Background: an optimization exercise with open tools, aiming at small area, a short achievable clock period and few clock cycles. Do not read the settings as production practice. RTL that was checked went through simulation tests only; none was proved equivalent to the original. Some runs may be left out. An edit can pass the tests and still lose a function that they never use. Function not checked in run 10: the RTL went through the layout flow alone.

**run.sh**
```bash
#!/bin/bash
# synth_recipe.tcl (not shown) runs the flow's synth.tcl, then flattens the netlist and writes it again
# the make line also repeats each setting of config.mk as NAME=value (left out here)
make -C /OpenROAD-flow-scripts/flow DESIGN_CONFIG=/design/flow/config.mk WORK_HOME=/design/flow/orfs CLKGATE_MAP_FILE= SYNTH_SCRIPT=/design/flow/synth_recipe.tcl finish
```
**constraint.sdc**
```tcl
create_clock -name core_clock -period 11.0 [get_ports {clk}]
set_input_delay 2.2000 -clock core_clock [delete_from_list [all_inputs] [get_ports {clk}]]
set_output_delay 2.2000 -clock core_clock [all_outputs]
set_load 0.01 [all_outputs]
```
**config.mk**
```make
export PLATFORM = sky130hd
export DESIGN_NAME = half_dot_v_m
export DESIGN_NICKNAME = half_dot_v_m
export VERILOG_FILES = /design/flow/design.v
export SDC_FILE = /design/flow/constraint.sdc
export NUM_CORES = 8
export LEC_CHECK = 0
export CAP_MARGIN = 20
export CORE_MARGIN = 2
export CORE_UTILIZATION = 40
export SLEW_MARGIN = 20
```
**design.v**
```verilog
`timescale 1ns / 1ps
module leading_zero_count
#
(
parameter WIDTH = 64
)
(
input [WIDTH-1:0] a,
output reg [$clog2(WIDTH):0] c
);
integer i;
always @(a)
  begin
    c = WIDTH;
    for (i = 0; i < WIDTH; i = i + 1)
      if (a[i]) c = WIDTH - 1 - i;
  end
endmodule
`timescale 1ns / 1ps
module half_add(
input rstn,
input clk,
input in_valid,
input [15:0] a,
input [15:0] b,
output reg out_valid,
output wire [15:0] c
);
localparam SUM_SHIFT = 24 - 12;
reg [15:0] c_int;
wire [23:0] sum;
wire a_zero;
wire b_zero;
wire expa_gt_expb;
wire expb_gt_expa;
wire mana_gt_manb;
wire manb_gt_mana;
wire a_gt_b;
wire [3:0] ashift;
wire [3:0] bshift;
wire minus;
wire extra_leading_zero_bit_for_exact_power_of_two;
wire [4:0] leading_zeros;
assign c = c_int;
assign a_zero = (a[14:10] == 5'b0) ? 1 : 0; 
assign b_zero = (b[14:10] == 5'b0) ? 1 : 0;     
assign expa_gt_expb = (a[14:10] > b[14:10]) ? 1 : 0;
assign expb_gt_expa = (b[14:10] > a[14:10]) ? 1 : 0;
assign mana_gt_manb = (a[9:0] > b[9:0]) ? 1 : 0;
assign manb_gt_mana = (b[9:0] > a[9:0]) ? 1 : 0;
assign a_gt_b = (expa_gt_expb | (!expb_gt_expa & mana_gt_manb));
assign ashift = expb_gt_expa ? 
                    (b[14:10] - a[14:10] < 11) ? b[14:10] - a[14:10] : 11
                    : 0;
assign bshift = expa_gt_expb ? 
                    (a[14:10] - b[14:10] < 11) ? a[14:10] - b[14:10] : 11                     
                    : 0;                    
assign minus = ((a[15] != b[15]) & (!a_zero & !b_zero));  
always @(posedge clk)
  out_valid <= in_valid;                    
always @(posedge clk)
  if (!rstn)
    c_int[15] <= 0;
  else
    c_int[15] <= (a[15] == b[15]) ? a[15] :
             expa_gt_expb ? a[15] :
             expb_gt_expa ? b[15] :
             mana_gt_manb ? a[15] : 
             manb_gt_mana ? b[15] : 0;
always @(posedge clk)
  if (!rstn)
    c_int[14:10] <= 0;
  else             
    c_int[14:10] <= (leading_zeros < 20) ?
                    expb_gt_expa ?
                    b[14:10] + (5'b1 - leading_zeros):
                    a[14:10] + (5'b1 - leading_zeros):
                    0;
always @(posedge clk)
  if (!rstn)
    c_int[9:0] <= 0;
  else
    c_int[9:0] <= (leading_zeros < 24) ?
                       (leading_zeros < 13) ?
                            sum >> (13 - leading_zeros):
                            sum << (leading_zeros - 13): 
                       0;
assign sum = (minus) ?
                (a_gt_b) ?
                    ({1'b1,a[9:0]} << (SUM_SHIFT - ashift)) - ({1'b1,b[9:0]} << (SUM_SHIFT - bshift)) :
                    ({1'b1,b[9:0]} << (SUM_SHIFT - bshift)) - ({1'b1,a[9:0]} << (SUM_SHIFT - ashift)) :
                (a_zero) ?
                    (b_zero) ?
                         0 :
                    ({1'b1,b[9:0]} << (SUM_SHIFT - bshift)) :
                (b_zero) ?
                    ({1'b1,a[9:0]} << (SUM_SHIFT - ashift)) :
                    ({1'b1,a[9:0]} << (SUM_SHIFT - ashift)) + ({1'b1,b[9:0]} << (SUM_SHIFT - bshift));            
leading_zero_count #(.WIDTH(24))
leading_zero_count1
(
.a(sum),
.c({extra_leading_zero_bit_for_exact_power_of_two,leading_zeros})
);
endmodule
`timescale 1ns / 1ps
module half_multiply(
input rstn,
input clk,
input in_valid,
input [15:0] a,
input [15:0] b,
output reg out_valid,
output reg [15:0] c
);
reg [21:0] temp;
reg sign;
reg [5:0] exp;
reg in_valid_d;
wire [5:0] exp_minus_E;
wire [5:0] exp_minus_F;
always @(posedge clk)
  in_valid_d <= in_valid;
always @(posedge clk)
  out_valid <= in_valid_d;
always @(posedge clk)
  if ((a == 0) | (b==0))
    temp <= 0;
  else
    temp <= {10'b1,a[9:0]} * {10'b1,b[9:0]};
always @(posedge clk)
  sign <= a[15] ^ b[15];
always @(posedge clk)
  if (!rstn)
    c[15] <= 0;
  else
    c[15] <= sign;
always @(posedge clk)
  exp <= {1'b0,a[14:10]} + {1'b0,b[14:10]};
assign exp_minus_E = exp - 6'h0E;
assign exp_minus_F = exp - 6'h0F;
always @(posedge clk)
  if (!rstn)
    c[14:10] <= 0;
  else
    if (temp[21])
      c[14:10] <= (exp < 5'he) ? 5'h0 : (exp > (6'b011111 + 6'h0E)) ? 5'b11111 : exp_minus_E[4:0]; 
    else
      if (temp == 0)
        c[14:10] <= 0;
      else
        c[14:10] <= (exp < 5'hf) ? 5'h0 : (exp > (6'b011111 + 6'h0F)) ? 5'b11111 : exp_minus_F[4:0];    
always @(posedge clk)
  if (!rstn)
    c[9:0] <= 0;
  else
    if (temp[21])
      c[9:0] <= (exp < 5'hE) ? 10'h0 : (exp > (6'b011111 + 6'h0E)) ? 10'h3FF : temp  >> 11;
    else
      c[9:0] <= (exp < 5'hF) ? 10'h0 : (exp > (6'b011111 + 6'h0F)) ? 10'h3FF : temp  >> 10;
endmodule
`timescale 1ns / 1ps
module half_multiply_accumulate(
input rstn,
input clk,
input clear,
input in_valid,
input [15:0] a,
input [15:0] b,
output reg [15:0] c
);
wire [15:0] product;
wire [15:0] sum;
wire out_valid_mult;
wire out_valid_sum;
wire [15:0] a_in;
assign a_in = (out_valid_sum) ? sum : c;
always @(posedge clk)
  if (!rstn | clear)
    c <= 0;
  else
    if (out_valid_sum)
      c <= sum;
    else
      c <= c;
half_multiply half_multiply1(
.rstn(rstn),
.clk(clk),
.in_valid(in_valid),
.a(a),
.b(b),
.out_valid(out_valid_mult),
.c(product)
);      
half_add half_add1(
.rstn(rstn),
.clk(clk),
.in_valid(out_valid_mult),
.a(a_in),
.b(product),
.out_valid(out_valid_sum),
.c(sum)
);
endmodule
`timescale 1ns / 1ps
module half_dot_v_v
#(
parameter WIDTH = 10
)
(
input rstn,
input clk,
input start,
input [WIDTH*16-1:0] vector_a,
input [WIDTH*16-1:0] vector_b,
output done,
output [15:0] c
);
reg [$clog2(WIDTH):0] count;
reg [15:0] a;
reg [15:0] b;
reg clear;
reg in_valid;
reg [2:0] done_count;
assign done = (done_count == 4);
always @(posedge clk)
  if (start)
    clear <= 1;
  else
    clear <= 0;
always @(posedge clk)
  if (count < WIDTH)
    in_valid <= 1;
  else
    in_valid <= 0;
always @(posedge clk)
  if (count < WIDTH)
    a <= vector_a[count*16 +: 16];
  else
    a <= 0;    
always @(posedge clk)
  if (count < WIDTH)
    b <= vector_b[count*16 +: 16];
  else
    b <= 0;      
always @(posedge clk)
  if (!rstn)
    count <= WIDTH + 1;
  else
    if (start)
      count <= 0;
    else
      begin
        count <= count;
        if (count < WIDTH)
          count <= count + 1;
      end
always @(posedge clk)
  if (!rstn)
    done_count <= 0;      
  else
    begin
      done_count <= done_count;
      if (start)
        done_count <= 0;
      else
        if (count == WIDTH)
          if (done_count < 4)
            done_count <= done_count +1;
    end
half_multiply_accumulate half_multiply_accumulate1(
.rstn(rstn),
.clk(clk),
.clear(clear),
.in_valid(in_valid),
.a(a),
.b(b),
.c(c)
);
endmodule
`timescale 1ns / 1ps
module half_transpose
#(
parameter WIDTH = 10,
parameter HEIGHT = 10
)
(
input [WIDTH*HEIGHT*16-1:0] m_in,
output [HEIGHT*WIDTH*16-1:0] m_out
);
generate
  genvar i, j;
  for (i = 0; i < WIDTH; i = i + 1)
    for (j = 0; j < HEIGHT; j = j + 1)
      assign m_out[(j*WIDTH+i)*16 +: 16] = m_in[(i*HEIGHT+j)*16 +: 16];
endgenerate
endmodule
`timescale 1ns / 1ps
module half_dot_v_m
#(
parameter WIDTH = 10,
parameter HEIGHT = 10
)
(
input rstn,
input clk,
input start,
input [WIDTH*16-1:0] vector,
input [WIDTH*HEIGHT*16-1:0] matrix,
output done,
output [HEIGHT*16-1:0] vector_out
);
wire [HEIGHT*WIDTH*16-1:0] matrixT;
wire [HEIGHT-1:0] done_array;
assign done = done_array[0];
generate
  genvar g;
  for (g = 0; g < HEIGHT; g = g + 1)
    half_dot_v_v #(.WIDTH(WIDTH))
    half_dot_v_v_array
    (
        .rstn(rstn),
        .clk(clk),
        .start(start),
        .vector_a(vector),
        .vector_b(matrixT[g*WIDTH*16 +: WIDTH*16]),
        .done(done_array[g]),
        .c(vector_out[g*16 +: 16])
    );
endgenerate
half_transpose #(.WIDTH(WIDTH), .HEIGHT(HEIGHT))
half_transpose1
(
.m_in(matrix),
.m_out(matrixT)
);
endmodule
```
**Run 1: the metal 1 layer**

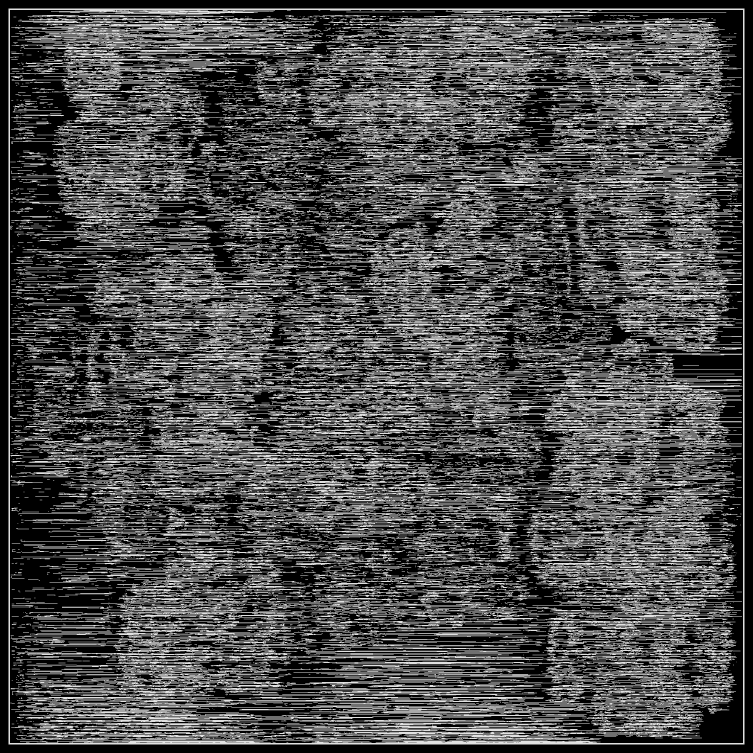
nets with wire on the layer: 26812
share of all routed wire: 39%

**Run 1: placement density heat map**

The die is cut into 34 by 34 equal tiles; black is low, pale yellow is high, 0 to 100% covered.
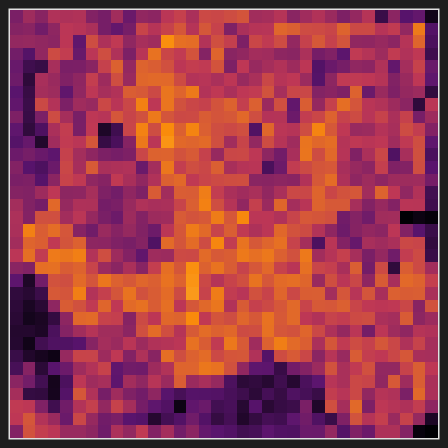
tiles over 75% full: 0.40%
mean over tiles: 45%
fullest tile: 78%
nearly empty tiles: 0.30%

==> results.toml, run 1 <==
[detailed_routing]
first_pass_iters = 9
routed_wirelength_um = 993000
vias = 192000
via_per_inst = 6.18
drt-wirelength-per-cell_um = 32.0
drc = 0
initialDrtViolationCount = 22500

[setup_path]
start_kind = "flip-flop"
crit_top_cell = "inv_1"
critPathKind = "flip-flop to flip-flop"
max_stage_delay_ns = 0.68
worstPathMaxFanout = 6
cp.required_ns = 11.79
crit_arrival_ns = 11.37
reg2reg_depth = 42
worst_path_max_delay_cell = "o21ai_0"
reg2reg_slack_ns = 0.42

[synthesis]
netlist_area_um2 = 185000
syn_nets = 27300
synth.avg_cell_area_um2 = 8.06
ys_types = 114
synthFlopType = "dfxtp_1"
synth_seq_cells = 1184
synthAdderAreaFrac_pct = 20.9
muxShareOfSynthArea_pct = 17.0
synth_top_family_by_area = "compound AO/OA/AOI/OAI gates"
synth-xor-area-share_pct = 3.22
yosysWarnings = 5
synth-seq-area-share_pct = 12.8
yosys.area_share.simple_pct = 16.8
synth-compound-area-share_pct = 21.3

[place]
placed_cell_area_um2 = 213000
dp.cells = 30500
dp_slack_ns = 0.0726
gp_congestion = 1.11
hpwl_um = 827000
portBuffers = 1923

[clock_tree]
root_buffer = "clkbuf_16"
clockBufferDepth = 4
tritoncts = "built"
post_cts_resized = 0
cts_buffers = 156
cts_setup_buffers = 0
clk_latency_ns = 0.91
clock_sinks = 1184

[layout]
layout_common_cells = "2457 x inv_1, 1921 x clkdlybuf4s50_1, 1704 x ha_1, 1662 x nor2_1, 1613 x a21oi_1"
fillCellCount = 45800
layout-drive-gt1-share_pct = 9.66
syn2layout_area_growth_pct = 18.7
nNetsFinal = 28800
final_common_cell = "inv_1"

[global_routing]
grt_pass1_vias = 179000
grt_max_degree = 72
grt_pass1_wl_um = 1370000
antenna_found_initial = 453
overflow = 0

[floorplanning]
num_rows = 249
core_um2 = 460000
die_y_um = 684
ios = 1924

[min_path]
hp-class = "flip-flop to flip-flop"
hold_depth = 0

[timing]
finalMaxSlewViolations = 0
fin_crit_ns = 10.58
report.final.hold_viol_count = 0
worstMarginPinSlew_ns = 1.26
slew_headroom_pct = 15.9
fin_ws_ns = 0.423

[status]
status = "timing/DRC/antenna clean"

[job]
drv_cap = 0
Testbench counts for the RTL of run 1, summed over its fixed seeds: cycles 27,000.
**Run 1: clock wires, drivers and flops**

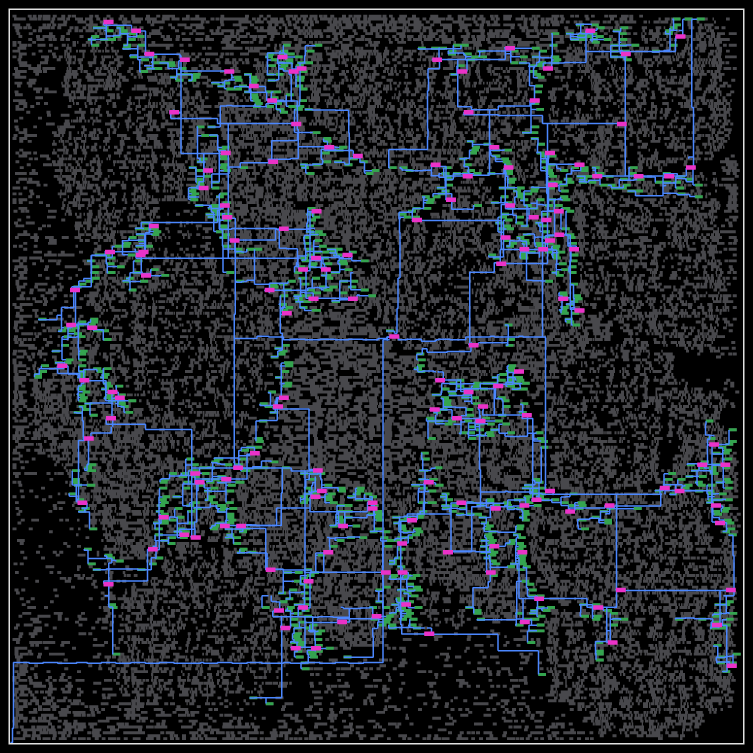
[blue] clock wires | length: 20.7 mm
[magenta] clock drivers | count: 156
[green] flip-flops | count: 1184
routed clock nets: 157
clock skew: 0.0627 ns

**Run 1: congestion heat map**

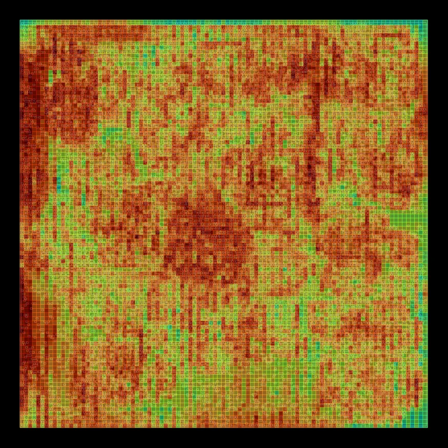
grt met1 use: 50.1%
grt met2 use: 59.5%
Global Route Usage Sum: 40.5%
GR peak layer: met2

## run 1: worst max-delay path by stage
stage           endpoint      start  slack [ns]  cells after the start
2_1_floorplan  flip-flop  flip-flop       0.006                     45
3_3_place_gp   flip-flop  flip-flop        0.29                     37
3_5_place_dp   flip-flop  flip-flop        0.07                     38
4_1_cts        flip-flop  flip-flop        0.06                     38
5_1_grt        flip-flop  flip-flop       -0.02                     42
6_report       flip-flop  flip-flop        0.42                     42
## run 1: area by class of cell
class,count,area [µm²],area share [%]
Clock inverter,73,1010,0.458
Multi-Input combinational cell,17900,147000,67.0
Tap cell,6149,7690,3.50
Sequential cell,1184,23800,10.8
Inverter,2499,9390,4.27
Clock buffer,204,4340,1.97
Antenna cell,317,793,0.361
Timing Repair Buffer,2734,25400,11.5
## run 1: synthesized netlist by cell type, drive strengths merged, types with 377 or more instances
master	count	area, µm²
a21oi	1626	8180
dfxtp	1184	23700
o21ai	1372	6870
o22ai	450	2820
fa	867	17400
ha	1710	21400
and2	1142	7140
clkbuf	1136	4260
nand2	1475	5540
xnor2	478	4190
mux4	748	16800
mux2i	1257	12600
nor2	1680	6310
a21o	377	2830
nor3	504	2530
inv	2471	9280
## run 1: worst max-delay path, delay by kind of cell (launching register included)
kind	cells	cell delay, ns
xor gates and xnor gates	3	0.57
muxes	1	0.14
and+or+nand+nor	8	1.90
buffers and inverters	10	1.41
DFF	1	0.57
AOI/OAI and AO/OA	14	4.13
adders and majority gates	6	1.76
## run 1: routing by layer
| layer | vias to the layer above | global-route usage (%) | routed length (µm) |
|---|---|---|---|
| met5 | - | 0.561 | 1140 |
| met4 | 176 | 24.1 | 68300 |
| met3 | 2188 | 15.6 | 123000 |
| met2 | 10700 | 59.5 | 415000 |
| met1 | 93800 | 50.1 | 385000 |
| li1 | 85100 | - | - |
## run 1: metrics by stage
stage / hold WS [ns] / setup TNS, ns / utilization, %
floorplan: 0.310 / 0 / -
global placement: 0.311 / 0 / 46.3
detailed placement: 0.312 / 0 / 46.3
CTS: 0.296 / 0 / 47.5
global route: 0.319 / -0.0223 / 47.7
finish: 0.296 / 0 / 47.7
## Run 2: files that changed since run 1, shown whole
==> design.v <==
module hdvm_lzc12(
input [11:0] a,
output reg [3:0] c
);
integer i;
always @* begin
  c = 4'd12;
  for (i = 0; i < 12; i = i + 1)
    if (a[i]) c = 11 - i;
end
endmodule
module hdvm_add_s1(
input [15:0] a,
input [15:0] b,
output [11:0] x,
output [11:0] y,
output sticky,
output [4:0] emax,
output s,
output sub,
output near
);
wire [4:0] ea = a[14:10];
wire [4:0] eb = b[14:10];
wire az = ~|ea;
wire bz = ~|eb;
wire [10:0] ma = {1'b1, a[9:0]};
wire [10:0] mb = {1'b1, b[9:0]};
wire [5:0] dab = {1'b0, ea} - {1'b0, eb};
wire [5:0] dba = {1'b0, eb} - {1'b0, ea};
wire bgt = dab[5];
wire agt = dba[5];
wire [10:0] mbig = bgt ? mb : ma;
wire [10:0] msml = bgt ? ma : mb;
wire [4:0] d = bgt ? dba[4:0] : dab[4:0];
wire [3:0] sh = (d > 5'd11) ? 4'd11 : d[3:0];
wire mgt = a[9:0] > b[9:0];
wire mlt = b[9:0] > a[9:0];
wire sdiff = a[15] ^ b[15];
assign s = ~sdiff ? a[15] : agt ? a[15] : bgt ? b[15] : mgt ? a[15] : mlt ? b[15] : 1'b0;
assign sub = sdiff & ~az & ~bz;
assign near = sub & (d[4:1] == 4'd0);
assign emax = (az & bz) ? 5'd0 : bgt ? eb : ea;
wire [11:0] yf = {msml, 1'b0} >> sh;
wire [10:0] lowmask = 11'h7ff >> (4'd12 - sh);
wire stf = (sh >= 4'd2) & |(msml & lowmask);
wire [11:0] d0ab = {1'b0, a[9:0], 1'b0} - {1'b0, b[9:0], 1'b0};
wire [11:0] d0ba = {1'b0, b[9:0], 1'b0} - {1'b0, a[9:0], 1'b0};
wire [11:0] d1ab = {ma, 1'b0} - {1'b0, mb};
wire [11:0] d1ba = {mb, 1'b0} - {1'b0, ma};
wire [11:0] d0 = mgt ? d0ab : d0ba;
wire [11:0] d1 = bgt ? d1ba : d1ab;
wire [11:0] nr = (ea == eb) ? d0 : d1;
assign x = near ? nr : (az & bz) ? 12'd0 : {mbig, 1'b0};
assign y = (near | az | bz) ? 12'd0 : yf;
assign sticky = ~near & ~az & ~bz & stf;
endmodule
module hdvm_add_s2(
input [11:0] x,
input [11:0] y,
input sticky,
input [4:0] emax,
input s,
input sub,
input near,
output [15:0] c
);
wire [12:0] r = sub ? ({1'b0, x} - {1'b0, y} - {12'd0, sticky}) : ({1'b0, x} + {1'b0, y});
reg [4:0] fexp;
reg [9:0] fman;
always @* begin
  if (~sub) begin
    if (r[12]) begin fexp = emax + 5'd1; fman = r[11:2]; end
    else begin fexp = emax; fman = r[10:1]; end
  end else begin
    if (r[11]) begin fexp = emax; fman = r[10:1]; end
    else begin fexp = emax - 5'd1; fman = r[9:0]; end
  end
end
wire [3:0] l;
hdvm_lzc12 lzc(.a(x), .c(l));
wire [11:0] xs = x << l;
wire [4:0] nexp = (x == 12'd0) ? 5'd0 : emax - {1'b0, l};
assign c = near ? {s, nexp, xs[10:1]} : {s, fexp, fman};
endmodule
module hdvm_mul_s1(
input [15:0] a,
input [15:0] b,
output [21:0] r0,
output [21:0] r1,
output [5:0] e,
output s,
output z
);
hdvm_mul_tree tree(.a(a[9:0]), .b(b[9:0]), .r0(r0), .r1(r1));
assign e = {1'b0, a[14:10]} + {1'b0, b[14:10]};
assign s = a[15] ^ b[15];
assign z = (a == 16'd0) | (b == 16'd0);
endmodule
module hdvm_mul_s2(
input [21:0] r0,
input [21:0] r1,
input [5:0] e,
input s,
input z,
output [15:0] c
);
wire [21:0] t = r0 + r1;
wire [6:0] en0 = {1'b0, e} - 7'd15;
wire [6:0] en1 = {1'b0, e} - 7'd14;
wire [15:0] c0 = (z | en0[6]) ? {s, 15'd0} : en0[5] ? {s, 15'h7fff} : {s, en0[4:0], t[19:10]};
wire [15:0] c1 = (z | en1[6]) ? {s, 15'd0} : en1[5] ? {s, 15'h7fff} : {s, en1[4:0], t[20:11]};
assign c = t[21] ? c1 : c0;
endmodule
module hdvm_mul_tree(input [9:0] a, input [9:0] b, output [21:0] r0, output [21:0] r1);
wire pp_0_0 = a[0] & b[0];
wire pp_0_1 = a[0] & b[1];
wire pp_0_2 = a[0] & b[2];
wire pp_0_3 = a[0] & b[3];
wire pp_0_4 = a[0] & b[4];
wire pp_0_5 = a[0] & b[5];
wire pp_0_6 = a[0] & b[6];
wire pp_0_7 = a[0] & b[7];
wire pp_0_8 = a[0] & b[8];
wire pp_0_9 = a[0] & b[9];
wire pp_1_0 = a[1] & b[0];
wire pp_1_1 = a[1] & b[1];
wire pp_1_2 = a[1] & b[2];
wire pp_1_3 = a[1] & b[3];
wire pp_1_4 = a[1] & b[4];
wire pp_1_5 = a[1] & b[5];
wire pp_1_6 = a[1] & b[6];
wire pp_1_7 = a[1] & b[7];
wire pp_1_8 = a[1] & b[8];
wire pp_1_9 = a[1] & b[9];
wire pp_2_0 = a[2] & b[0];
wire pp_2_1 = a[2] & b[1];
wire pp_2_2 = a[2] & b[2];
wire pp_2_3 = a[2] & b[3];
wire pp_2_4 = a[2] & b[4];
wire pp_2_5 = a[2] & b[5];
wire pp_2_6 = a[2] & b[6];
wire pp_2_7 = a[2] & b[7];
wire pp_2_8 = a[2] & b[8];
wire pp_2_9 = a[2] & b[9];
wire pp_3_0 = a[3] & b[0];
wire pp_3_1 = a[3] & b[1];
wire pp_3_2 = a[3] & b[2];
wire pp_3_3 = a[3] & b[3];
wire pp_3_4 = a[3] & b[4];
wire pp_3_5 = a[3] & b[5];
wire pp_3_6 = a[3] & b[6];
wire pp_3_7 = a[3] & b[7];
wire pp_3_8 = a[3] & b[8];
wire pp_3_9 = a[3] & b[9];
wire pp_4_0 = a[4] & b[0];
wire pp_4_1 = a[4] & b[1];
wire pp_4_2 = a[4] & b[2];
wire pp_4_3 = a[4] & b[3];
wire pp_4_4 = a[4] & b[4];
wire pp_4_5 = a[4] & b[5];
wire pp_4_6 = a[4] & b[6];
wire pp_4_7 = a[4] & b[7];
wire pp_4_8 = a[4] & b[8];
wire pp_4_9 = a[4] & b[9];
wire pp_5_0 = a[5] & b[0];
wire pp_5_1 = a[5] & b[1];
wire pp_5_2 = a[5] & b[2];
wire pp_5_3 = a[5] & b[3];
wire pp_5_4 = a[5] & b[4];
wire pp_5_5 = a[5] & b[5];
wire pp_5_6 = a[5] & b[6];
wire pp_5_7 = a[5] & b[7];
wire pp_5_8 = a[5] & b[8];
wire pp_5_9 = a[5] & b[9];
wire pp_6_0 = a[6] & b[0];
wire pp_6_1 = a[6] & b[1];
wire pp_6_2 = a[6] & b[2];
wire pp_6_3 = a[6] & b[3];
wire pp_6_4 = a[6] & b[4];
wire pp_6_5 = a[6] & b[5];
wire pp_6_6 = a[6] & b[6];
wire pp_6_7 = a[6] & b[7];
wire pp_6_8 = a[6] & b[8];
wire pp_6_9 = a[6] & b[9];
wire pp_7_0 = a[7] & b[0];
wire pp_7_1 = a[7] & b[1];
wire pp_7_2 = a[7] & b[2];
wire pp_7_3 = a[7] & b[3];
wire pp_7_4 = a[7] & b[4];
wire pp_7_5 = a[7] & b[5];
wire pp_7_6 = a[7] & b[6];
wire pp_7_7 = a[7] & b[7];
wire pp_7_8 = a[7] & b[8];
wire pp_7_9 = a[7] & b[9];
wire pp_8_0 = a[8] & b[0];
wire pp_8_1 = a[8] & b[1];
wire pp_8_2 = a[8] & b[2];
wire pp_8_3 = a[8] & b[3];
wire pp_8_4 = a[8] & b[4];
wire pp_8_5 = a[8] & b[5];
wire pp_8_6 = a[8] & b[6];
wire pp_8_7 = a[8] & b[7];
wire pp_8_8 = a[8] & b[8];
wire pp_8_9 = a[8] & b[9];
wire pp_9_0 = a[9] & b[0];
wire pp_9_1 = a[9] & b[1];
wire pp_9_2 = a[9] & b[2];
wire pp_9_3 = a[9] & b[3];
wire pp_9_4 = a[9] & b[4];
wire pp_9_5 = a[9] & b[5];
wire pp_9_6 = a[9] & b[6];
wire pp_9_7 = a[9] & b[7];
wire pp_9_8 = a[9] & b[8];
wire pp_9_9 = a[9] & b[9];
wire n1 = pp_0_9 ^ pp_1_8;
wire n2 = pp_0_9 & pp_1_8;
wire n3 = pp_1_9 ^ pp_2_8 ^ pp_3_7;
wire n4 = (pp_1_9 & pp_2_8) | (pp_1_9 & pp_3_7) | (pp_2_8 & pp_3_7);
wire n5 = pp_4_6 ^ pp_5_5;
wire n6 = pp_4_6 & pp_5_5;
wire n7 = pp_2_9 ^ pp_3_8 ^ pp_4_7;
wire n8 = (pp_2_9 & pp_3_8) | (pp_2_9 & pp_4_7) | (pp_3_8 & pp_4_7);
wire n9 = pp_5_6 ^ pp_6_5;
wire n10 = pp_5_6 & pp_6_5;
wire n11 = pp_3_9 ^ pp_4_8 ^ pp_5_7;
wire n12 = (pp_3_9 & pp_4_8) | (pp_3_9 & pp_5_7) | (pp_4_8 & pp_5_7);
wire n13 = pp_0_6 ^ pp_1_5;
wire n14 = pp_0_6 & pp_1_5;
wire n15 = pp_0_7 ^ pp_1_6 ^ pp_2_5;
wire n16 = (pp_0_7 & pp_1_6) | (pp_0_7 & pp_2_5) | (pp_1_6 & pp_2_5);
wire n17 = pp_3_4 ^ pp_4_3;
wire n18 = pp_3_4 & pp_4_3;
wire n19 = pp_0_8 ^ pp_1_7 ^ pp_2_6;
wire n20 = (pp_0_8 & pp_1_7) | (pp_0_8 & pp_2_6) | (pp_1_7 & pp_2_6);
wire n21 = pp_3_5 ^ pp_4_4 ^ pp_5_3;
wire n22 = (pp_3_5 & pp_4_4) | (pp_3_5 & pp_5_3) | (pp_4_4 & pp_5_3);
wire n23 = pp_6_2 ^ pp_7_1;
wire n24 = pp_6_2 & pp_7_1;
wire n25 = n1 ^ pp_2_7 ^ pp_3_6;
wire n26 = (n1 & pp_2_7) | (n1 & pp_3_6) | (pp_2_7 & pp_3_6);
wire n27 = pp_4_5 ^ pp_5_4 ^ pp_6_3;
wire n28 = (pp_4_5 & pp_5_4) | (pp_4_5 & pp_6_3) | (pp_5_4 & pp_6_3);
wire n29 = pp_7_2 ^ pp_8_1 ^ pp_9_0;
wire n30 = (pp_7_2 & pp_8_1) | (pp_7_2 & pp_9_0) | (pp_8_1 & pp_9_0);
wire n31 = n2 ^ n3 ^ n5;
wire n32 = (n2 & n3) | (n2 & n5) | (n3 & n5);
wire n33 = pp_6_4 ^ pp_7_3 ^ pp_8_2;
wire n34 = (pp_6_4 & pp_7_3) | (pp_6_4 & pp_8_2) | (pp_7_3 & pp_8_2);
wire n35 = pp_9_1 ^ a[0] ^ b[0];
wire n36 = (pp_9_1 & a[0]) | (pp_9_1 & b[0]) | (a[0] & b[0]);
wire n37 = n4 ^ n6 ^ n7;
wire n38 = (n4 & n6) | (n4 & n7) | (n6 & n7);
wire n39 = n9 ^ pp_7_4 ^ pp_8_3;
wire n40 = (n9 & pp_7_4) | (n9 & pp_8_3) | (pp_7_4 & pp_8_3);
wire n41 = pp_9_2 ^ a[1] ^ b[1];
wire n42 = (pp_9_2 & a[1]) | (pp_9_2 & b[1]) | (a[1] & b[1]);
wire n43 = n8 ^ n10 ^ n11;
wire n44 = (n8 & n10) | (n8 & n11) | (n10 & n11);
wire n45 = pp_6_6 ^ pp_7_5 ^ pp_8_4;
wire n46 = (pp_6_6 & pp_7_5) | (pp_6_6 & pp_8_4) | (pp_7_5 & pp_8_4);
wire n47 = pp_9_3 ^ a[2] ^ b[2];
wire n48 = (pp_9_3 & a[2]) | (pp_9_3 & b[2]) | (a[2] & b[2]);
wire n49 = n12 ^ pp_4_9 ^ pp_5_8;
wire n50 = (n12 & pp_4_9) | (n12 & pp_5_8) | (pp_4_9 & pp_5_8);
wire n51 = pp_6_7 ^ pp_7_6 ^ pp_8_5;
wire n52 = (pp_6_7 & pp_7_6) | (pp_6_7 & pp_8_5) | (pp_7_6 & pp_8_5);
wire n53 = pp_9_4 ^ a[3] ^ b[3];
wire n54 = (pp_9_4 & a[3]) | (pp_9_4 & b[3]) | (a[3] & b[3]);
wire n55 = pp_5_9 ^ pp_6_8 ^ pp_7_7;
wire n56 = (pp_5_9 & pp_6_8) | (pp_5_9 & pp_7_7) | (pp_6_8 & pp_7_7);
wire n57 = pp_8_6 ^ pp_9_5 ^ a[4];
wire n58 = (pp_8_6 & pp_9_5) | (pp_8_6 & a[4]) | (pp_9_5 & a[4]);
wire n59 = pp_6_9 ^ pp_7_8 ^ pp_8_7;
wire n60 = (pp_6_9 & pp_7_8) | (pp_6_9 & pp_8_7) | (pp_7_8 & pp_8_7);
wire n61 = pp_0_4 ^ pp_1_3;
wire n62 = pp_0_4 & pp_1_3;
wire n63 = pp_0_5 ^ pp_1_4 ^ pp_2_3;
wire n64 = (pp_0_5 & pp_1_4) | (pp_0_5 & pp_2_3) | (pp_1_4 & pp_2_3);
wire n65 = pp_3_2 ^ pp_4_1;
wire n66 = pp_3_2 & pp_4_1;
wire n67 = n13 ^ pp_2_4 ^ pp_3_3;
wire n68 = (n13 & pp_2_4) | (n13 & pp_3_3) | (pp_2_4 & pp_3_3);
wire n69 = pp_4_2 ^ pp_5_1 ^ pp_6_0;
wire n70 = (pp_4_2 & pp_5_1) | (pp_4_2 & pp_6_0) | (pp_5_1 & pp_6_0);
wire n71 = n14 ^ n15 ^ n17;
wire n72 = (n14 & n15) | (n14 & n17) | (n15 & n17);
wire n73 = pp_5_2 ^ pp_6_1 ^ pp_7_0;
wire n74 = (pp_5_2 & pp_6_1) | (pp_5_2 & pp_7_0) | (pp_6_1 & pp_7_0);
wire n75 = n16 ^ n18 ^ n19;
wire n76 = (n16 & n18) | (n16 & n19) | (n18 & n19);
wire n77 = n21 ^ n23 ^ pp_8_0;
wire n78 = (n21 & n23) | (n21 & pp_8_0) | (n23 & pp_8_0);
wire n79 = n20 ^ n22 ^ n24;
wire n80 = (n20 & n22) | (n20 & n24) | (n22 & n24);
wire n81 = n25 ^ n27 ^ n29;
wire n82 = (n25 & n27) | (n25 & n29) | (n27 & n29);
wire n83 = n26 ^ n28 ^ n30;
wire n84 = (n26 & n28) | (n26 & n30) | (n28 & n30);
wire n85 = n31 ^ n33 ^ n35;
wire n86 = (n31 & n33) | (n31 & n35) | (n33 & n35);
wire n87 = n32 ^ n34 ^ n36;
wire n88 = (n32 & n34) | (n32 & n36) | (n34 & n36);
wire n89 = n37 ^ n39 ^ n41;
wire n90 = (n37 & n39) | (n37 & n41) | (n39 & n41);
wire n91 = n38 ^ n40 ^ n42;
wire n92 = (n38 & n40) | (n38 & n42) | (n40 & n42);
wire n93 = n43 ^ n45 ^ n47;
wire n94 = (n43 & n45) | (n43 & n47) | (n45 & n47);
wire n95 = n44 ^ n46 ^ n48;
wire n96 = (n44 & n46) | (n44 & n48) | (n46 & n48);
wire n97 = n49 ^ n51 ^ n53;
wire n98 = (n49 & n51) | (n49 & n53) | (n51 & n53);
wire n99 = n50 ^ n52 ^ n54;
wire n100 = (n50 & n52) | (n50 & n54) | (n52 & n54);
wire n101 = n55 ^ n57 ^ b[4];
wire n102 = (n55 & n57) | (n55 & b[4]) | (n57 & b[4]);
wire n103 = n56 ^ n58 ^ n59;
wire n104 = (n56 & n58) | (n56 & n59) | (n58 & n59);
wire n105 = pp_9_6 ^ a[5] ^ b[5];
wire n106 = (pp_9_6 & a[5]) | (pp_9_6 & b[5]) | (a[5] & b[5]);
wire n107 = n60 ^ pp_7_9 ^ pp_8_8;
wire n108 = (n60 & pp_7_9) | (n60 & pp_8_8) | (pp_7_9 & pp_8_8);
wire n109 = pp_9_7 ^ a[6] ^ b[6];
wire n110 = (pp_9_7 & a[6]) | (pp_9_7 & b[6]) | (a[6] & b[6]);
wire n111 = pp_8_9 ^ pp_9_8 ^ a[7];
wire n112 = (pp_8_9 & pp_9_8) | (pp_8_9 & a[7]) | (pp_9_8 & a[7]);
wire n113 = pp_0_3 ^ pp_1_2;
wire n114 = pp_0_3 & pp_1_2;
wire n115 = n61 ^ pp_2_2 ^ pp_3_1;
wire n116 = (n61 & pp_2_2) | (n61 & pp_3_1) | (pp_2_2 & pp_3_1);
wire n117 = n62 ^ n63 ^ n65;
wire n118 = (n62 & n63) | (n62 & n65) | (n63 & n65);
wire n119 = n64 ^ n66 ^ n67;
wire n120 = (n64 & n66) | (n64 & n67) | (n66 & n67);
wire n121 = n68 ^ n70 ^ n71;
wire n122 = (n68 & n70) | (n68 & n71) | (n70 & n71);
wire n123 = n72 ^ n74 ^ n75;
wire n124 = (n72 & n74) | (n72 & n75) | (n74 & n75);
wire n125 = n76 ^ n78 ^ n79;
wire n126 = (n76 & n78) | (n76 & n79) | (n78 & n79);
wire n127 = n80 ^ n82 ^ n83;
wire n128 = (n80 & n82) | (n80 & n83) | (n82 & n83);
wire n129 = n84 ^ n86 ^ n87;
wire n130 = (n84 & n86) | (n84 & n87) | (n86 & n87);
wire n131 = n88 ^ n90 ^ n91;
wire n132 = (n88 & n90) | (n88 & n91) | (n90 & n91);
wire n133 = n92 ^ n94 ^ n95;
wire n134 = (n92 & n94) | (n92 & n95) | (n94 & n95);
wire n135 = n96 ^ n98 ^ n99;
wire n136 = (n96 & n98) | (n96 & n99) | (n98 & n99);
wire n137 = n100 ^ n102 ^ n103;
wire n138 = (n100 & n102) | (n100 & n103) | (n102 & n103);
wire n139 = n104 ^ n106 ^ n107;
wire n140 = (n104 & n106) | (n104 & n107) | (n106 & n107);
wire n141 = n108 ^ n110 ^ n111;
wire n142 = (n108 & n110) | (n108 & n111) | (n110 & n111);
wire n143 = n112 ^ pp_9_9 ^ a[8];
wire n144 = (n112 & pp_9_9) | (n112 & a[8]) | (pp_9_9 & a[8]);
wire n145 = pp_0_2 ^ pp_1_1;
wire n146 = pp_0_2 & pp_1_1;
wire n147 = n113 ^ pp_2_1 ^ pp_3_0;
wire n148 = (n113 & pp_2_1) | (n113 & pp_3_0) | (pp_2_1 & pp_3_0);
wire n149 = n114 ^ n115 ^ pp_4_0;
wire n150 = (n114 & n115) | (n114 & pp_4_0) | (n115 & pp_4_0);
wire n151 = n116 ^ n117 ^ pp_5_0;
wire n152 = (n116 & n117) | (n116 & pp_5_0) | (n117 & pp_5_0);
wire n153 = n118 ^ n119 ^ n69;
wire n154 = (n118 & n119) | (n118 & n69) | (n119 & n69);
wire n155 = n120 ^ n121 ^ n73;
wire n156 = (n120 & n121) | (n120 & n73) | (n121 & n73);
wire n157 = n122 ^ n123 ^ n77;
wire n158 = (n122 & n123) | (n122 & n77) | (n123 & n77);
wire n159 = n124 ^ n125 ^ n81;
wire n160 = (n124 & n125) | (n124 & n81) | (n125 & n81);
wire n161 = n126 ^ n127 ^ n85;
wire n162 = (n126 & n127) | (n126 & n85) | (n127 & n85);
wire n163 = n128 ^ n129 ^ n89;
wire n164 = (n128 & n129) | (n128 & n89) | (n129 & n89);
wire n165 = n130 ^ n131 ^ n93;
wire n166 = (n130 & n131) | (n130 & n93) | (n131 & n93);
wire n167 = n132 ^ n133 ^ n97;
wire n168 = (n132 & n133) | (n132 & n97) | (n133 & n97);
wire n169 = n134 ^ n135 ^ n101;
wire n170 = (n134 & n135) | (n134 & n101) | (n135 & n101);
wire n171 = n136 ^ n137 ^ n105;
wire n172 = (n136 & n137) | (n136 & n105) | (n137 & n105);
wire n173 = n138 ^ n139 ^ n109;
wire n174 = (n138 & n139) | (n138 & n109) | (n139 & n109);
wire n175 = n140 ^ n141 ^ b[7];
wire n176 = (n140 & n141) | (n140 & b[7]) | (n141 & b[7]);
wire n177 = n142 ^ n143 ^ b[8];
wire n178 = (n142 & n143) | (n142 & b[8]) | (n143 & b[8]);
wire n179 = n144 ^ a[9] ^ b[9];
wire n180 = (n144 & a[9]) | (n144 & b[9]) | (a[9] & b[9]);
assign r0 = {1'b0, n180, n178, n176, n174, n172, n170, n168, n166, n164, n162, n160, n158, n156, n154, n152, n150, n148, n146, n145, pp_0_1, pp_0_0};
assign r1 = {1'b0, 1'b1, n179, n177, n175, n173, n171, n169, n167, n165, n163, n161, n159, n157, n155, n153, n151, n149, n147, pp_2_0, pp_1_0, 1'b0};
endmodule
module hdvm_mac(
input clk,
input [15:0] v,
input [15:0] m,
input clear,
input wr0,
input wr1,
output reg [15:0] out0,
output reg [15:0] out1
);
wire [21:0] q0, q1;
wire [5:0] qe;
wire qs, qz;
hdvm_mul_s1 mul1(.a(v), .b(m), .r0(q0), .r1(q1), .e(qe), .s(qs), .z(qz));
reg [21:0] m_r0, m_r1;
reg [5:0] m_e;
reg m_s, m_z;
always @(posedge clk) begin
  m_r0 <= q0;
  m_r1 <= q1;
  m_e <= qe;
  m_s <= qs;
  m_z <= qz;
end
wire [15:0] prod;
hdvm_mul_s2 mul2(.r0(m_r0), .r1(m_r1), .e(m_e), .s(m_s), .z(m_z), .c(prod));
reg [15:0] p;
always @(posedge clk)
  p <= prod;
reg [15:0] acc_q;
wire [11:0] ax, ay;
wire [4:0] aemax;
wire asticky, as, asub, anear;
hdvm_add_s1 add1(.a(acc_q), .b(p), .x(ax), .y(ay), .sticky(asticky), .emax(aemax),
                 .s(as), .sub(asub), .near(anear));
reg [11:0] a_x, a_y;
reg [4:0] a_emax;
reg a_sticky, a_s, a_sub, a_near;
always @(posedge clk) begin
  a_x <= ax;
  a_y <= ay;
  a_emax <= aemax;
  a_sticky <= asticky;
  a_s <= as;
  a_sub <= asub;
  a_near <= anear;
end
wire [15:0] sum;
hdvm_add_s2 add2(.x(a_x), .y(a_y), .sticky(a_sticky), .emax(a_emax), .s(a_s),
                 .sub(a_sub), .near(a_near), .c(sum));
always @(posedge clk) begin
  acc_q <= clear ? 16'd0 : sum;
  if (wr0)
    out0 <= sum;
  if (wr1)
    out1 <= sum;
end
endmodule
module hdvm_select #(
parameter N = 10
)(
input [N-1:0] sel,
input [16*N-1:0] d,
output reg [15:0] q
);
integer k;
always @* begin
  q = 16'd0;
  for (k = 0; k < N; k = k + 1)
    q = q | (d[16*k +: 16] & {16{sel[k]}});
end
endmodule
module half_dot_v_m(
input rstn,
input clk,
input start,
input [159:0] vector,
input [1599:0] matrix,
output done,
output [159:0] vector_out
);
reg [19:0] sel;
always @(posedge clk)
  if (!rstn)
    sel <= 20'd1;
  else if (start)
    sel <= 20'd2;
  else if (!sel[0])
    sel <= {sel[18:0], sel[19]};
wire fetch = start | ~sel[0];
wire [9:0] row_sel;
wire col_sel = |(sel & 20'haaaaa);
genvar i, j;
generate
  for (i = 0; i < 10; i = i + 1) begin : rows
    assign row_sel[i] = sel[2*i] | sel[2*i+1];
  end
endgenerate
wire [15:0] v_mux;
wire [15:0] m_mux [0:4];
hdvm_select #(.N(10)) vsel(.sel(row_sel), .d(vector), .q(v_mux));
generate
  for (j = 0; j < 5; j = j + 1) begin : msel
    wire [319:0] d;
    for (i = 0; i < 20; i = i + 1) begin : e
      assign d[16*i +: 16] = matrix[16*(10*(i/2) + 2*j + (i%2)) +: 16];
    end
    hdvm_select #(.N(20)) s(.sel(sel), .d(d), .q(m_mux[j]));
  end
endgenerate
reg [15:0] op_v;
reg [15:0] op_m [0:4];
integer u;
always @(posedge clk) begin
  op_v <= v_mux;
  for (u = 0; u < 5; u = u + 1)
    op_m[u] <= m_mux[u];
end
reg [3:0] tag_op, tag_m, tag_p, tag_a;
always @(posedge clk)
  if (!rstn) begin
    tag_op <= 4'd0;
    tag_m <= 4'd0;
    tag_p <= 4'd0;
    tag_a <= 4'd0;
  end else begin
    tag_op <= {fetch, row_sel[0], row_sel[9], col_sel};
    tag_m <= tag_op;
    tag_p <= tag_m;
    tag_a <= tag_p;
  end
wire clear = tag_m[2];
wire wr0 = tag_a[3] & tag_a[1] & ~tag_a[0];
wire wr1 = tag_a[3] & tag_a[1] & tag_a[0];
reg done_q;
always @(posedge clk)
  if (!rstn | start)
    done_q <= 1'b0;
  else if (wr1)
    done_q <= 1'b1;
assign done = done_q;
genvar g;
generate
  for (g = 0; g < 5; g = g + 1) begin : unit
    hdvm_mac mac(
      .clk(clk),
      .v(op_v),
      .m(op_m[g]),
      .clear(clear),
      .wr0(wr0),
      .wr1(wr1),
      .out0(vector_out[32*g +: 16]),
      .out1(vector_out[32*g+16 +: 16])
    );
  end
endgenerate
endmodule
==> results.toml, run 2 <==
[synthesis]
netlist_top_cells_area = "dfxtp_1 18%, fa_1 12%, ha_1 10%"
synth_top_area_cell = "dfxtp_1"
synth.avg_cell_area_um2 = 8.61
synth-edff-count = 160
synth.most_common_cell = "inv_1"
synth_commonest_cells = "942 x inv_1, 691 x dfxtp_1, 645 x ha_1"
syn_nets = 11900
synth-seq-area-share_pct = 24.1
synth_seq_cells = 851
yosysWarnings = 8
ys_types = 114
netlist_area_um2 = 77500
synthFlopType = "dfxtp_1"
synth_top_cell_area_share_pct = 17.9
async_flop_share_pct = 0
synth_cells = 8993

[floorplanning]
die_width_um = 444
num_rows = 161
initial_utilization_pct = 40.2
die_y_um = 444

[status]
haltStage = "I/O pin placement (3_2_place_iop)"
status = "aborted with a tool error"
firstError = "[ERROR PPL-0024] Number of IO pins (1924) exceeds maximum number of available positions (1608). Increase the die perimeter from 1776.34um to 2616.64um."
Testbench counts for the RTL of run 2, summed over its fixed seeds: cycles 43,200.
==> run 2: kinds of logic after synthesis <==
logic type	after synthesis	share of synthesized area, %
and+or+nand+nor	2410	15.8
adders and majority gates	1100	22.2
muxes	209	2.81
DFF	851	24.1
AOI/OAI and AO/OA	2629	24.1
xor gates and xnor gates	334	3.78
buffers and inverters	1460	7.24
==> run 3: changes to the inputs <==
--- a/config.mk
+++ b/config.mk
@@ -6,6 +6,6 @@
 export NUM_CORES = 8
 export LEC_CHECK = 0
 export CAP_MARGIN = 20
-export CORE_MARGIN = 2
-export CORE_UTILIZATION = 40
+export CORE_AREA = 5 5 695 695
+export DIE_AREA = 0 0 700 700
 export SLEW_MARGIN = 20
**Run 3: the metal 1 layer**

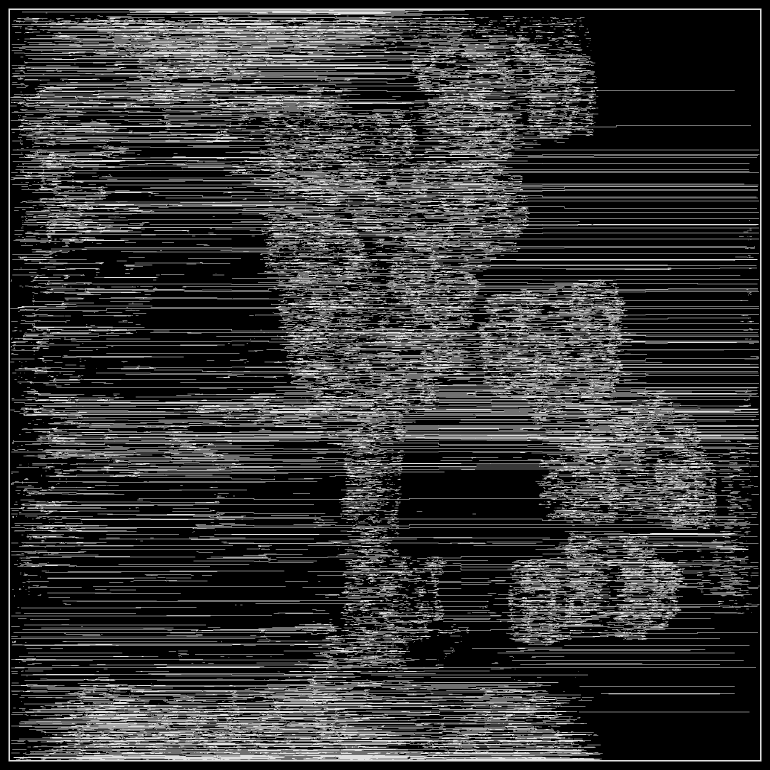
wire length on this layer: 281 mm
main direction: horizontal
longest straight run: 326 µm
nets with wire on the layer: 12506
via count: 86000
grt met1 use: 33.4%

**Run 3: placement density heat map**

The die is cut into 35 by 35 equal tiles; black is low, pale yellow is high, 0 to 100% covered.
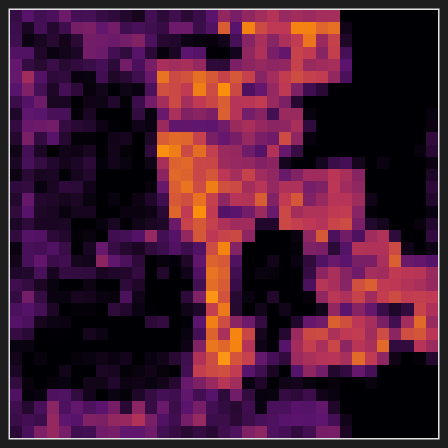
emptiest ninth of the die: west
fullest tile: 77%
mean over tiles: 20%
nearly empty tiles: 27%

==> results.toml, run 3 <==
[synthesis]
synth-seq-area-share_pct = 24.1
synth_commonest_cells = "942 x inv_1, 691 x dfxtp_1, 645 x ha_1"
async_flop_share_pct = 0
synth_top_area_cell = "dfxtp_1"
synth_seq_cells = 851
netlist_top_cells_area = "dfxtp_1 18%, fa_1 12%, ha_1 10%"
netlist_area_um2 = 77500
synth.most_common_cell = "inv_1"
yosysWarnings = 8

[timing]
slew_headroom_pct = 19.5
report.final.hold_viol_count = 0
fin_ws_ns = 5.75
fin_skew_ns = 0.0789
hold_slack_ns = 0.326
tns_ns = 0

[layout]
nNetsFinal = 13500
layout_common_cells = "1923 x clkdlybuf4s50_1, 941 x inv_1, 660 x dfxtp_1, 645 x ha_1, 548 x nand2_1"
seqCellArea_um2 = 18700
layout-drive-gt1-share_pct = 4.84

[clock_tree]
tritoncts = "built"
cts_setup_buffers = 0
root_buffer = "clkbuf_16"
post_cts_resized = 0
clock_sinks = 851

[global_routing]
use_met3_pct = 14.7
grt_usage_pct = 29.0
grt_pass1_vias = 79100
busiest_layer = "met2"
grt_pass1_wl_um = 915000

[detailed_routing]
drt-wirelength-per-cell_um = 41.9
first_pass_iters = 7
drc = 0
routed_wirelength_um = 746000

[job]
drv_cap = 0

[floorplanning]
initial_utilization_pct = 16.3
die_width_um = 700

[place]
hpwl_um = 650000
portBuffers = 1923
placed_cell_area_um2 = 104000

[status]
status = "timing/DRC/antenna clean"

[setup_path]
start_kind = "flip-flop"
## run 3: cell counts after synthesis
Identical to the previous run, type by type.
## run 3: kinds of logic after synthesis
| family | after synthesis | synth area share, % |
|---|---|---|
| XOR/XNOR | 334 | 3.78 |
| AO/OA/AOI/OAI | 2629 | 24.1 |
| buffers and inverters | 1460 | 7.24 |
| AND/OR/NAND/NOR | 2410 | 15.8 |
| multiplexers | 209 | 2.81 |
| adder cells (fa/ha/maj) | 1100 | 22.2 |
| flip-flops | 851 | 24.1 |
## run 3: final cells by class
| type | count | area share, % |
|---|---|---|
| antenna | 780 | 1.78 |
| clock buffer | 131 | 2.69 |
| clock inverter | 72 | 0.917 |
| inverter | 955 | 3.27 |
| multi-input combinational | 6682 | 48.5 |
| sequential | 851 | 17.1 |
| tap | 6247 | 7.12 |
| timing repair buffer | 2075 | 18.6 |
## run 3: layer usage
layer	wire (µm)	share of wire (%)
met1	281000	38
met2	309000	41
met3	97500	13
met4	56000	7.5
met5	2060	0.28
## run 3: worst paths after layout
path | startpoint | end | slack (ns) | cells after the start
worst max-delay path | unit[0].mac.p[13] | unit[0].mac.a_sticky | 5.75 | 18
worst min-delay path | unit[0].mac.m_s | unit[0].mac.p[15] | 0.33 | 0
worst max register to register | unit[0].mac.p[13] | unit[0].mac.a_sticky | 5.75 | 18
worst min register to register | unit[0].mac.m_s | unit[0].mac.p[15] | 0.33 | 0
## run 3: worst max-delay path, cell delays in order, from the launching register on
cell and delay, ns:
dfxtp_1 0.39, inv_1 0.06, ha_1 0.47, o21ai_2 0.13, a21oi_4 0.22, o21ai_1 0.14, nand2_1 0.10, buf_4 0.41
mux2i_1 0.55, o211a_1 0.75, ha_1 0.32, ha_1 0.28, nor2_1 0.12, a211oi_1 0.06, a2111oi_0 0.43, nand4_1 0.20
nand4b_1 0.24, a22oi_1 0.14, a2111oi_0 0.08
**Run 3: clock wires, drivers and flops**

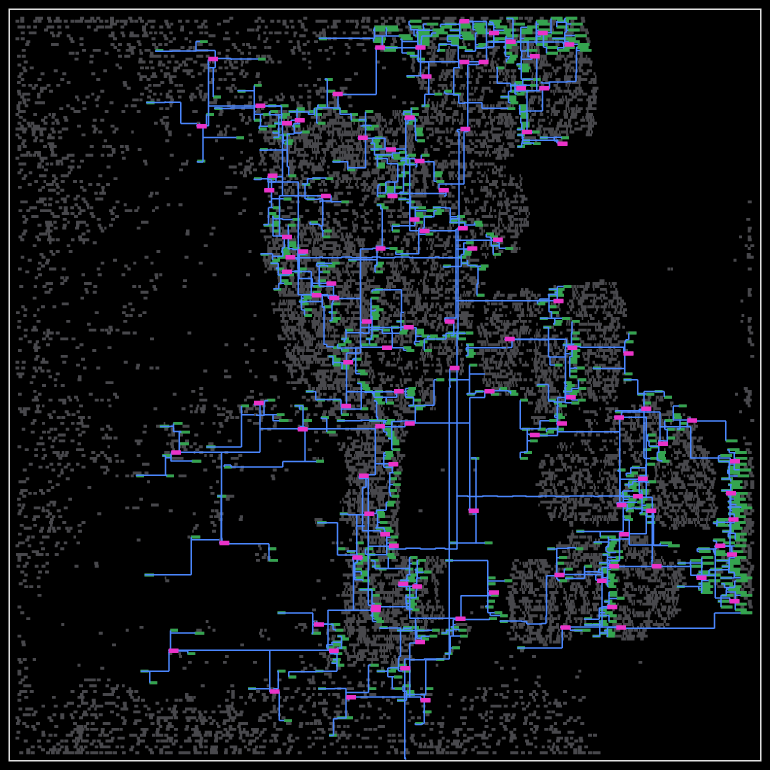

==> run 4: changes to the inputs <==
--- a/design.v
+++ b/design.v
@@ -9,6 +9,17 @@
     if (a[i]) c = 11 - i;
 end
 endmodule
+module hdvm_tzc10(
+input [9:0] a,
+output reg [3:0] c
+);
+integer i;
+always @* begin
+  c = 4'd10;
+  for (i = 9; i >= 0; i = i - 1)
+    if (a[i]) c = i;
+end
+endmodule
 module hdvm_add_s1(
 input [15:0] a,
 input [15:0] b,
@@ -33,7 +44,6 @@
 wire [10:0] mbig = bgt ? mb : ma;
 wire [10:0] msml = bgt ? ma : mb;
 wire [4:0] d = bgt ? dba[4:0] : dab[4:0];
-wire [3:0] sh = (d > 5'd11) ? 4'd11 : d[3:0];
 wire mgt = a[9:0] > b[9:0];
 wire mlt = b[9:0] > a[9:0];
 wire sdiff = a[15] ^ b[15];
@@ -41,9 +51,15 @@
 assign sub = sdiff & ~az & ~bz;
 assign near = sub & (d[4:1] == 4'd0);
 assign emax = (az & bz) ? 5'd0 : bgt ? eb : ea;
-wire [11:0] yf = {msml, 1'b0} >> sh;
-wire [10:0] lowmask = 11'h7ff >> (4'd12 - sh);
-wire stf = (sh >= 4'd2) & |(msml & lowmask);
+wire [11:0] yf = (d[4] | (d[3] & d[2])) ? 12'd1 : ({msml, 1'b0} >> d[3:0]);
+wire [3:0] tza, tzb;
+hdvm_tzc10 tzc_a(.a(a[9:0]), .c(tza));
+hdvm_tzc10 tzc_b(.a(b[9:0]), .c(tzb));
+wire [6:0] ka = {2'b0, ea} + {3'b0, tza} + 7'd2;
+wire [6:0] kb = {2'b0, eb} + {3'b0, tzb} + 7'd2;
+wire st_ab = (tzb != 4'd10) & ({2'b0, ea} >= kb);
+wire st_ba = (tza != 4'd10) & ({2'b0, eb} >= ka);
+wire stf = bgt ? st_ba : st_ab;
 wire [11:0] d0ab = {1'b0, a[9:0], 1'b0} - {1'b0, b[9:0], 1'b0};
 wire [11:0] d0ba = {1'b0, b[9:0], 1'b0} - {1'b0, a[9:0], 1'b0};
 wire [11:0] d1ab = {ma, 1'b0} - {1'b0, mb};
==> flow/run.sh (new file) <==
#!/bin/bash
set -uo pipefail
export BUFFER_PORTS_ARGS="-buffer_cell sky130_fd_sc_hd__buf_1"
bash standard.sh SETUP_SLACK_MARGIN=7.0 finish > standard.log 2>&1
==> standard.sh (new file) <==
#!/bin/bash
# synth_recipe.tcl (not shown) runs the flow's synth.tcl, then flattens the netlist and writes it again
# the make line also repeats each setting of config.mk as NAME=value (left out here)
make -C /OpenROAD-flow-scripts/flow DESIGN_CONFIG=/design/flow/config.mk WORK_HOME=/design/flow/orfs CLKGATE_MAP_FILE= SYNTH_SCRIPT=/design/flow/synth_recipe.tcl "${@:-finish}"
removed: run.sh
**Run 4: clock wires, drivers and flops**

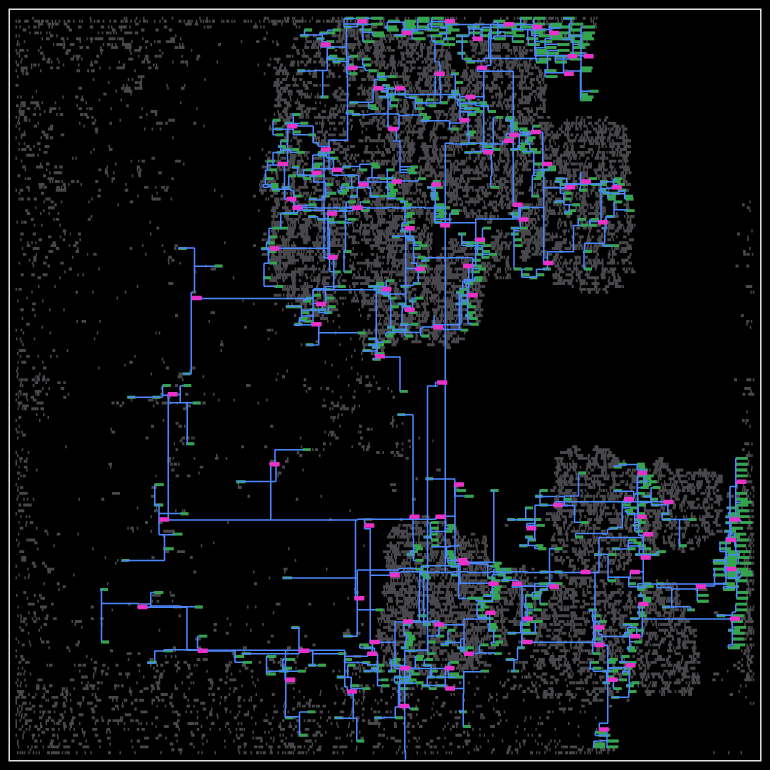
[green] flip-flops | count: 851
[magenta] clock drivers | count: 113
[blue] clock wires | length: 16200 µm
routed clock nets: 114
Clk Latency, worst-skew pair: 0.90 ns

**Run 4: placement density heat map**

The die is cut into 35 by 35 equal tiles; black is low, pale yellow is high, 0 to 100% covered.
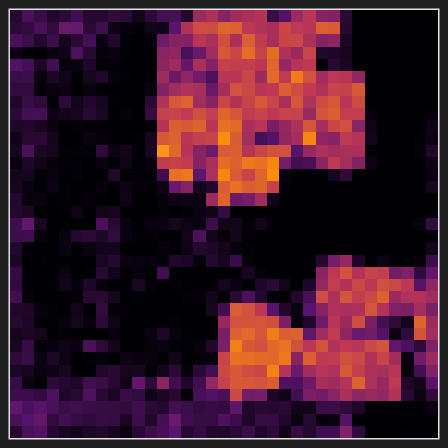
nearly empty tiles: 35%
fullest tile: 77%
mean over tiles: 19%
Final Util: 21.1%
Core Box Area: 475000 µm²

==> results.toml, run 4 <==
[status]
status = "timing/DRC/antenna clean"

[setup_path]
crit_arrival_ns = 4.67
path_delay_family = "adder cells"
max_stage_delay_ns = 0.64
crit_chain = "buf_6 -> inv_1 -> buf_4 -> nor2_1 -> fa_1 -> fa_1 -> inv_1 -> fa_1 -> inv_1 -> fa_1"
worstPathMaxFanout = 28

[synthesis]
synth-edff-count = 160
ys_types = 106
netlist_top_cells_area = "dfxtp_1 17%, ha_1 12%, fa_1 12%"
synth_seq_cells = 851
synth_top_cell_area_share_pct = 17.4
syn_nets = 12100
synth_commonest_cells = "952 x inv_1, 745 x ha_1, 691 x dfxtp_1"
synth.most_common_cell = "inv_1"
synth_top_area_cell = "dfxtp_1"

[timing]
slew_headroom_pct = 21.4
finalMaxSlewViolations = 0
fin_crit_ns = 3.93

[min_path]
hp-class = "flip-flop to flip-flop"

[layout]
layout_common_cells = "1923 x buf_1, 950 x inv_1, 745 x ha_1, 644 x dfxtp_1, 570 x nor2_1"
final_common_cell = "buf_1"
nNetsFinal = 13800
syn2layout_area_growth_pct = 25.9

[global_routing]
antenna_found_initial = 694
grt_max_degree = 61
grt_pass1_vias = 80300
overflow = 0

[detailed_routing]
via_per_inst = 4.85
routed_wirelength_um = 733000
drc = 0
vias = 86400
first_pass_iters = 6

[clock_tree]
clockBufferDepth = 4
cts_buffers = 113

[floorplanning]
die_y_um = 700
die_width_um = 700

[place]
hpwl_um = 640000
portBuffers = 1923
Testbench counts for the RTL of run 4, summed over its fixed seeds: cycles 43,200.
## run 4: worst paths after layout
path	startpoint	end	slack [ns]	cells after the start
min	unit[0].mac.m_s	unit[0].mac.p[15]	0.33	0
max reg2reg	op_v[7]	unit[4].mac.m_r1[15]	7.07	10
min reg2reg	unit[0].mac.m_s	unit[0].mac.p[15]	0.33	0
max	op_v[7]	unit[4].mac.m_r1[15]	7.07	10
## run 4: cells by family (layout without fill, tap and decap cells)
family | Yosys count | count (layout) | share of synthesized area [%]
compound gates | 2567 | 2567 | 23.0
xor+xnor | 367 | 367 | 4.07
fa+ha+maj | 1212 | 1212 | 23.5
buf+inv | 1458 | 3267 | 6.95
flops | 851 | 851 | 23.5
mux | 286 | 286 | 3.78
other cells | 0 | 635 | 0
simple gates | 2398 | 2398 | 15.3
## run 4: stage by stage
step | setup slack (ns) | hold slack [ns] | instance area (µm²)
floorplan | 7.25 | 0.310 | 79500
global placement | 6.51 | 0.313 | 94100
detailed placement | 6.48 | 0.312 | 94100
CTS | 7.02 | 0.326 | 98000
global route | 6.99 | 0.330 | 99400
finish | 7.07 | 0.326 | 100000
## run 4: layer usage
layer / GRT usage [%] / vias up / routed length (µm)
met1: 33.4 / 42400 / 281000
met2: 41.2 / 5082 / 303000
met5: 0 / - / 2450
li1: - / 37000 / -
met3: 15.1 / 1564 / 99200
met4: 16.5 / 384 / 48300
## run 4: final cells by class
cell class                      count  area [µm²]  area share, %
Multi-Input combinational cell   6830       55800           55.7
Sequential cell                   851       18800           18.7
Timing Repair Buffer             2099        8650           8.64
Tap cell                         6247        7820           7.81
Inverter                          961        3610           3.61
Clock buffer                      141        3130           3.13
Antenna cell                      635        1590           1.59
Clock inverter                     66         748          0.748
## run 4: repair_timing
action                     4_1_cts  5_1_grt
setup endpoints to repair       98      209
resized for setup               21       91
pin swaps                        0        4
setup buffers                    0        9
**Run 4: the metal 1 layer**

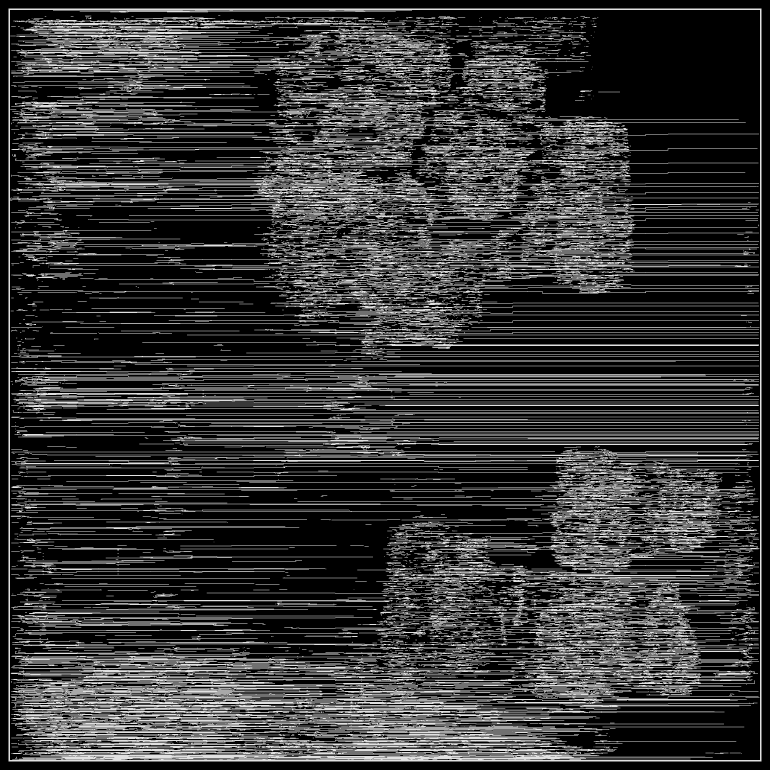

==> run 5: changes to the inputs <==
==> flow/run.sh (replaced) <==
#!/bin/bash
set -uo pipefail
export BUFFER_PORTS_ARGS="-buffer_cell sky130_fd_sc_hd__buf_1"
bash standard.sh SETUP_SLACK_MARGIN=7.5 finish > standard.log 2>&1
--- a/config.mk
+++ b/config.mk
@@ -7,5 +7,6 @@
 export LEC_CHECK = 0
 export CAP_MARGIN = 20
 export CORE_AREA = 5 5 695 695
+export CTS_BUF_LIST = sky130_fd_sc_hd__clkbuf_8
 export DIE_AREA = 0 0 700 700
 export SLEW_MARGIN = 20
**Run 5: the metal 1 layer**

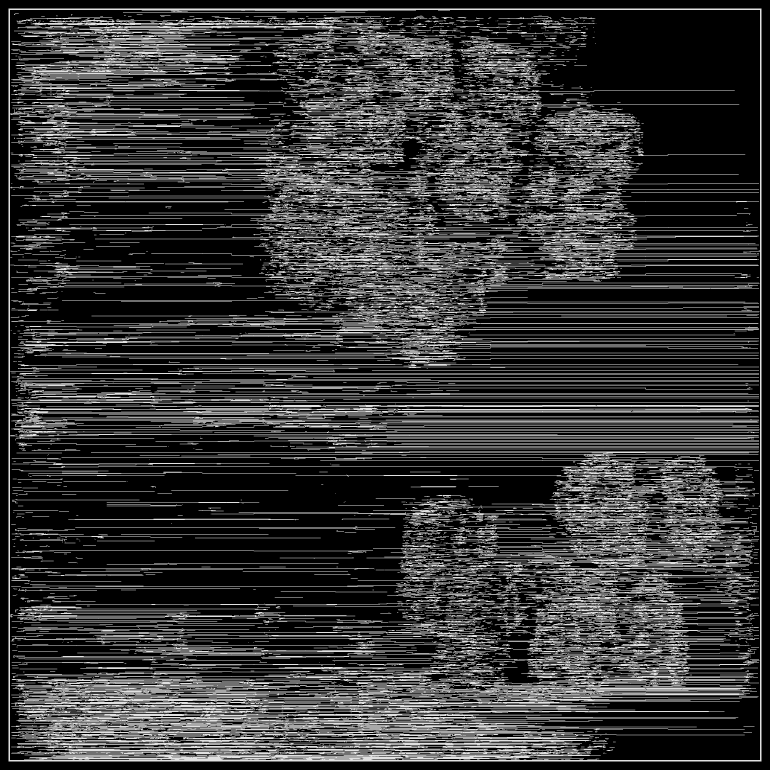
wire length on this layer: 284 mm
longest straight run: 589 µm

==> results.toml, run 5 <==
[setup_path]
start_kind = "flip-flop"
reg2reg_depth = 13
reg2reg_slack_ns = 7.44
max_stage_delay_ns = 0.49
crit_arrival_ns = 1.68
path_depth = 1
r2r_start = "unit[2].mac.a_y[0]"
crit_chain = "buf_1"
worstPathMaxFanout = 1
cp_num_buf_inv = 1
worst_path_max_delay_cell = "edfxtp_1"
path_delay_family = "flip-flops"

[synthesis]
synth-seq-area-share_pct = 23.5
synth-edff-count = 160
synth_top_area_cell = "dfxtp_1"
synthFlopType = "dfxtp_1"
synth_commonest_cells = "952 x inv_1, 745 x ha_1, 691 x dfxtp_1"
syn_nets = 12100
netlist_area_um2 = 79500
synth_cells = 9139
synth_top_cell_area_share_pct = 17.4
yosysWarnings = 9
ys_types = 106

[global_routing]
grt_pass1_wl_um = 915000
antenna_found_initial = 675
grt_max_degree = 62
grt_pass1_vias = 81700
overflow = 0

[timing]
fin_crit_ns = 3.88
worstMarginPinSlew_ns = 1.27
fin_skew_ns = 0.144
tns_ns = 0
finalMaxSlewViolations = 0
slew_headroom_pct = 15.0
report.final.hold_viol_count = 0

[floorplanning]
num_rows = 253
initial_utilization_pct = 16.7
ios = 1924
die_width_um = 700

[min_path]
hp-class = "flip-flop to flip-flop"
hold_depth = 0
worstHoldStart = "unit[1].mac.m_s"

[layout]
final_common_cell = "buf_1"
layout-drive-gt1-share_pct = 12.8
layout_common_cells = "1784 x buf_1, 940 x inv_1, 709 x ha_1, 561 x nor2_1, 526 x dfxtp_1"
stdcell_area_um2 = 105000
nNetsFinal = 14100
syn2layout_area_growth_pct = 32.4

[clock_tree]
clockBufferDepth = 4
clock_sinks = 851
root_buffer = "clkbuf_8"
cts_buffers = 173

[detailed_routing]
via_per_inst = 4.86
first_pass_iters = 7
routed_wirelength_um = 750000
initialDrtViolationCount = 9852
drc = 0
vias = 89400

[job]
drv_cap = 0

[place]
placed_cell_area_um2 = 94100

[status]
status = "timing/DRC/antenna clean"
**Run 5: congestion heat map**

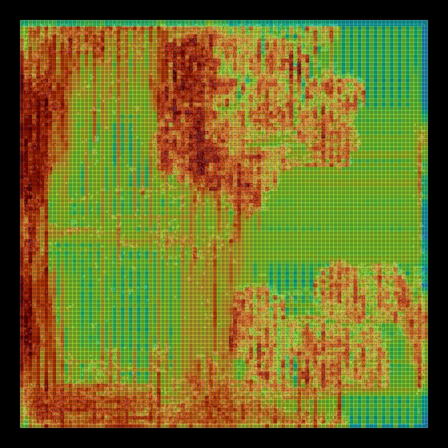
Global Route Usage Sum: 28.9%
mean routed wirelength per cell: 40.8 µm

## run 5: cell type report
| cell class | instances | area [µm²] |
|---|---|---|
| Multi-Input combinational cell | 6835 | 57700 |
| Timing Repair Buffer | 2288 | 11000 |
| Tap cell | 6247 | 7820 |
| Clock inverter | 108 | 942 |
| Timing Repair inverter | 1 | 5.00 |
| Fill cell | 52800 | 369000 |
| Inverter | 961 | 3660 |
| Antenna cell | 907 | 2270 |
| Clock buffer | 201 | 2770 |
| Sequential cell | 851 | 19000 |
## run 5: final timing paths
path,to
hold reg to reg,unit[1].mac.p[15]
setup / recovery,vector_out[118]
setup reg to reg,unit[2].mac.out0[13]
hold / removal,unit[1].mac.p[15]
## run 5: per-stage QoR
step | worst slack [ns] | instances | utilization (%) | hold slack [ns]
6_report | 7.12 | 18400 | 22.2 | 0.330
5_1_grt | 7.06 | 18000 | 22.0 | 0.343
4_1_cts | 6.99 | 17300 | 21.0 | 0.327
2_1_floorplan | 7.43 | 9139 | - | 0.310
3_5_place_dp | 6.36 | 17000 | 19.8 | 0.315
3_3_place_gp | 6.33 | 17000 | 19.8 | 0.311
## run 5: cell families (layout without fill, tap and decap cells)
family	count (synthesis)	in the layout	share of synthesized area (%)
muxes	286	286	3.78
other	0	907	0
DFF	851	851	23.5
buffers and inverters	1458	3559	6.95
and+or+nand+nor	2398	2401	15.3
adders and majority gates	1212	1212	23.5
xor gates and xnor gates	367	367	4.07
AOI/OAI and AO/OA	2567	2569	23.0
## run 5: routing by layer
| metal | wire, µm | vias up | global-route usage [%] |
|---|---|---|---|
| li1 | - | 37800 | - |
| met1 | 284000 | 43900 | 33.5 |
| met2 | 316000 | 5774 | 42.5 |
| met3 | 96900 | 1598 | 14.6 |
| met4 | 51300 | 304 | 17.2 |
| met5 | 1980 | - | 0 |
## run 5: repair_timing
| action | CTS | global route |
|---|---|---|
| endpoints found under the setup margin | 599 | 539 |
| pin swaps | 51 | 126 |
| setup buffers | 59 | 129 |
| hold endpoints to repair | 0 | 0 |
| gates resized for setup | 372 | 579 |
| cloned | 12 | 14 |
**Run 5: placement density heat map**

The die is cut into 35 by 35 equal tiles; black is low, pale yellow is high, 0 to 100% covered.
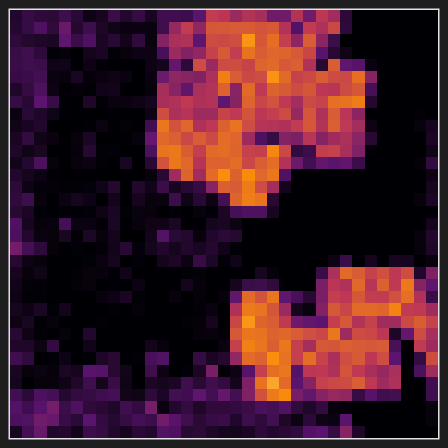

==> run 6: changes to the inputs <==
--- a/config.mk
+++ b/config.mk
@@ -7,6 +7,6 @@
 export LEC_CHECK = 0
 export CAP_MARGIN = 20
 export CORE_AREA = 5 5 695 695
-export CTS_BUF_LIST = sky130_fd_sc_hd__clkbuf_8
 export DIE_AREA = 0 0 700 700
+export PLACE_DENSITY = 0.8
 export SLEW_MARGIN = 20
**Run 6: placement density heat map**

The die is cut into 35 by 35 equal tiles; black is low, pale yellow is high, 0 to 100% covered.
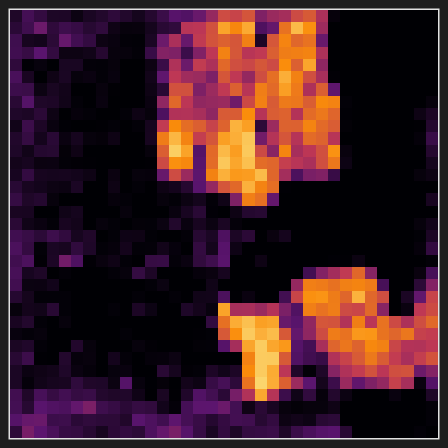
tiles over 75% full: 4.5%
densest ninth of the die: north
mean over tiles: 19%

**Run 6: clock wires, drivers and flops**

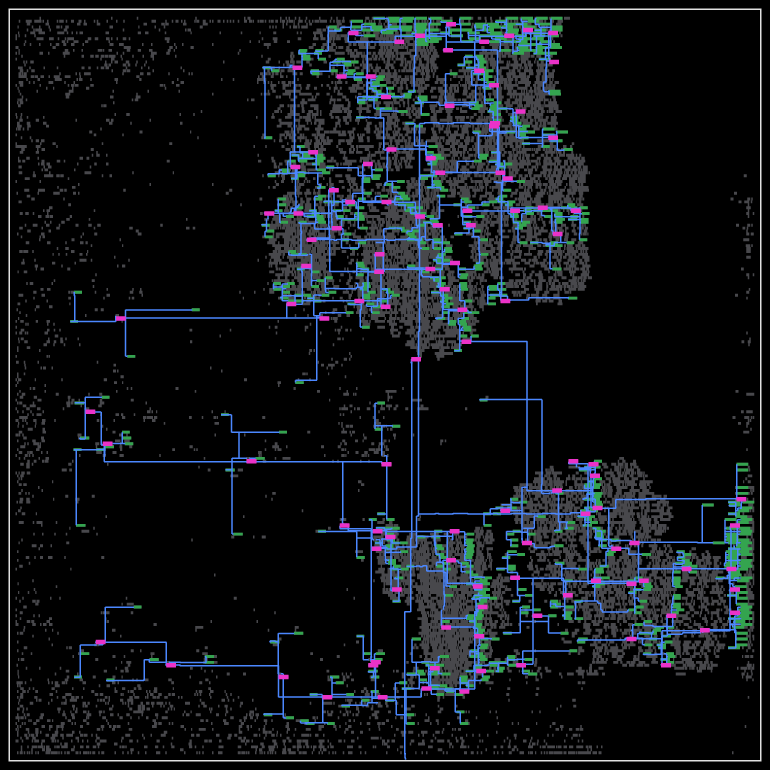
[magenta] clock drivers | count: 112
[green] flip-flops | count: 851
[blue] clock wires | length: 15900 µm
routed clock nets: 113

==> results.toml, run 6 <==
[synthesis]
synth-seq-area-share_pct = 23.5
netlist_area_um2 = 79500
synth_top_area_cell = "dfxtp_1"
async_flop_share_pct = 0
synth_seq_cells = 851
synth-edff-count = 160
syn_nets = 12100
synth_commonest_cells = "952 x inv_1, 745 x ha_1, 691 x dfxtp_1"
synth.most_common_cell = "inv_1"
synth_top_cell_area_share_pct = 17.4
synth.avg_cell_area_um2 = 8.69
netlist_top_cells_area = "dfxtp_1 17%, ha_1 12%, fa_1 12%"
yosysWarnings = 9
synthFlopType = "dfxtp_1"
ys_types = 106
synth_cells = 9139

[floorplanning]
dieArea_um2 = 490000
core_um2 = 475000
die_width_um = 700
die_y_um = 700
ios = 1924
num_rows = 253
initial_utilization_pct = 16.7

[timing]
rsz0062_at_grt = "true"
fin_crit_ns = 3.78
finalSetupViolations = 0
report.final.hold_viol_count = 0
fin_skew_ns = 0.0771
finalMaxSlewViolations = 0
tns_ns = 0
slew_headroom_pct = 23.8
fin_ws_ns = 7.22
worstMarginPinSlew_ns = 1.14
hold_slack_ns = 0.327

[setup_path]
path_delay_family = "flip-flops"
reg2reg_slack_ns = 7.44
max_stage_delay_ns = 0.48
worstPathMaxFanout = 1
r2r_start = "op_m[1][7]"
cp.required_ns = 8.80
worst_path_max_delay_cell = "edfxtp_1"
crit_arrival_ns = 1.58
crit_chain = "clkbuf_2"
cp-end-kind = "output pin"
cp_num_buf_inv = 1
start_kind = "flip-flop"
r2r-end = "unit[1].mac.m_r1[11]"
critPathKind = "flip-flop to output pin"
reg2reg_depth = 9

[clock_tree]
clockBufferDepth = 4
clk_latency_ns = 0.90
post_cts_resized = 342
cts_buffers = 112
tritoncts = "built"
root_buffer = "clkbuf_16"
clock_sinks = 851
clk_pin_slew_ns = 0.08
cts_setup_buffers = 71

[place]
dp.cells = 17000
gp_congestion = 1.12
portBuffers = 1923
placed_cell_area_um2 = 94100
hpwl_um = 637000
dp_slack_ns = 6.46

[detailed_routing]
drt-wirelength-per-cell_um = 40.9
initialDrtViolationCount = 11600
drc = 0
via_per_inst = 4.95
vias = 90200
first_pass_iters = 6
routed_wirelength_um = 745000

[min_path]
hp-class = "flip-flop to flip-flop"
holdPathEnd = "unit[3].mac.p[15]"
hold_depth = 0
worstHoldStart = "unit[3].mac.m_s"

[layout]
syn2layout_area_growth_pct = 31.9
top_register = "unit.mac.m_r0"
layout_common_cells = "1783 x buf_1, 890 x inv_1, 705 x ha_1, 567 x nor2_1, 529 x dfxtp_1"
fillCellCount = 52300
nNetsFinal = 14000
stdcell_area_um2 = 105000
layout-drive-gt1-share_pct = 12.2
final_common_cell = "buf_1"
final_cells = 18200
fin_util_pct = 22.1
biggestRegsByFlops = "unit.mac.m_r0: 100 flops, unit.mac.m_r1: 95 flops"

[global_routing]
overflow = 0
grt_max_degree = 60
grt_pass1_wl_um = 913000
antenna_found_initial = 690
grt_usage_pct = 28.8
grt_pass1_vias = 82800

[status]
status = "timing/DRC/antenna clean"

[job]
drv_cap = 0
run 6: cell counts after synthesis:
No cell type changed its count.
run 6: worst reg2reg max path, cell delays in order (launching register included):
cell and delay, ns:
dfxtp_1 0.68, nand2_2 0.16, fa_1 0.55, inv_2 0.04
fa_2 0.34, fa_1 0.51, inv_1 0.06, fa_1 0.53
inv_1 0.06, fa_1 0.48
run 6: worst max path at each step:
| stage | start | end | slack [ns] | cells after the start |
|---|---|---|---|---|
| 6_report | unit[3].mac.out1[5] | vector_out[117] | 7.22 | 1 |
| 5_1_grt | unit[3].mac.out1[5] | vector_out[117] | 7.17 | 1 |
| 4_1_cts | unit[3].mac.out1[5] | vector_out[117] | 7.12 | 1 |
| 3_5_place_dp | unit[2].mac.p[11] | unit[2].mac.a_y[4] | 6.46 | 13 |
| 3_3_place_gp | matrix[22] | op_m[0][6] | 6.48 | 5 |
| 2_1_floorplan | op_v[2] | unit[0].mac.m_r1[11] | 7.43 | 11 |
run 6: layout make-up:
type	count	area, µm²	share of cell area, %
Multi-Input combinational cell	6833	57500	54.9
Sequential cell	851	19000	18.2
Timing Repair Buffer	2266	10800	10.3
Tap cell	6247	7820	7.46
Inverter	961	3660	3.49
Clock buffer	141	3110	2.97
Antenna cell	840	2100	2.01
Clock inverter	65	773	0.738
Timing Repair inverter	1	5.00	0.00478
run 6: metal layers:
metal	GRT usage, %	part of all wire, %	routed length, µm
met5	0.282	0.35	2620
met4	20.3	8.6	64200
met3	16.6	15	108000
met2	41.3	41	303000
met1	31.7	36	266000
run 6: logic make-up (layout without fill, tap and decap cells):
logic type,Yosys count,in the layout,synth area share [%]
AO/OA/AOI/OAI,2567,2567,23.0
XOR/XNOR,367,367,4.07
adder cells (fa/ha/maj),1212,1212,23.5
buffers and inverters,1458,3434,6.95
flip-flops,851,851,23.5
multiplexers,286,286,3.78
other,0,840,0
AND/OR/NAND/NOR,2398,2401,15.3
**Run 6: the metal 1 layer**

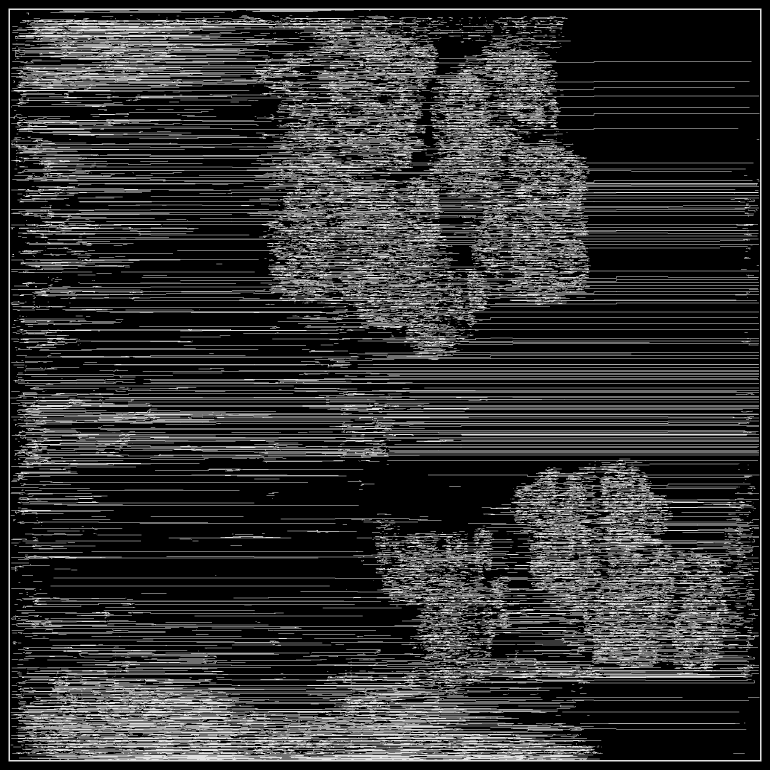

==> run 7: changes to the inputs <==
--- a/config.mk
+++ b/config.mk
@@ -6,7 +6,6 @@
 export NUM_CORES = 8
 export LEC_CHECK = 0
 export CAP_MARGIN = 20
-export CORE_AREA = 5 5 695 695
+export CORE_AREA = 100 100 600 600
 export DIE_AREA = 0 0 700 700
-export PLACE_DENSITY = 0.8
 export SLEW_MARGIN = 20
**Run 7: the metal 1 layer**

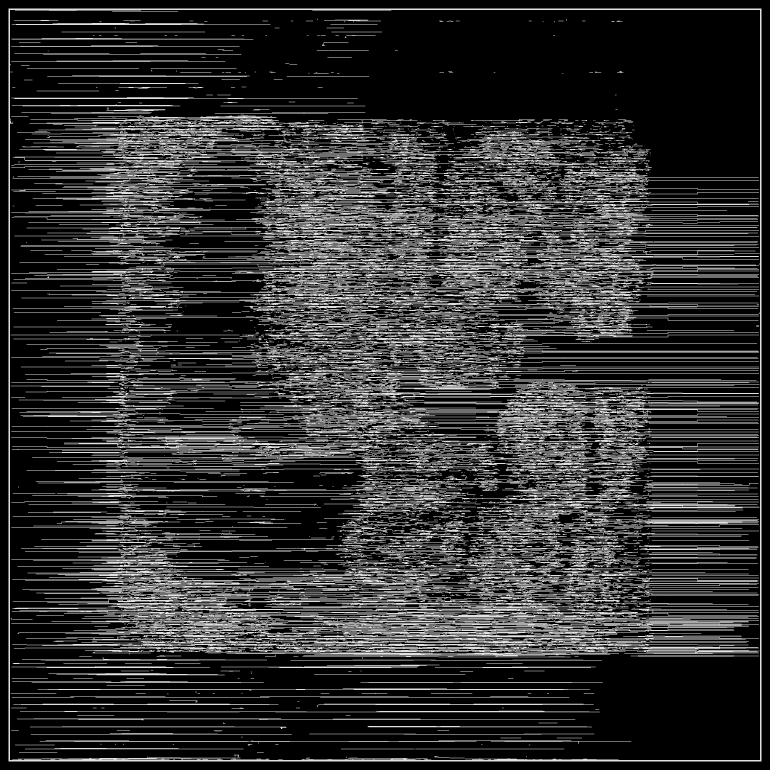
wire length on this layer: 260 mm
longest straight run: 303 µm
nets with wire on the layer: 13001
share of all routed wire: 33%
Routed WL: 798000 µm
via count: 91800
grt met1 use: 28.0%

==> results.toml, run 7 <==
[timing]
hold_slack_ns = 0.334
report.final.hold_viol_count = 0
fin_crit_ns = 3.65
fin_skew_ns = 0.0495
rsz0062_at_grt = "true"
finalSetupViolations = 0
slew_headroom_pct = 8.60
tns_ns = 0
finalMaxSlewViolations = 0

[layout]
biggestRegsByFlops = "unit.mac.m_r0: 100 flops, unit.mac.m_r1: 95 flops"
layout_common_cells = "1762 x buf_1, 907 x inv_1, 705 x ha_1, 564 x nor2_1, 528 x dfxtp_1"
seqCellArea_um2 = 19000
syn2layout_area_growth_pct = 27.2
multiInputGateArea_um2 = 57200
fillCellCount = 26200
layout-drive-gt1-share_pct = 10.9
top_register = "unit.mac.m_r0"
stdcell_area_um2 = 101000

[floorplanning]
ios = 1924
die_width_um = 700
die_y_um = 700
initial_utilization_pct = 32.0
num_rows = 183

[status]
status = "timing/DRC/antenna clean"

[synthesis]
yosys.area_share.simple_pct = 15.3
synth-compound-area-share_pct = 23.0
synth_commonest_cells = "952 x inv_1, 745 x ha_1, 691 x dfxtp_1"
syn_nets = 12100
synth-edff-count = 160
synth.avg_cell_area_um2 = 8.69
netlist_top_cells_area = "dfxtp_1 17%, ha_1 12%, fa_1 12%"
synth-xor-area-share_pct = 4.07
synth_cells = 9139
synth_seq_cells = 851
synthAdderAreaFrac_pct = 23.5
yosysWarnings = 9
netlist_area_um2 = 79500
ys_types = 106
muxShareOfSynthArea_pct = 3.78
synth_top_area_cell = "dfxtp_1"
async_flop_share_pct = 0

[clock_tree]
clk_pin_slew_ns = 0.06
root_buffer = "clkbuf_16"
clockBufferDepth = 3
cts_buffers = 100

[setup_path]
max_stage_delay_ns = 0.49
crit_arrival_ns = 1.45
cp_num_buf_inv = 1
path_depth = 1
path_delay_family = "flip-flops"
reg2reg_depth = 13
start_kind = "flip-flop"
r2r-end = "unit[2].mac.acc_q[13]"
worstPathMaxFanout = 1
r2r_start = "unit[2].mac.a_sticky"
critPathKind = "flip-flop to output pin"
setup.worst_path.start = "unit[3].mac.out0[6]"
worst_path_max_delay_cell = "edfxtp_1"
endpoint = "vector_out[102]"
cp-end-kind = "output pin"

[place]
dp_slack_ns = 6.31
gp_congestion = 1.04
portBuffers = 1923
placed_cell_area_um2 = 90000
dp.cells = 14000

[min_path]
hp-class = "flip-flop to flip-flop"
worstHoldStart = "unit[4].mac.m_s"

[detailed_routing]
drc = 0
initialDrtViolationCount = 12800

[global_routing]
grt_max_degree = 57
overflow = 0
**Run 7: placement density heat map**

The die is cut into 35 by 35 equal tiles; black is low, pale yellow is high, 0 to 100% covered.
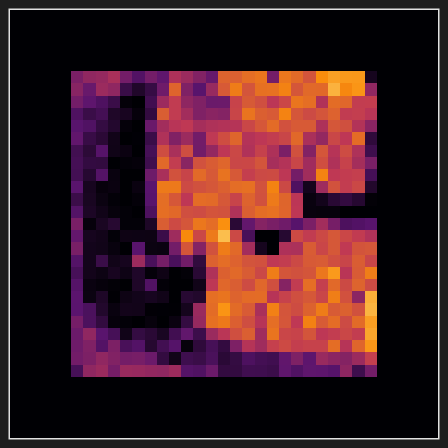
Core Box Area: 249000 µm²
Final Util: 40.6%

## run 7: cell types whose count changed in the layout (fill, tap and decap cells not counted), moves of 9 or more
cell       delta
a21oi_1      +15
inv_2        -15
fa_1         +26
a21oi_2      -10
diode_2     +174
bufinv_16     -9
fa_2         -26
inv_1        +17
clkbuf_16     -9
buf_4        -67
buf_6       +148
buf_1        -21
clkbuf_2    -127
## run 7: worst min path at each step
stage / to / depth (start not counted)
detailed placement: unit[3].mac.p[15] / 0
floorplan: unit[0].mac.p[15] / 0
global route: unit[4].mac.p[15] / 0
global placement: unit[0].mac.p[15] / 0
CTS: unit[4].mac.p[15] / 0
finish: unit[4].mac.p[15] / 0
## run 7: final cells by class
type	instances	area share, %
timing repair buffer	2178	10.9
tap	3330	4.12
clock inverter	58	0.598
multi-input combinational	6833	56.6
antenna	1014	2.51
sequential	851	18.8
clock buffer	132	2.88
inverter	961	3.61
## run 7: timing repair
action / 4_1_cts / 5_1_grt
pin swaps: 27 / 95
endpoints found under the setup margin: 582 / 515
gates resized for setup: 769 / 387
cloned: 15 / 10
setup buffers: 43 / 72
## run 7: logic make-up (layout without fill, tap and decap cells)
group                      count (synthesis)  count (layout)
AOI/OAI and AO/OA                       2567            2568
xor gates and xnor gates                 367             367
adders and majority gates               1212            1212
other                                      0            1014
muxes                                    286             286
buffers and inverters                   1458            3329
DFF                                      851             851
and+or+nand+nor                         2398            2400
## run 7: per-layer routing
layer	track usage [%]	wire length [µm]
met1	28.0	260000
met2	43.8	351000
met3	18.8	128000
met4	16.4	55700
met5	0	4460
## run 7: worst reg2reg max path, stage by stage (launching register included)
cell,delay (ns)
dfxtp_2,0.32
inv_2,0.04
fa_1,0.60
ha_2,0.22
o21ai_4,0.07
a31oi_4,0.23
o32ai_4,0.13
o211ai_1,0.33
o211ai_4,0.18
or2_4,0.28
or4_4,0.52
o2111ai_4,0.13
o311ai_4,0.16
nor2b_1,0.17
**Run 7: clock wires, drivers and flops**

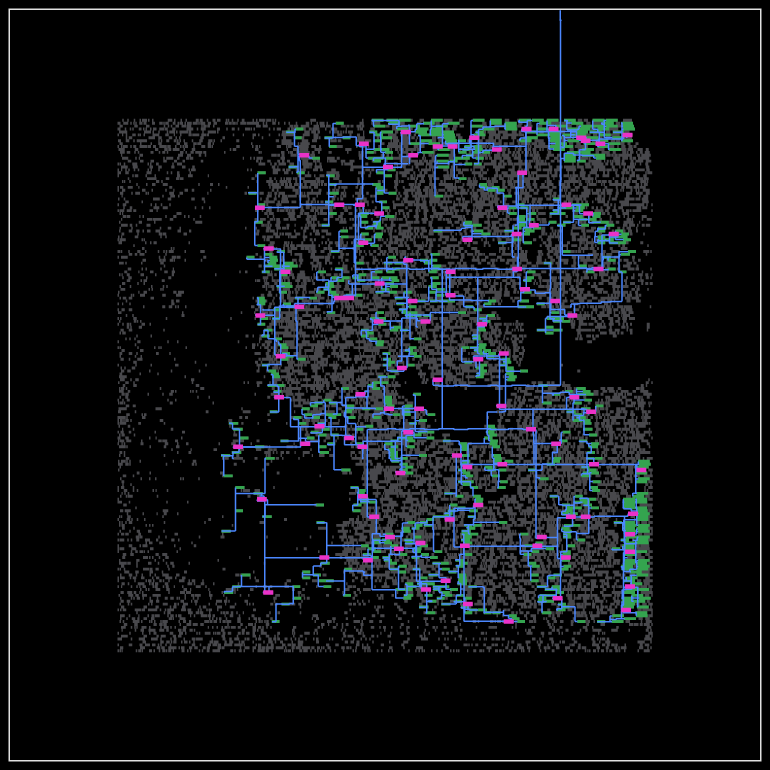

==> run 8: changes to the inputs <==
--- a/config.mk
+++ b/config.mk
@@ -6,6 +6,6 @@
 export NUM_CORES = 8
 export LEC_CHECK = 0
 export CAP_MARGIN = 20
-export CORE_AREA = 100 100 600 600
+export CORE_AREA = 5 5 695 695
 export DIE_AREA = 0 0 700 700
 export SLEW_MARGIN = 20
**Run 8: clock wires, drivers and flops**

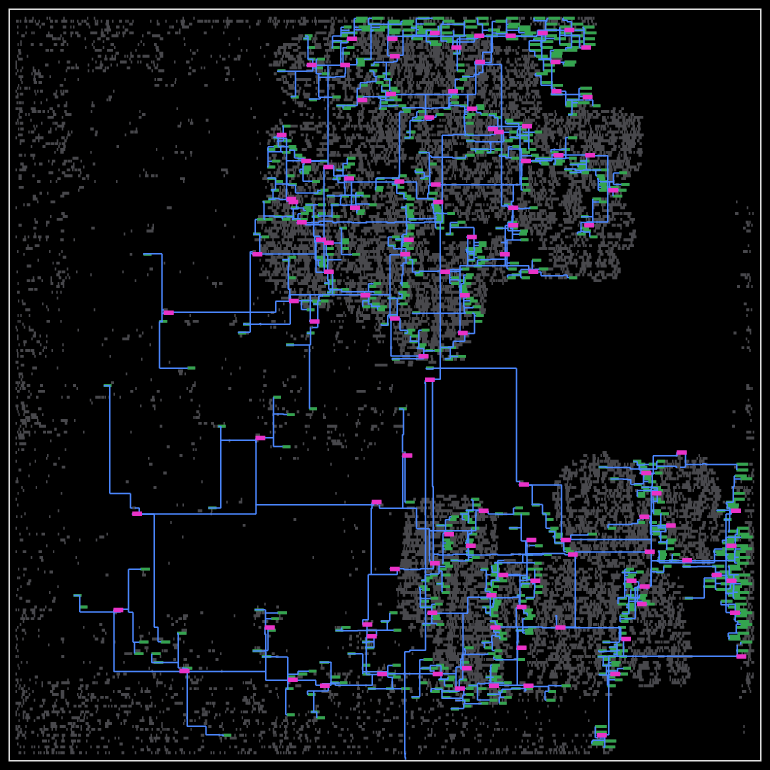
[magenta] clock drivers | count: 114
[blue] clock wires | length: 16300 µm
[green] flip-flops | count: 851
routed clock nets: 115
clock skew: 0.0842 ns

**Run 8: the metal 1 layer**

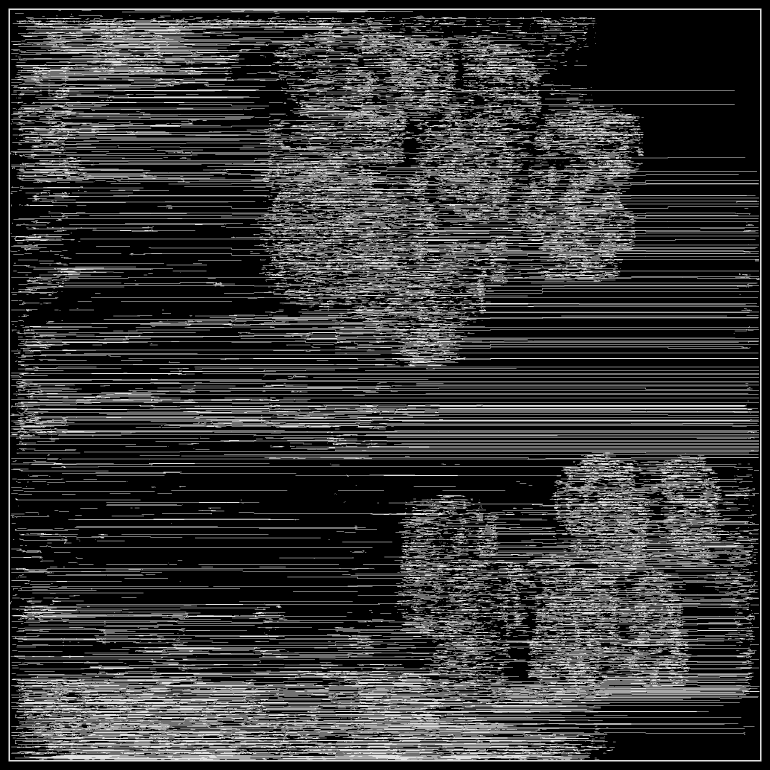
wire length on this layer: 287 mm
longest straight run: 588 µm
share of all routed wire: 38%
main direction: horizontal
nets with wire on the layer: 12978

==> results.toml, run 8 <==
[layout]
top_register = "unit.mac.m_r0"
final_cells = 18300
fillCellCount = 52800
final_common_cell = "buf_1"
syn2layout_area_growth_pct = 32.1
biggestRegsByFlops = "unit.mac.m_r0: 100 flops, unit.mac.m_r1: 95 flops"

[place]
hpwl_um = 642000
placed_cell_area_um2 = 94100

[detailed_routing]
routed_wirelength_um = 749000
via_per_inst = 4.86
wl_met3_um = 93700
wl_met1_um = 287000
top_layer_used = "met5"
dr_wl_met2_um = 315000

[status]
status = "timing/DRC/antenna clean"

[global_routing]
grtUsageMet1_pct = 33.8
grt_pass1_vias = 81300
grt_pass1_wl_um = 915000
overflow = 0
met2_usage_pct = 42.2
grt_usage_pct = 28.9
antenna_found_initial = 672
use_met3_pct = 14.0

[clock_tree]
clockBufferDepth = 4
clock_sinks = 851
tritoncts = "built"
cts_buffers = 114
clk_pin_slew_ns = 0.08

[setup_path]
start_kind = "flip-flop"
max_stage_delay_ns = 0.49
worstPathMaxFanout = 1
worst_path_max_delay_cell = "edfxtp_1"
reg2reg_slack_ns = 7.49
reg2reg_depth = 14
critPathKind = "flip-flop to output pin"
cp-end-kind = "output pin"

[floorplanning]
initial_utilization_pct = 16.7
num_rows = 253
dieArea_um2 = 490000
ios = 1924
die_width_um = 700

[timing]
fin_ws_ns = 7.23
finalMaxSlewViolations = 0
fin_crit_ns = 3.77
tns_ns = 0
hold_slack_ns = 0.268
slew_headroom_pct = 5.81
worstMarginPinSlew_ns = 1.41
rsz0062_at_grt = "true"
finalSetupViolations = 0

[synthesis]
synth_seq_cells = 851
synth_commonest_cells = "952 x inv_1, 745 x ha_1, 691 x dfxtp_1"
netlist_area_um2 = 79500
ys_types = 106
synth_cells = 9139
synth_top_cell_area_share_pct = 17.4
yosysWarnings = 9
synth-seq-area-share_pct = 23.5
synth.avg_cell_area_um2 = 8.69

[min_path]
holdPathEnd = "unit[3].mac.p[15]"
worstHoldStart = "unit[3].mac.m_s"
hold_depth = 0
run 8: changes by cell type in the layout (fill, tap and decap cells not counted), moves of 22 or more:
| cell | change |
|---|---|
| diode_2 | -105 |
| buf_1 | +22 |
| buf_4 | +84 |
| clkbuf_2 | +127 |
| buf_6 | -149 |
| fa_2 | +25 |
| fa_1 | -25 |
run 8: how the worst max path moves through the flow:
stage / start / endpoint / slack, ns
after CTS: unit[3].mac.out1[6] / vector_out[118] / 7.15
after detailed placement: unit[1].mac.p[11] / unit[1].mac.a_x[9] / 6.36
after global routing: unit[3].mac.out1[6] / vector_out[118] / 7.20
after global placement: unit[1].mac.p[11] / unit[1].mac.a_x[10] / 6.33
after floorplan: op_v[2] / unit[0].mac.m_r1[11] / 7.43
final: unit[3].mac.out1[6] / vector_out[118] / 7.23
run 8: layout make-up:
| cell class | count | area [µm²] | share of cell area, % |
|---|---|---|---|
| Inverter | 961 | 3640 | 3.47 |
| Clock inverter | 67 | 766 | 0.729 |
| Timing Repair Buffer | 2272 | 10800 | 10.3 |
| Antenna cell | 909 | 2270 | 2.17 |
| Sequential cell | 851 | 19000 | 18.1 |
| Timing Repair inverter | 1 | 6.26 | 0.00596 |
| Clock buffer | 137 | 3100 | 2.96 |
| Multi-Input combinational cell | 6835 | 57600 | 54.8 |
| Tap cell | 6247 | 7820 | 7.45 |
run 8: kinds of logic after synthesis:
| family | Yosys count | synth area share, % |
|---|---|---|
| DFF | 851 | 23.5 |
| AOI/OAI and AO/OA | 2567 | 23.0 |
| muxes | 286 | 3.78 |
| adders and majority gates | 1212 | 23.5 |
| xor gates and xnor gates | 367 | 4.07 |
| and+or+nand+nor | 2398 | 15.3 |
| buffers and inverters | 1458 | 6.95 |
run 8: repair_timing:
action / 4_1_cts / 5_1_grt
setup buffers: 70 / 103
endpoints found under the setup margin: 617 / 545
gates resized for setup: 363 / 568
gates cloned: 15 / 10
pin swaps: 51 / 132
**Run 8: placement density heat map**

The die is cut into 35 by 35 equal tiles; black is low, pale yellow is high, 0 to 100% covered.
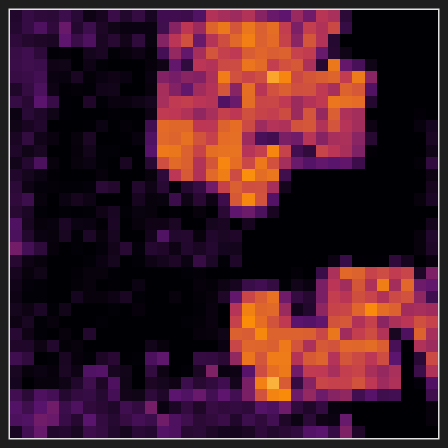

==> run 9: changes to the inputs <==
--- a/config.mk
+++ b/config.mk
@@ -6,6 +6,6 @@
 export NUM_CORES = 8
 export LEC_CHECK = 0
 export CAP_MARGIN = 20
-export CORE_AREA = 5 5 695 695
-export DIE_AREA = 0 0 700 700
+export CORE_AREA = 5 5 1105 215
+export DIE_AREA = 0 0 1110 220
 export SLEW_MARGIN = 20
**Run 9: placement density heat map**

The die is cut into 28 by 6 equal tiles; black is low, pale yellow is high, 0 to 100% covered.
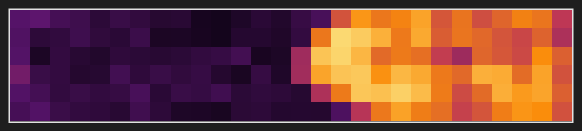
Final Util: 44.1%
Core Box Area: 230000 µm²
initial core utilization: 34.5%

**Run 9: the metal 1 layer**

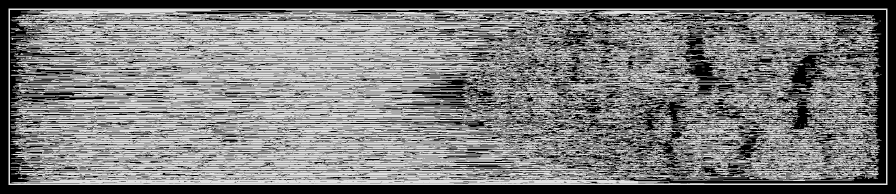
longest straight run: 220 µm
share of all routed wire: 41%
wire length on this layer: 305 mm
Routed WL: 737000 µm
via count: 103000
grt met1 use: 72.5%

==> results.toml, run 9 <==
[synthesis]
synth.most_common_cell = "inv_1"
synth-edff-count = 160
async_flop_share_pct = 0
synth_top_area_cell = "dfxtp_1"
synth_seq_cells = 851
synthFlopType = "dfxtp_1"
synth.avg_cell_area_um2 = 8.69
synth_commonest_cells = "952 x inv_1, 745 x ha_1, 691 x dfxtp_1"
yosysWarnings = 9
yosys.area_share.simple_pct = 15.3
synth_cells = 9139
synth_top_family_by_area = "adder cells"

[place]
gp_congestion = 1.33
dp_slack_ns = 6.59
portBuffers = 1923

[global_routing]
grt_usage_pct = 56.1
grt_pass1_vias = 86500

[layout]
layout_common_cells = "1758 x buf_1, 894 x inv_1, 694 x ha_1, 552 x nor2_1, 498 x dfxtp_1"
biggestRegsByFlops = "unit.mac.m_r0: 100 flops, unit.mac.m_r1: 95 flops"
final_common_cell = "buf_1"
syn2layout_area_growth_pct = 27.8
top_register = "unit.mac.m_r0"

[status]
status = "complete, but fails checks"
check-failures = "capacitance limit, slew limit"

[setup_path]
crit_arrival_ns = 4.66
worst_path_max_delay_cell = "buf_1"
crit_chain = "buf_1 -> a221oi_1 -> buf_4 -> and3_1 -> nand4_1"
critPathKind = "input port to flip-flop"
cp.required_ns = 11.70
max_stage_delay_ns = 0.69

[timing]
worstMarginPinSlew_ns = 1.82
fin_crit_ns = 3.96
fin_skew_ns = 0.114
finalMaxSlewViolations = 48
tns_ns = 0
hold_slack_ns = 0.334

[detailed_routing]
first_pass_iters = 17
drt-wirelength-per-cell_um = 48.7

[clock_tree]
clk_pin_slew_ns = 0.09
clk_latency_ns = 0.93
clock_sinks = 851

[floorplanning]
die_width_um = 1110
ios = 1924

[job]
drv_cap = 7
[run 9: cell counts after synthesis]
No cell type changed its count.
[run 9: metrics by stage]
stage,utilization (%),instances,cell area [µm²]
floorplan,-,9139,79500
global placement,39.2,13900,90200
detailed placement,39.2,13900,90400
CTS,41.6,14100,95900
global route,43.9,15000,101000
finish,44.1,15100,102000
[run 9: layout make-up]
| class | instances | area (µm²) |
|---|---|---|
| Fill cell | 21700 | 129000 |
| Multi-Input combinational cell | 6834 | 58400 |
| Sequential cell | 851 | 19100 |
| Timing Repair Buffer | 2351 | 11800 |
| Tap cell | 3120 | 3900 |
| Inverter | 961 | 3670 |
| Antenna cell | 866 | 2170 |
| Clock buffer | 94 | 2140 |
| Clock inverter | 43 | 427 |
[run 9: routing by layer]
metal	wire length, µm	part of all wire (%)	GRT usage, %
met5	8920	1.2	39.9
met1	305000	41	72.5
met2	234000	32	62.2
met3	160000	22	49.8
met4	29100	3.9	13.2
[run 9: path summary, 6_finish.rpt]
kind | slack, ns | startpoint | cells past startpoint | to
setup / recovery | 7.04 | matrix[724] | 5 | op_m[2][4]
hold / removal | 0.33 | unit[4].mac.m_s | 0 | unit[4].mac.p[15]
setup reg to reg | 7.15 | sel[7] | 5 | op_v[0]
hold reg to reg | 0.33 | unit[4].mac.m_s | 0 | unit[4].mac.p[15]
[run 9: what timing repair did]
| item | in CTS | in global routing |
|---|---|---|
| cloned | 11 | 12 |
| buffers inserted | 78 | 139 |
| pin swaps | 55 | 168 |
| setup endpoints to repair | 622 | 563 |
| resized for setup | 623 | 591 |
[run 9: kinds of logic after synthesis]
family / count (synthesis)
and+or+nand+nor: 2398
xor gates and xnor gates: 367
DFF: 851
adders and majority gates: 1212
buffers and inverters: 1458
AOI/OAI and AO/OA: 2567
muxes: 286
**Run 9: clock wires, drivers and flops**

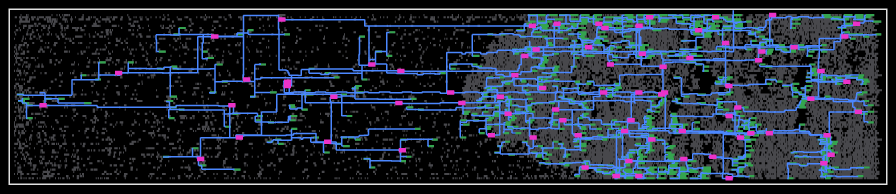

==> run 10: changes to the inputs <==
--- a/design.v
+++ b/design.v
@@ -414,6 +414,7 @@
 endmodule
 module hdvm_mac(
 input clk,
+input rstn,
 input [15:0] v,
 input [15:0] m,
 input clear,
@@ -462,13 +463,18 @@
 wire [15:0] sum;
 hdvm_add_s2 add2(.x(a_x), .y(a_y), .sticky(a_sticky), .emax(a_emax), .s(a_s),
                  .sub(a_sub), .near(a_near), .c(sum));
-always @(posedge clk) begin
+always @(posedge clk)
   acc_q <= clear ? 16'd0 : sum;
-  if (wr0)
-    out0 <= sum;
-  if (wr1)
-    out1 <= sum;
-end
+always @(posedge clk or negedge rstn)
+  if (!rstn) begin
+    out0 <= 16'd0;
+    out1 <= 16'd0;
+  end else begin
+    if (wr0)
+      out0 <= sum;
+    if (wr1)
+      out1 <= sum;
+  end
 endmodule
 module hdvm_select #(
 parameter N = 10
@@ -558,6 +564,7 @@
   for (g = 0; g < 5; g = g + 1) begin : unit
     hdvm_mac mac(
       .clk(clk),
+      .rstn(rstn),
       .v(op_v),
       .m(op_m[g]),
       .clear(clear),
--- a/config.mk
+++ b/config.mk
@@ -6,6 +6,6 @@
 export NUM_CORES = 8
 export LEC_CHECK = 0
 export CAP_MARGIN = 20
-export CORE_AREA = 5 5 1105 215
-export DIE_AREA = 0 0 1110 220
+export CORE_AREA = 100 100 600 600
+export DIE_AREA = 0 0 700 700
 export SLEW_MARGIN = 20
**Run 10: clock wires, drivers and flops**

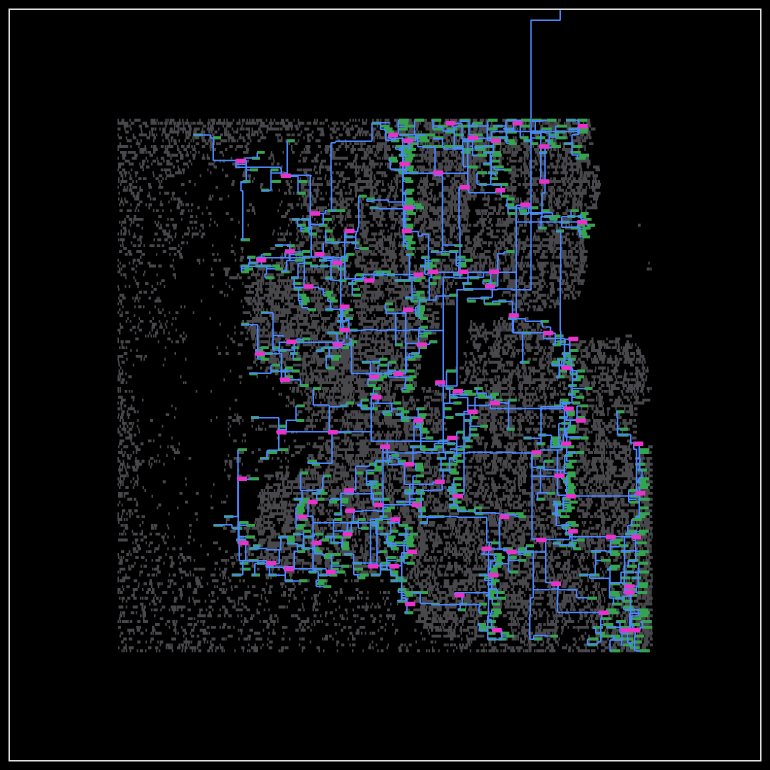
[blue] clock wires | length: 13800 µm
[green] flip-flops | count: 851
[magenta] clock drivers | count: 101
routed clock nets: 102

**Run 10: placement density heat map**

The die is cut into 35 by 35 equal tiles; black is low, pale yellow is high, 0 to 100% covered.
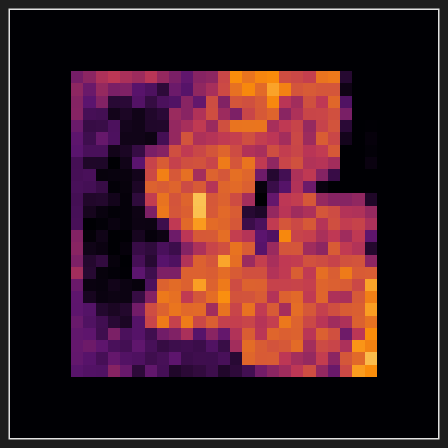
nearly empty tiles: 53%
mean over tiles: 20%
densest ninth of the die: center
fullest tile: 87%
tiles over 75% full: 1.2%
Final Util: 41.7%
initial core utilization: 32.7%
Core Box Area: 249000 µm²

==> results.toml, run 10 <==
[status]
status = "complete, but fails checks"
check-failures = "antenna rules"

[timing]
finalMaxSlewViolations = 0
rsz0062_at_grt = "true"
fin_crit_ns = 3.59
fin_skew_ns = 0.0428
tns_ns = 0
finalSetupViolations = 0
report.final.hold_viol_count = 0
fmax_mhz = 279
fin_crit_sh_pct = 32.6
slew_headroom_pct = 17.1
hold_slack_ns = 0.327
worstMarginPinSlew_ns = 1.24

[synthesis]
synthFlopType = "dfxtp_1"
ys_types = 109
synth.most_common_cell = "inv_1"
synth-seq-area-share_pct = 21.9
async_flop_share_pct = 18.8
yosysWarnings = 9
synthAdderAreaFrac_pct = 22.9
synth_cells = 9577
synth_seq_cells = 851
synth_top_area_cell = "dfxtp_1"
muxShareOfSynthArea_pct = 4.26
netlist_area_um2 = 81300
netlist_top_cells_area = "dfxtp_1 17%, ha_1 11%, fa_1 11%"
syn_nets = 12600
synth_top_cell_area_share_pct = 17.0
synth_commonest_cells = "956 x inv_1, 745 x ha_1, 691 x dfxtp_1"
yosys.area_share.simple_pct = 16.1
synth-compound-area-share_pct = 23.8
synth.avg_cell_area_um2 = 8.49
synth-xor-area-share_pct = 3.96
synth-edff-count = 0
synth_top_family_by_area = "compound AO/OA/AOI/OAI gates"

[setup_path]
max_stage_delay_ns = 0.46
crit_chain = "buf_6"
r2r_start = "unit[3].mac.p[11]"
worstPathMaxFanout = 2
cp.required_ns = 8.80
path_delay_family = "flip-flops"
crit_arrival_ns = 1.39
cp_num_buf_inv = 1
start_kind = "flip-flop"
reg2reg_depth = 13
cp-end-kind = "output pin"
critPathKind = "flip-flop to output pin"
worst_path_max_delay_cell = "dfrtp_2"
r2r-end = "unit[3].mac.a_x[3]"
reg2reg_slack_ns = 7.51

[detailed_routing]
first_pass_iters = 7
initialDrtViolationCount = 13200
drc = 0
drt-wirelength-per-cell_um = 52.2
vias = 96100
routed_wirelength_um = 832000
ant_nets = 3
via_per_inst = 6.03

[place]
portBuffers = 1923
hpwl_um = 729000
gp_congestion = 1.06

[layout]
multiInputGateArea_um2 = 59500
nNetsFinal = 14400
seqCellArea_um2 = 18200
top_register = "unit.mac.m_r0"
fillCellCount = 25900
layout_common_cells = "1761 x buf_1, 908 x inv_1, 693 x ha_1, 634 x nor2_1, 634 x nand2_1"
layout-drive-gt1-share_pct = 11.8
syn2layout_area_growth_pct = 27.4
biggestRegsByFlops = "unit.mac.m_r0: 100 flops, unit.mac.m_r1: 95 flops"
largest_register_ffs = 100
final_common_cell = "buf_1"

[global_routing]
grt_pass1_vias = 83100
antenna_found_initial = 1446
grt_usage_pct = 29.4
grt_max_degree = 80
overflow = 0
grt_pass1_wl_um = 1000000

[min_path]
hold_depth = 0
hp-class = "flip-flop to flip-flop"
worstHoldStart = "unit[1].mac.m_s"
holdPathEnd = "unit[1].mac.p[15]"

[job]
drv_cap = 0

[clock_tree]
tritoncts = "built"
clk_pin_slew_ns = 0.07
clockBufferDepth = 3
htree_levels = 3
cts_buffers = 101
root_buffer = "clkbuf_16"
clk_latency_ns = 0.77
clock_sinks = 851
cts_hold_buf = 0

[floorplanning]
die_y_um = 700
num_rows = 183
dieArea_um2 = 490000
die_width_um = 700
ios = 1924
-- run 10: changes by cell type in the layout (fill, tap and decap cells not counted), moves of 25 or more --
cell	delta
buf_2	-28
buf_4	-30
buf_6	+85
clkbuf_2	-92
dfrtp_1	+159
diode_2	+223
edfxtp_1	-160
mux4_2	+25
nand2_1	+171
nor2_1	+82
nor2b_1	-63
o21ai_0	+104
-- run 10: per-layer routing --
metal  up-vias  GRT usage [%]  share of wire, %
met4       746           15.6               6.4
met1     45700           28.6                33
met2      7448           43.7                42
met3      2823           23.8                18
li1      39300              -                 -
met5         -              0              0.73
-- run 10: stage by stage --
stage                     worst slack, ns  instance area, µm²  cells
after floorplan                      7.51               81300   9577
after global placement               6.82               91600  14400
after detailed placement             6.82               91600  14400
after CTS                            7.32               98300  14700
after global routing                 7.39              102000  15200
final                                7.41              104000  15900
-- run 10: worst max path at each step --
stage / startpoint / to / depth (start not counted)
after floorplan: op_v[3] / unit[0].mac.m_r1[11] / 10
after global placement: unit[3].mac.a_x[11] / unit[3].mac.out1[14] / 14
after detailed placement: unit[3].mac.a_x[11] / unit[3].mac.out1[14] / 14
after CTS: unit[1].mac.out0[2] / vector_out[34] / 1
after global routing: unit[1].mac.out1[7] / vector_out[55] / 1
final: unit[4].mac.out1[4] / vector_out[148] / 1
-- run 10: final cells by class --
| class | count | area share (%) |
|---|---|---|
| multi-input combinational | 7227 | 57.5 |
| sequential | 851 | 17.6 |
| timing repair buffer | 2282 | 11.4 |
| tap | 3330 | 4.02 |
| inverter | 966 | 3.55 |
| clock buffer | 126 | 2.67 |
| antenna | 1089 | 2.63 |
| clock inverter | 63 | 0.675 |
-- run 10: timing repair --
action | 4_1_cts | 5_1_grt
gates resized for setup | 765 | 412
setup endpoints to repair | 596 | 536
setup buffers | 106 | 128
pin swaps | 27 | 106
gates cloned | 10 | 13

==> gallery <==
Congestion heat map.
shot_01.png
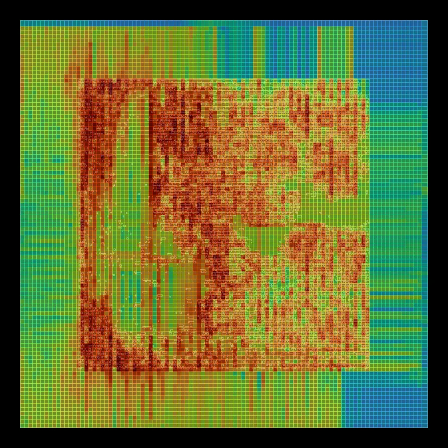
shot_02.png
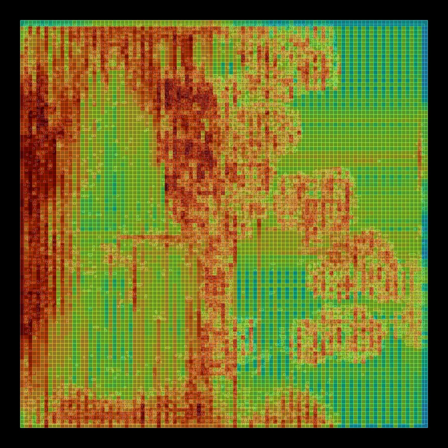
For run 3, see shot_02.png.
For run 7, see shot_01.png.


==> layout pictures side by side <==
Congestion heat map.
(a)
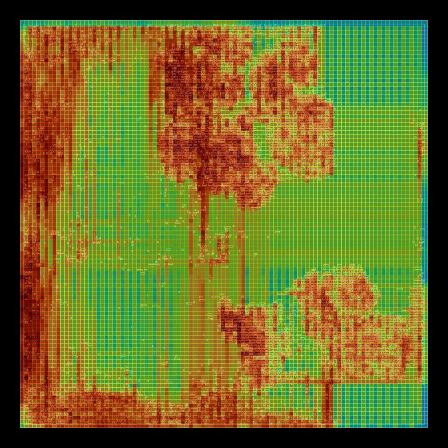
(b)
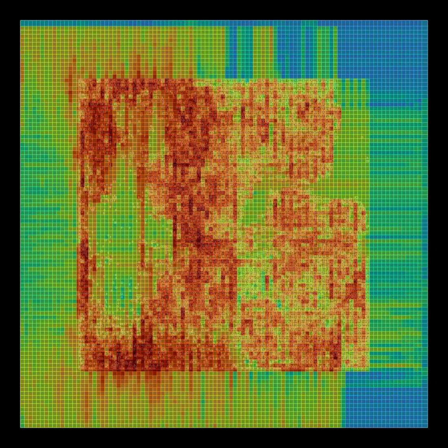
For run 6, see (a).
For run 10, see (b).
The one with the most wire per cell is (b).
The one with the highest utilization is (b).

==> static timing again, ports no longer ideal <==
How much do the figures lean on ideal ports? The routed layouts below were timed once more, with nothing changed but the port constraints. Step 1: set_driving_cell puts a clkbuf_16 on clk and a buf_2 on each other input, an assumption about the parent block. Step 2 moves the port delays by t, midway between the first and last clock arrival at a register: inputs arrive t later, outputs are due t later. That takes back most of the time a late clock gives input paths. Three values: ideal ports, drivers, drivers and shift; two values: the first two.
run | t (ns) | setup WS [ns] | worst data-port slew with drivers (ns) | slew violations | pins driven straight from the clock port
run 1 | 1.040 | 0.423 / 0.423 / 0.423 | 0.56 | 0 / 0 | 1
run 3 | 0.927 | 5.755 / 5.755 / 5.755 | 0.76 | 0 / 0 | 1
run 4 | 0.950 | 7.075 / 7.075 / 6.607 | 0.76 | 0 / 0 | 1
run 5 | 1.107 | 7.122 / 7.042 / 6.504 | 0.73 | 0 / 0 | 1
run 6 | 0.954 | 7.221 / 7.136 / 6.591 | 0.78 | 0 / 0 | 1
run 7 | 0.865 | 7.351 / 7.247 / 6.754 | 0.70 | 0 / 0 | 1
run 8 | 0.955 | 7.233 / 7.146 / 6.405 | 0.77 | 0 / 0 | 1
run 9 | 0.990 | 7.040 / 6.951 / 6.092 | 1.02 | 48 / 50 | 1
run 10 | 0.844 | 7.410 / 7.319 / 6.818 | 0.71 | 0 / 0 | 1
With drivers on, slew violations rise in run 9. For run 9, which loses most, drivers alone change the setup slack by -0.089 ns; drivers and shift together by -0.948 ns.
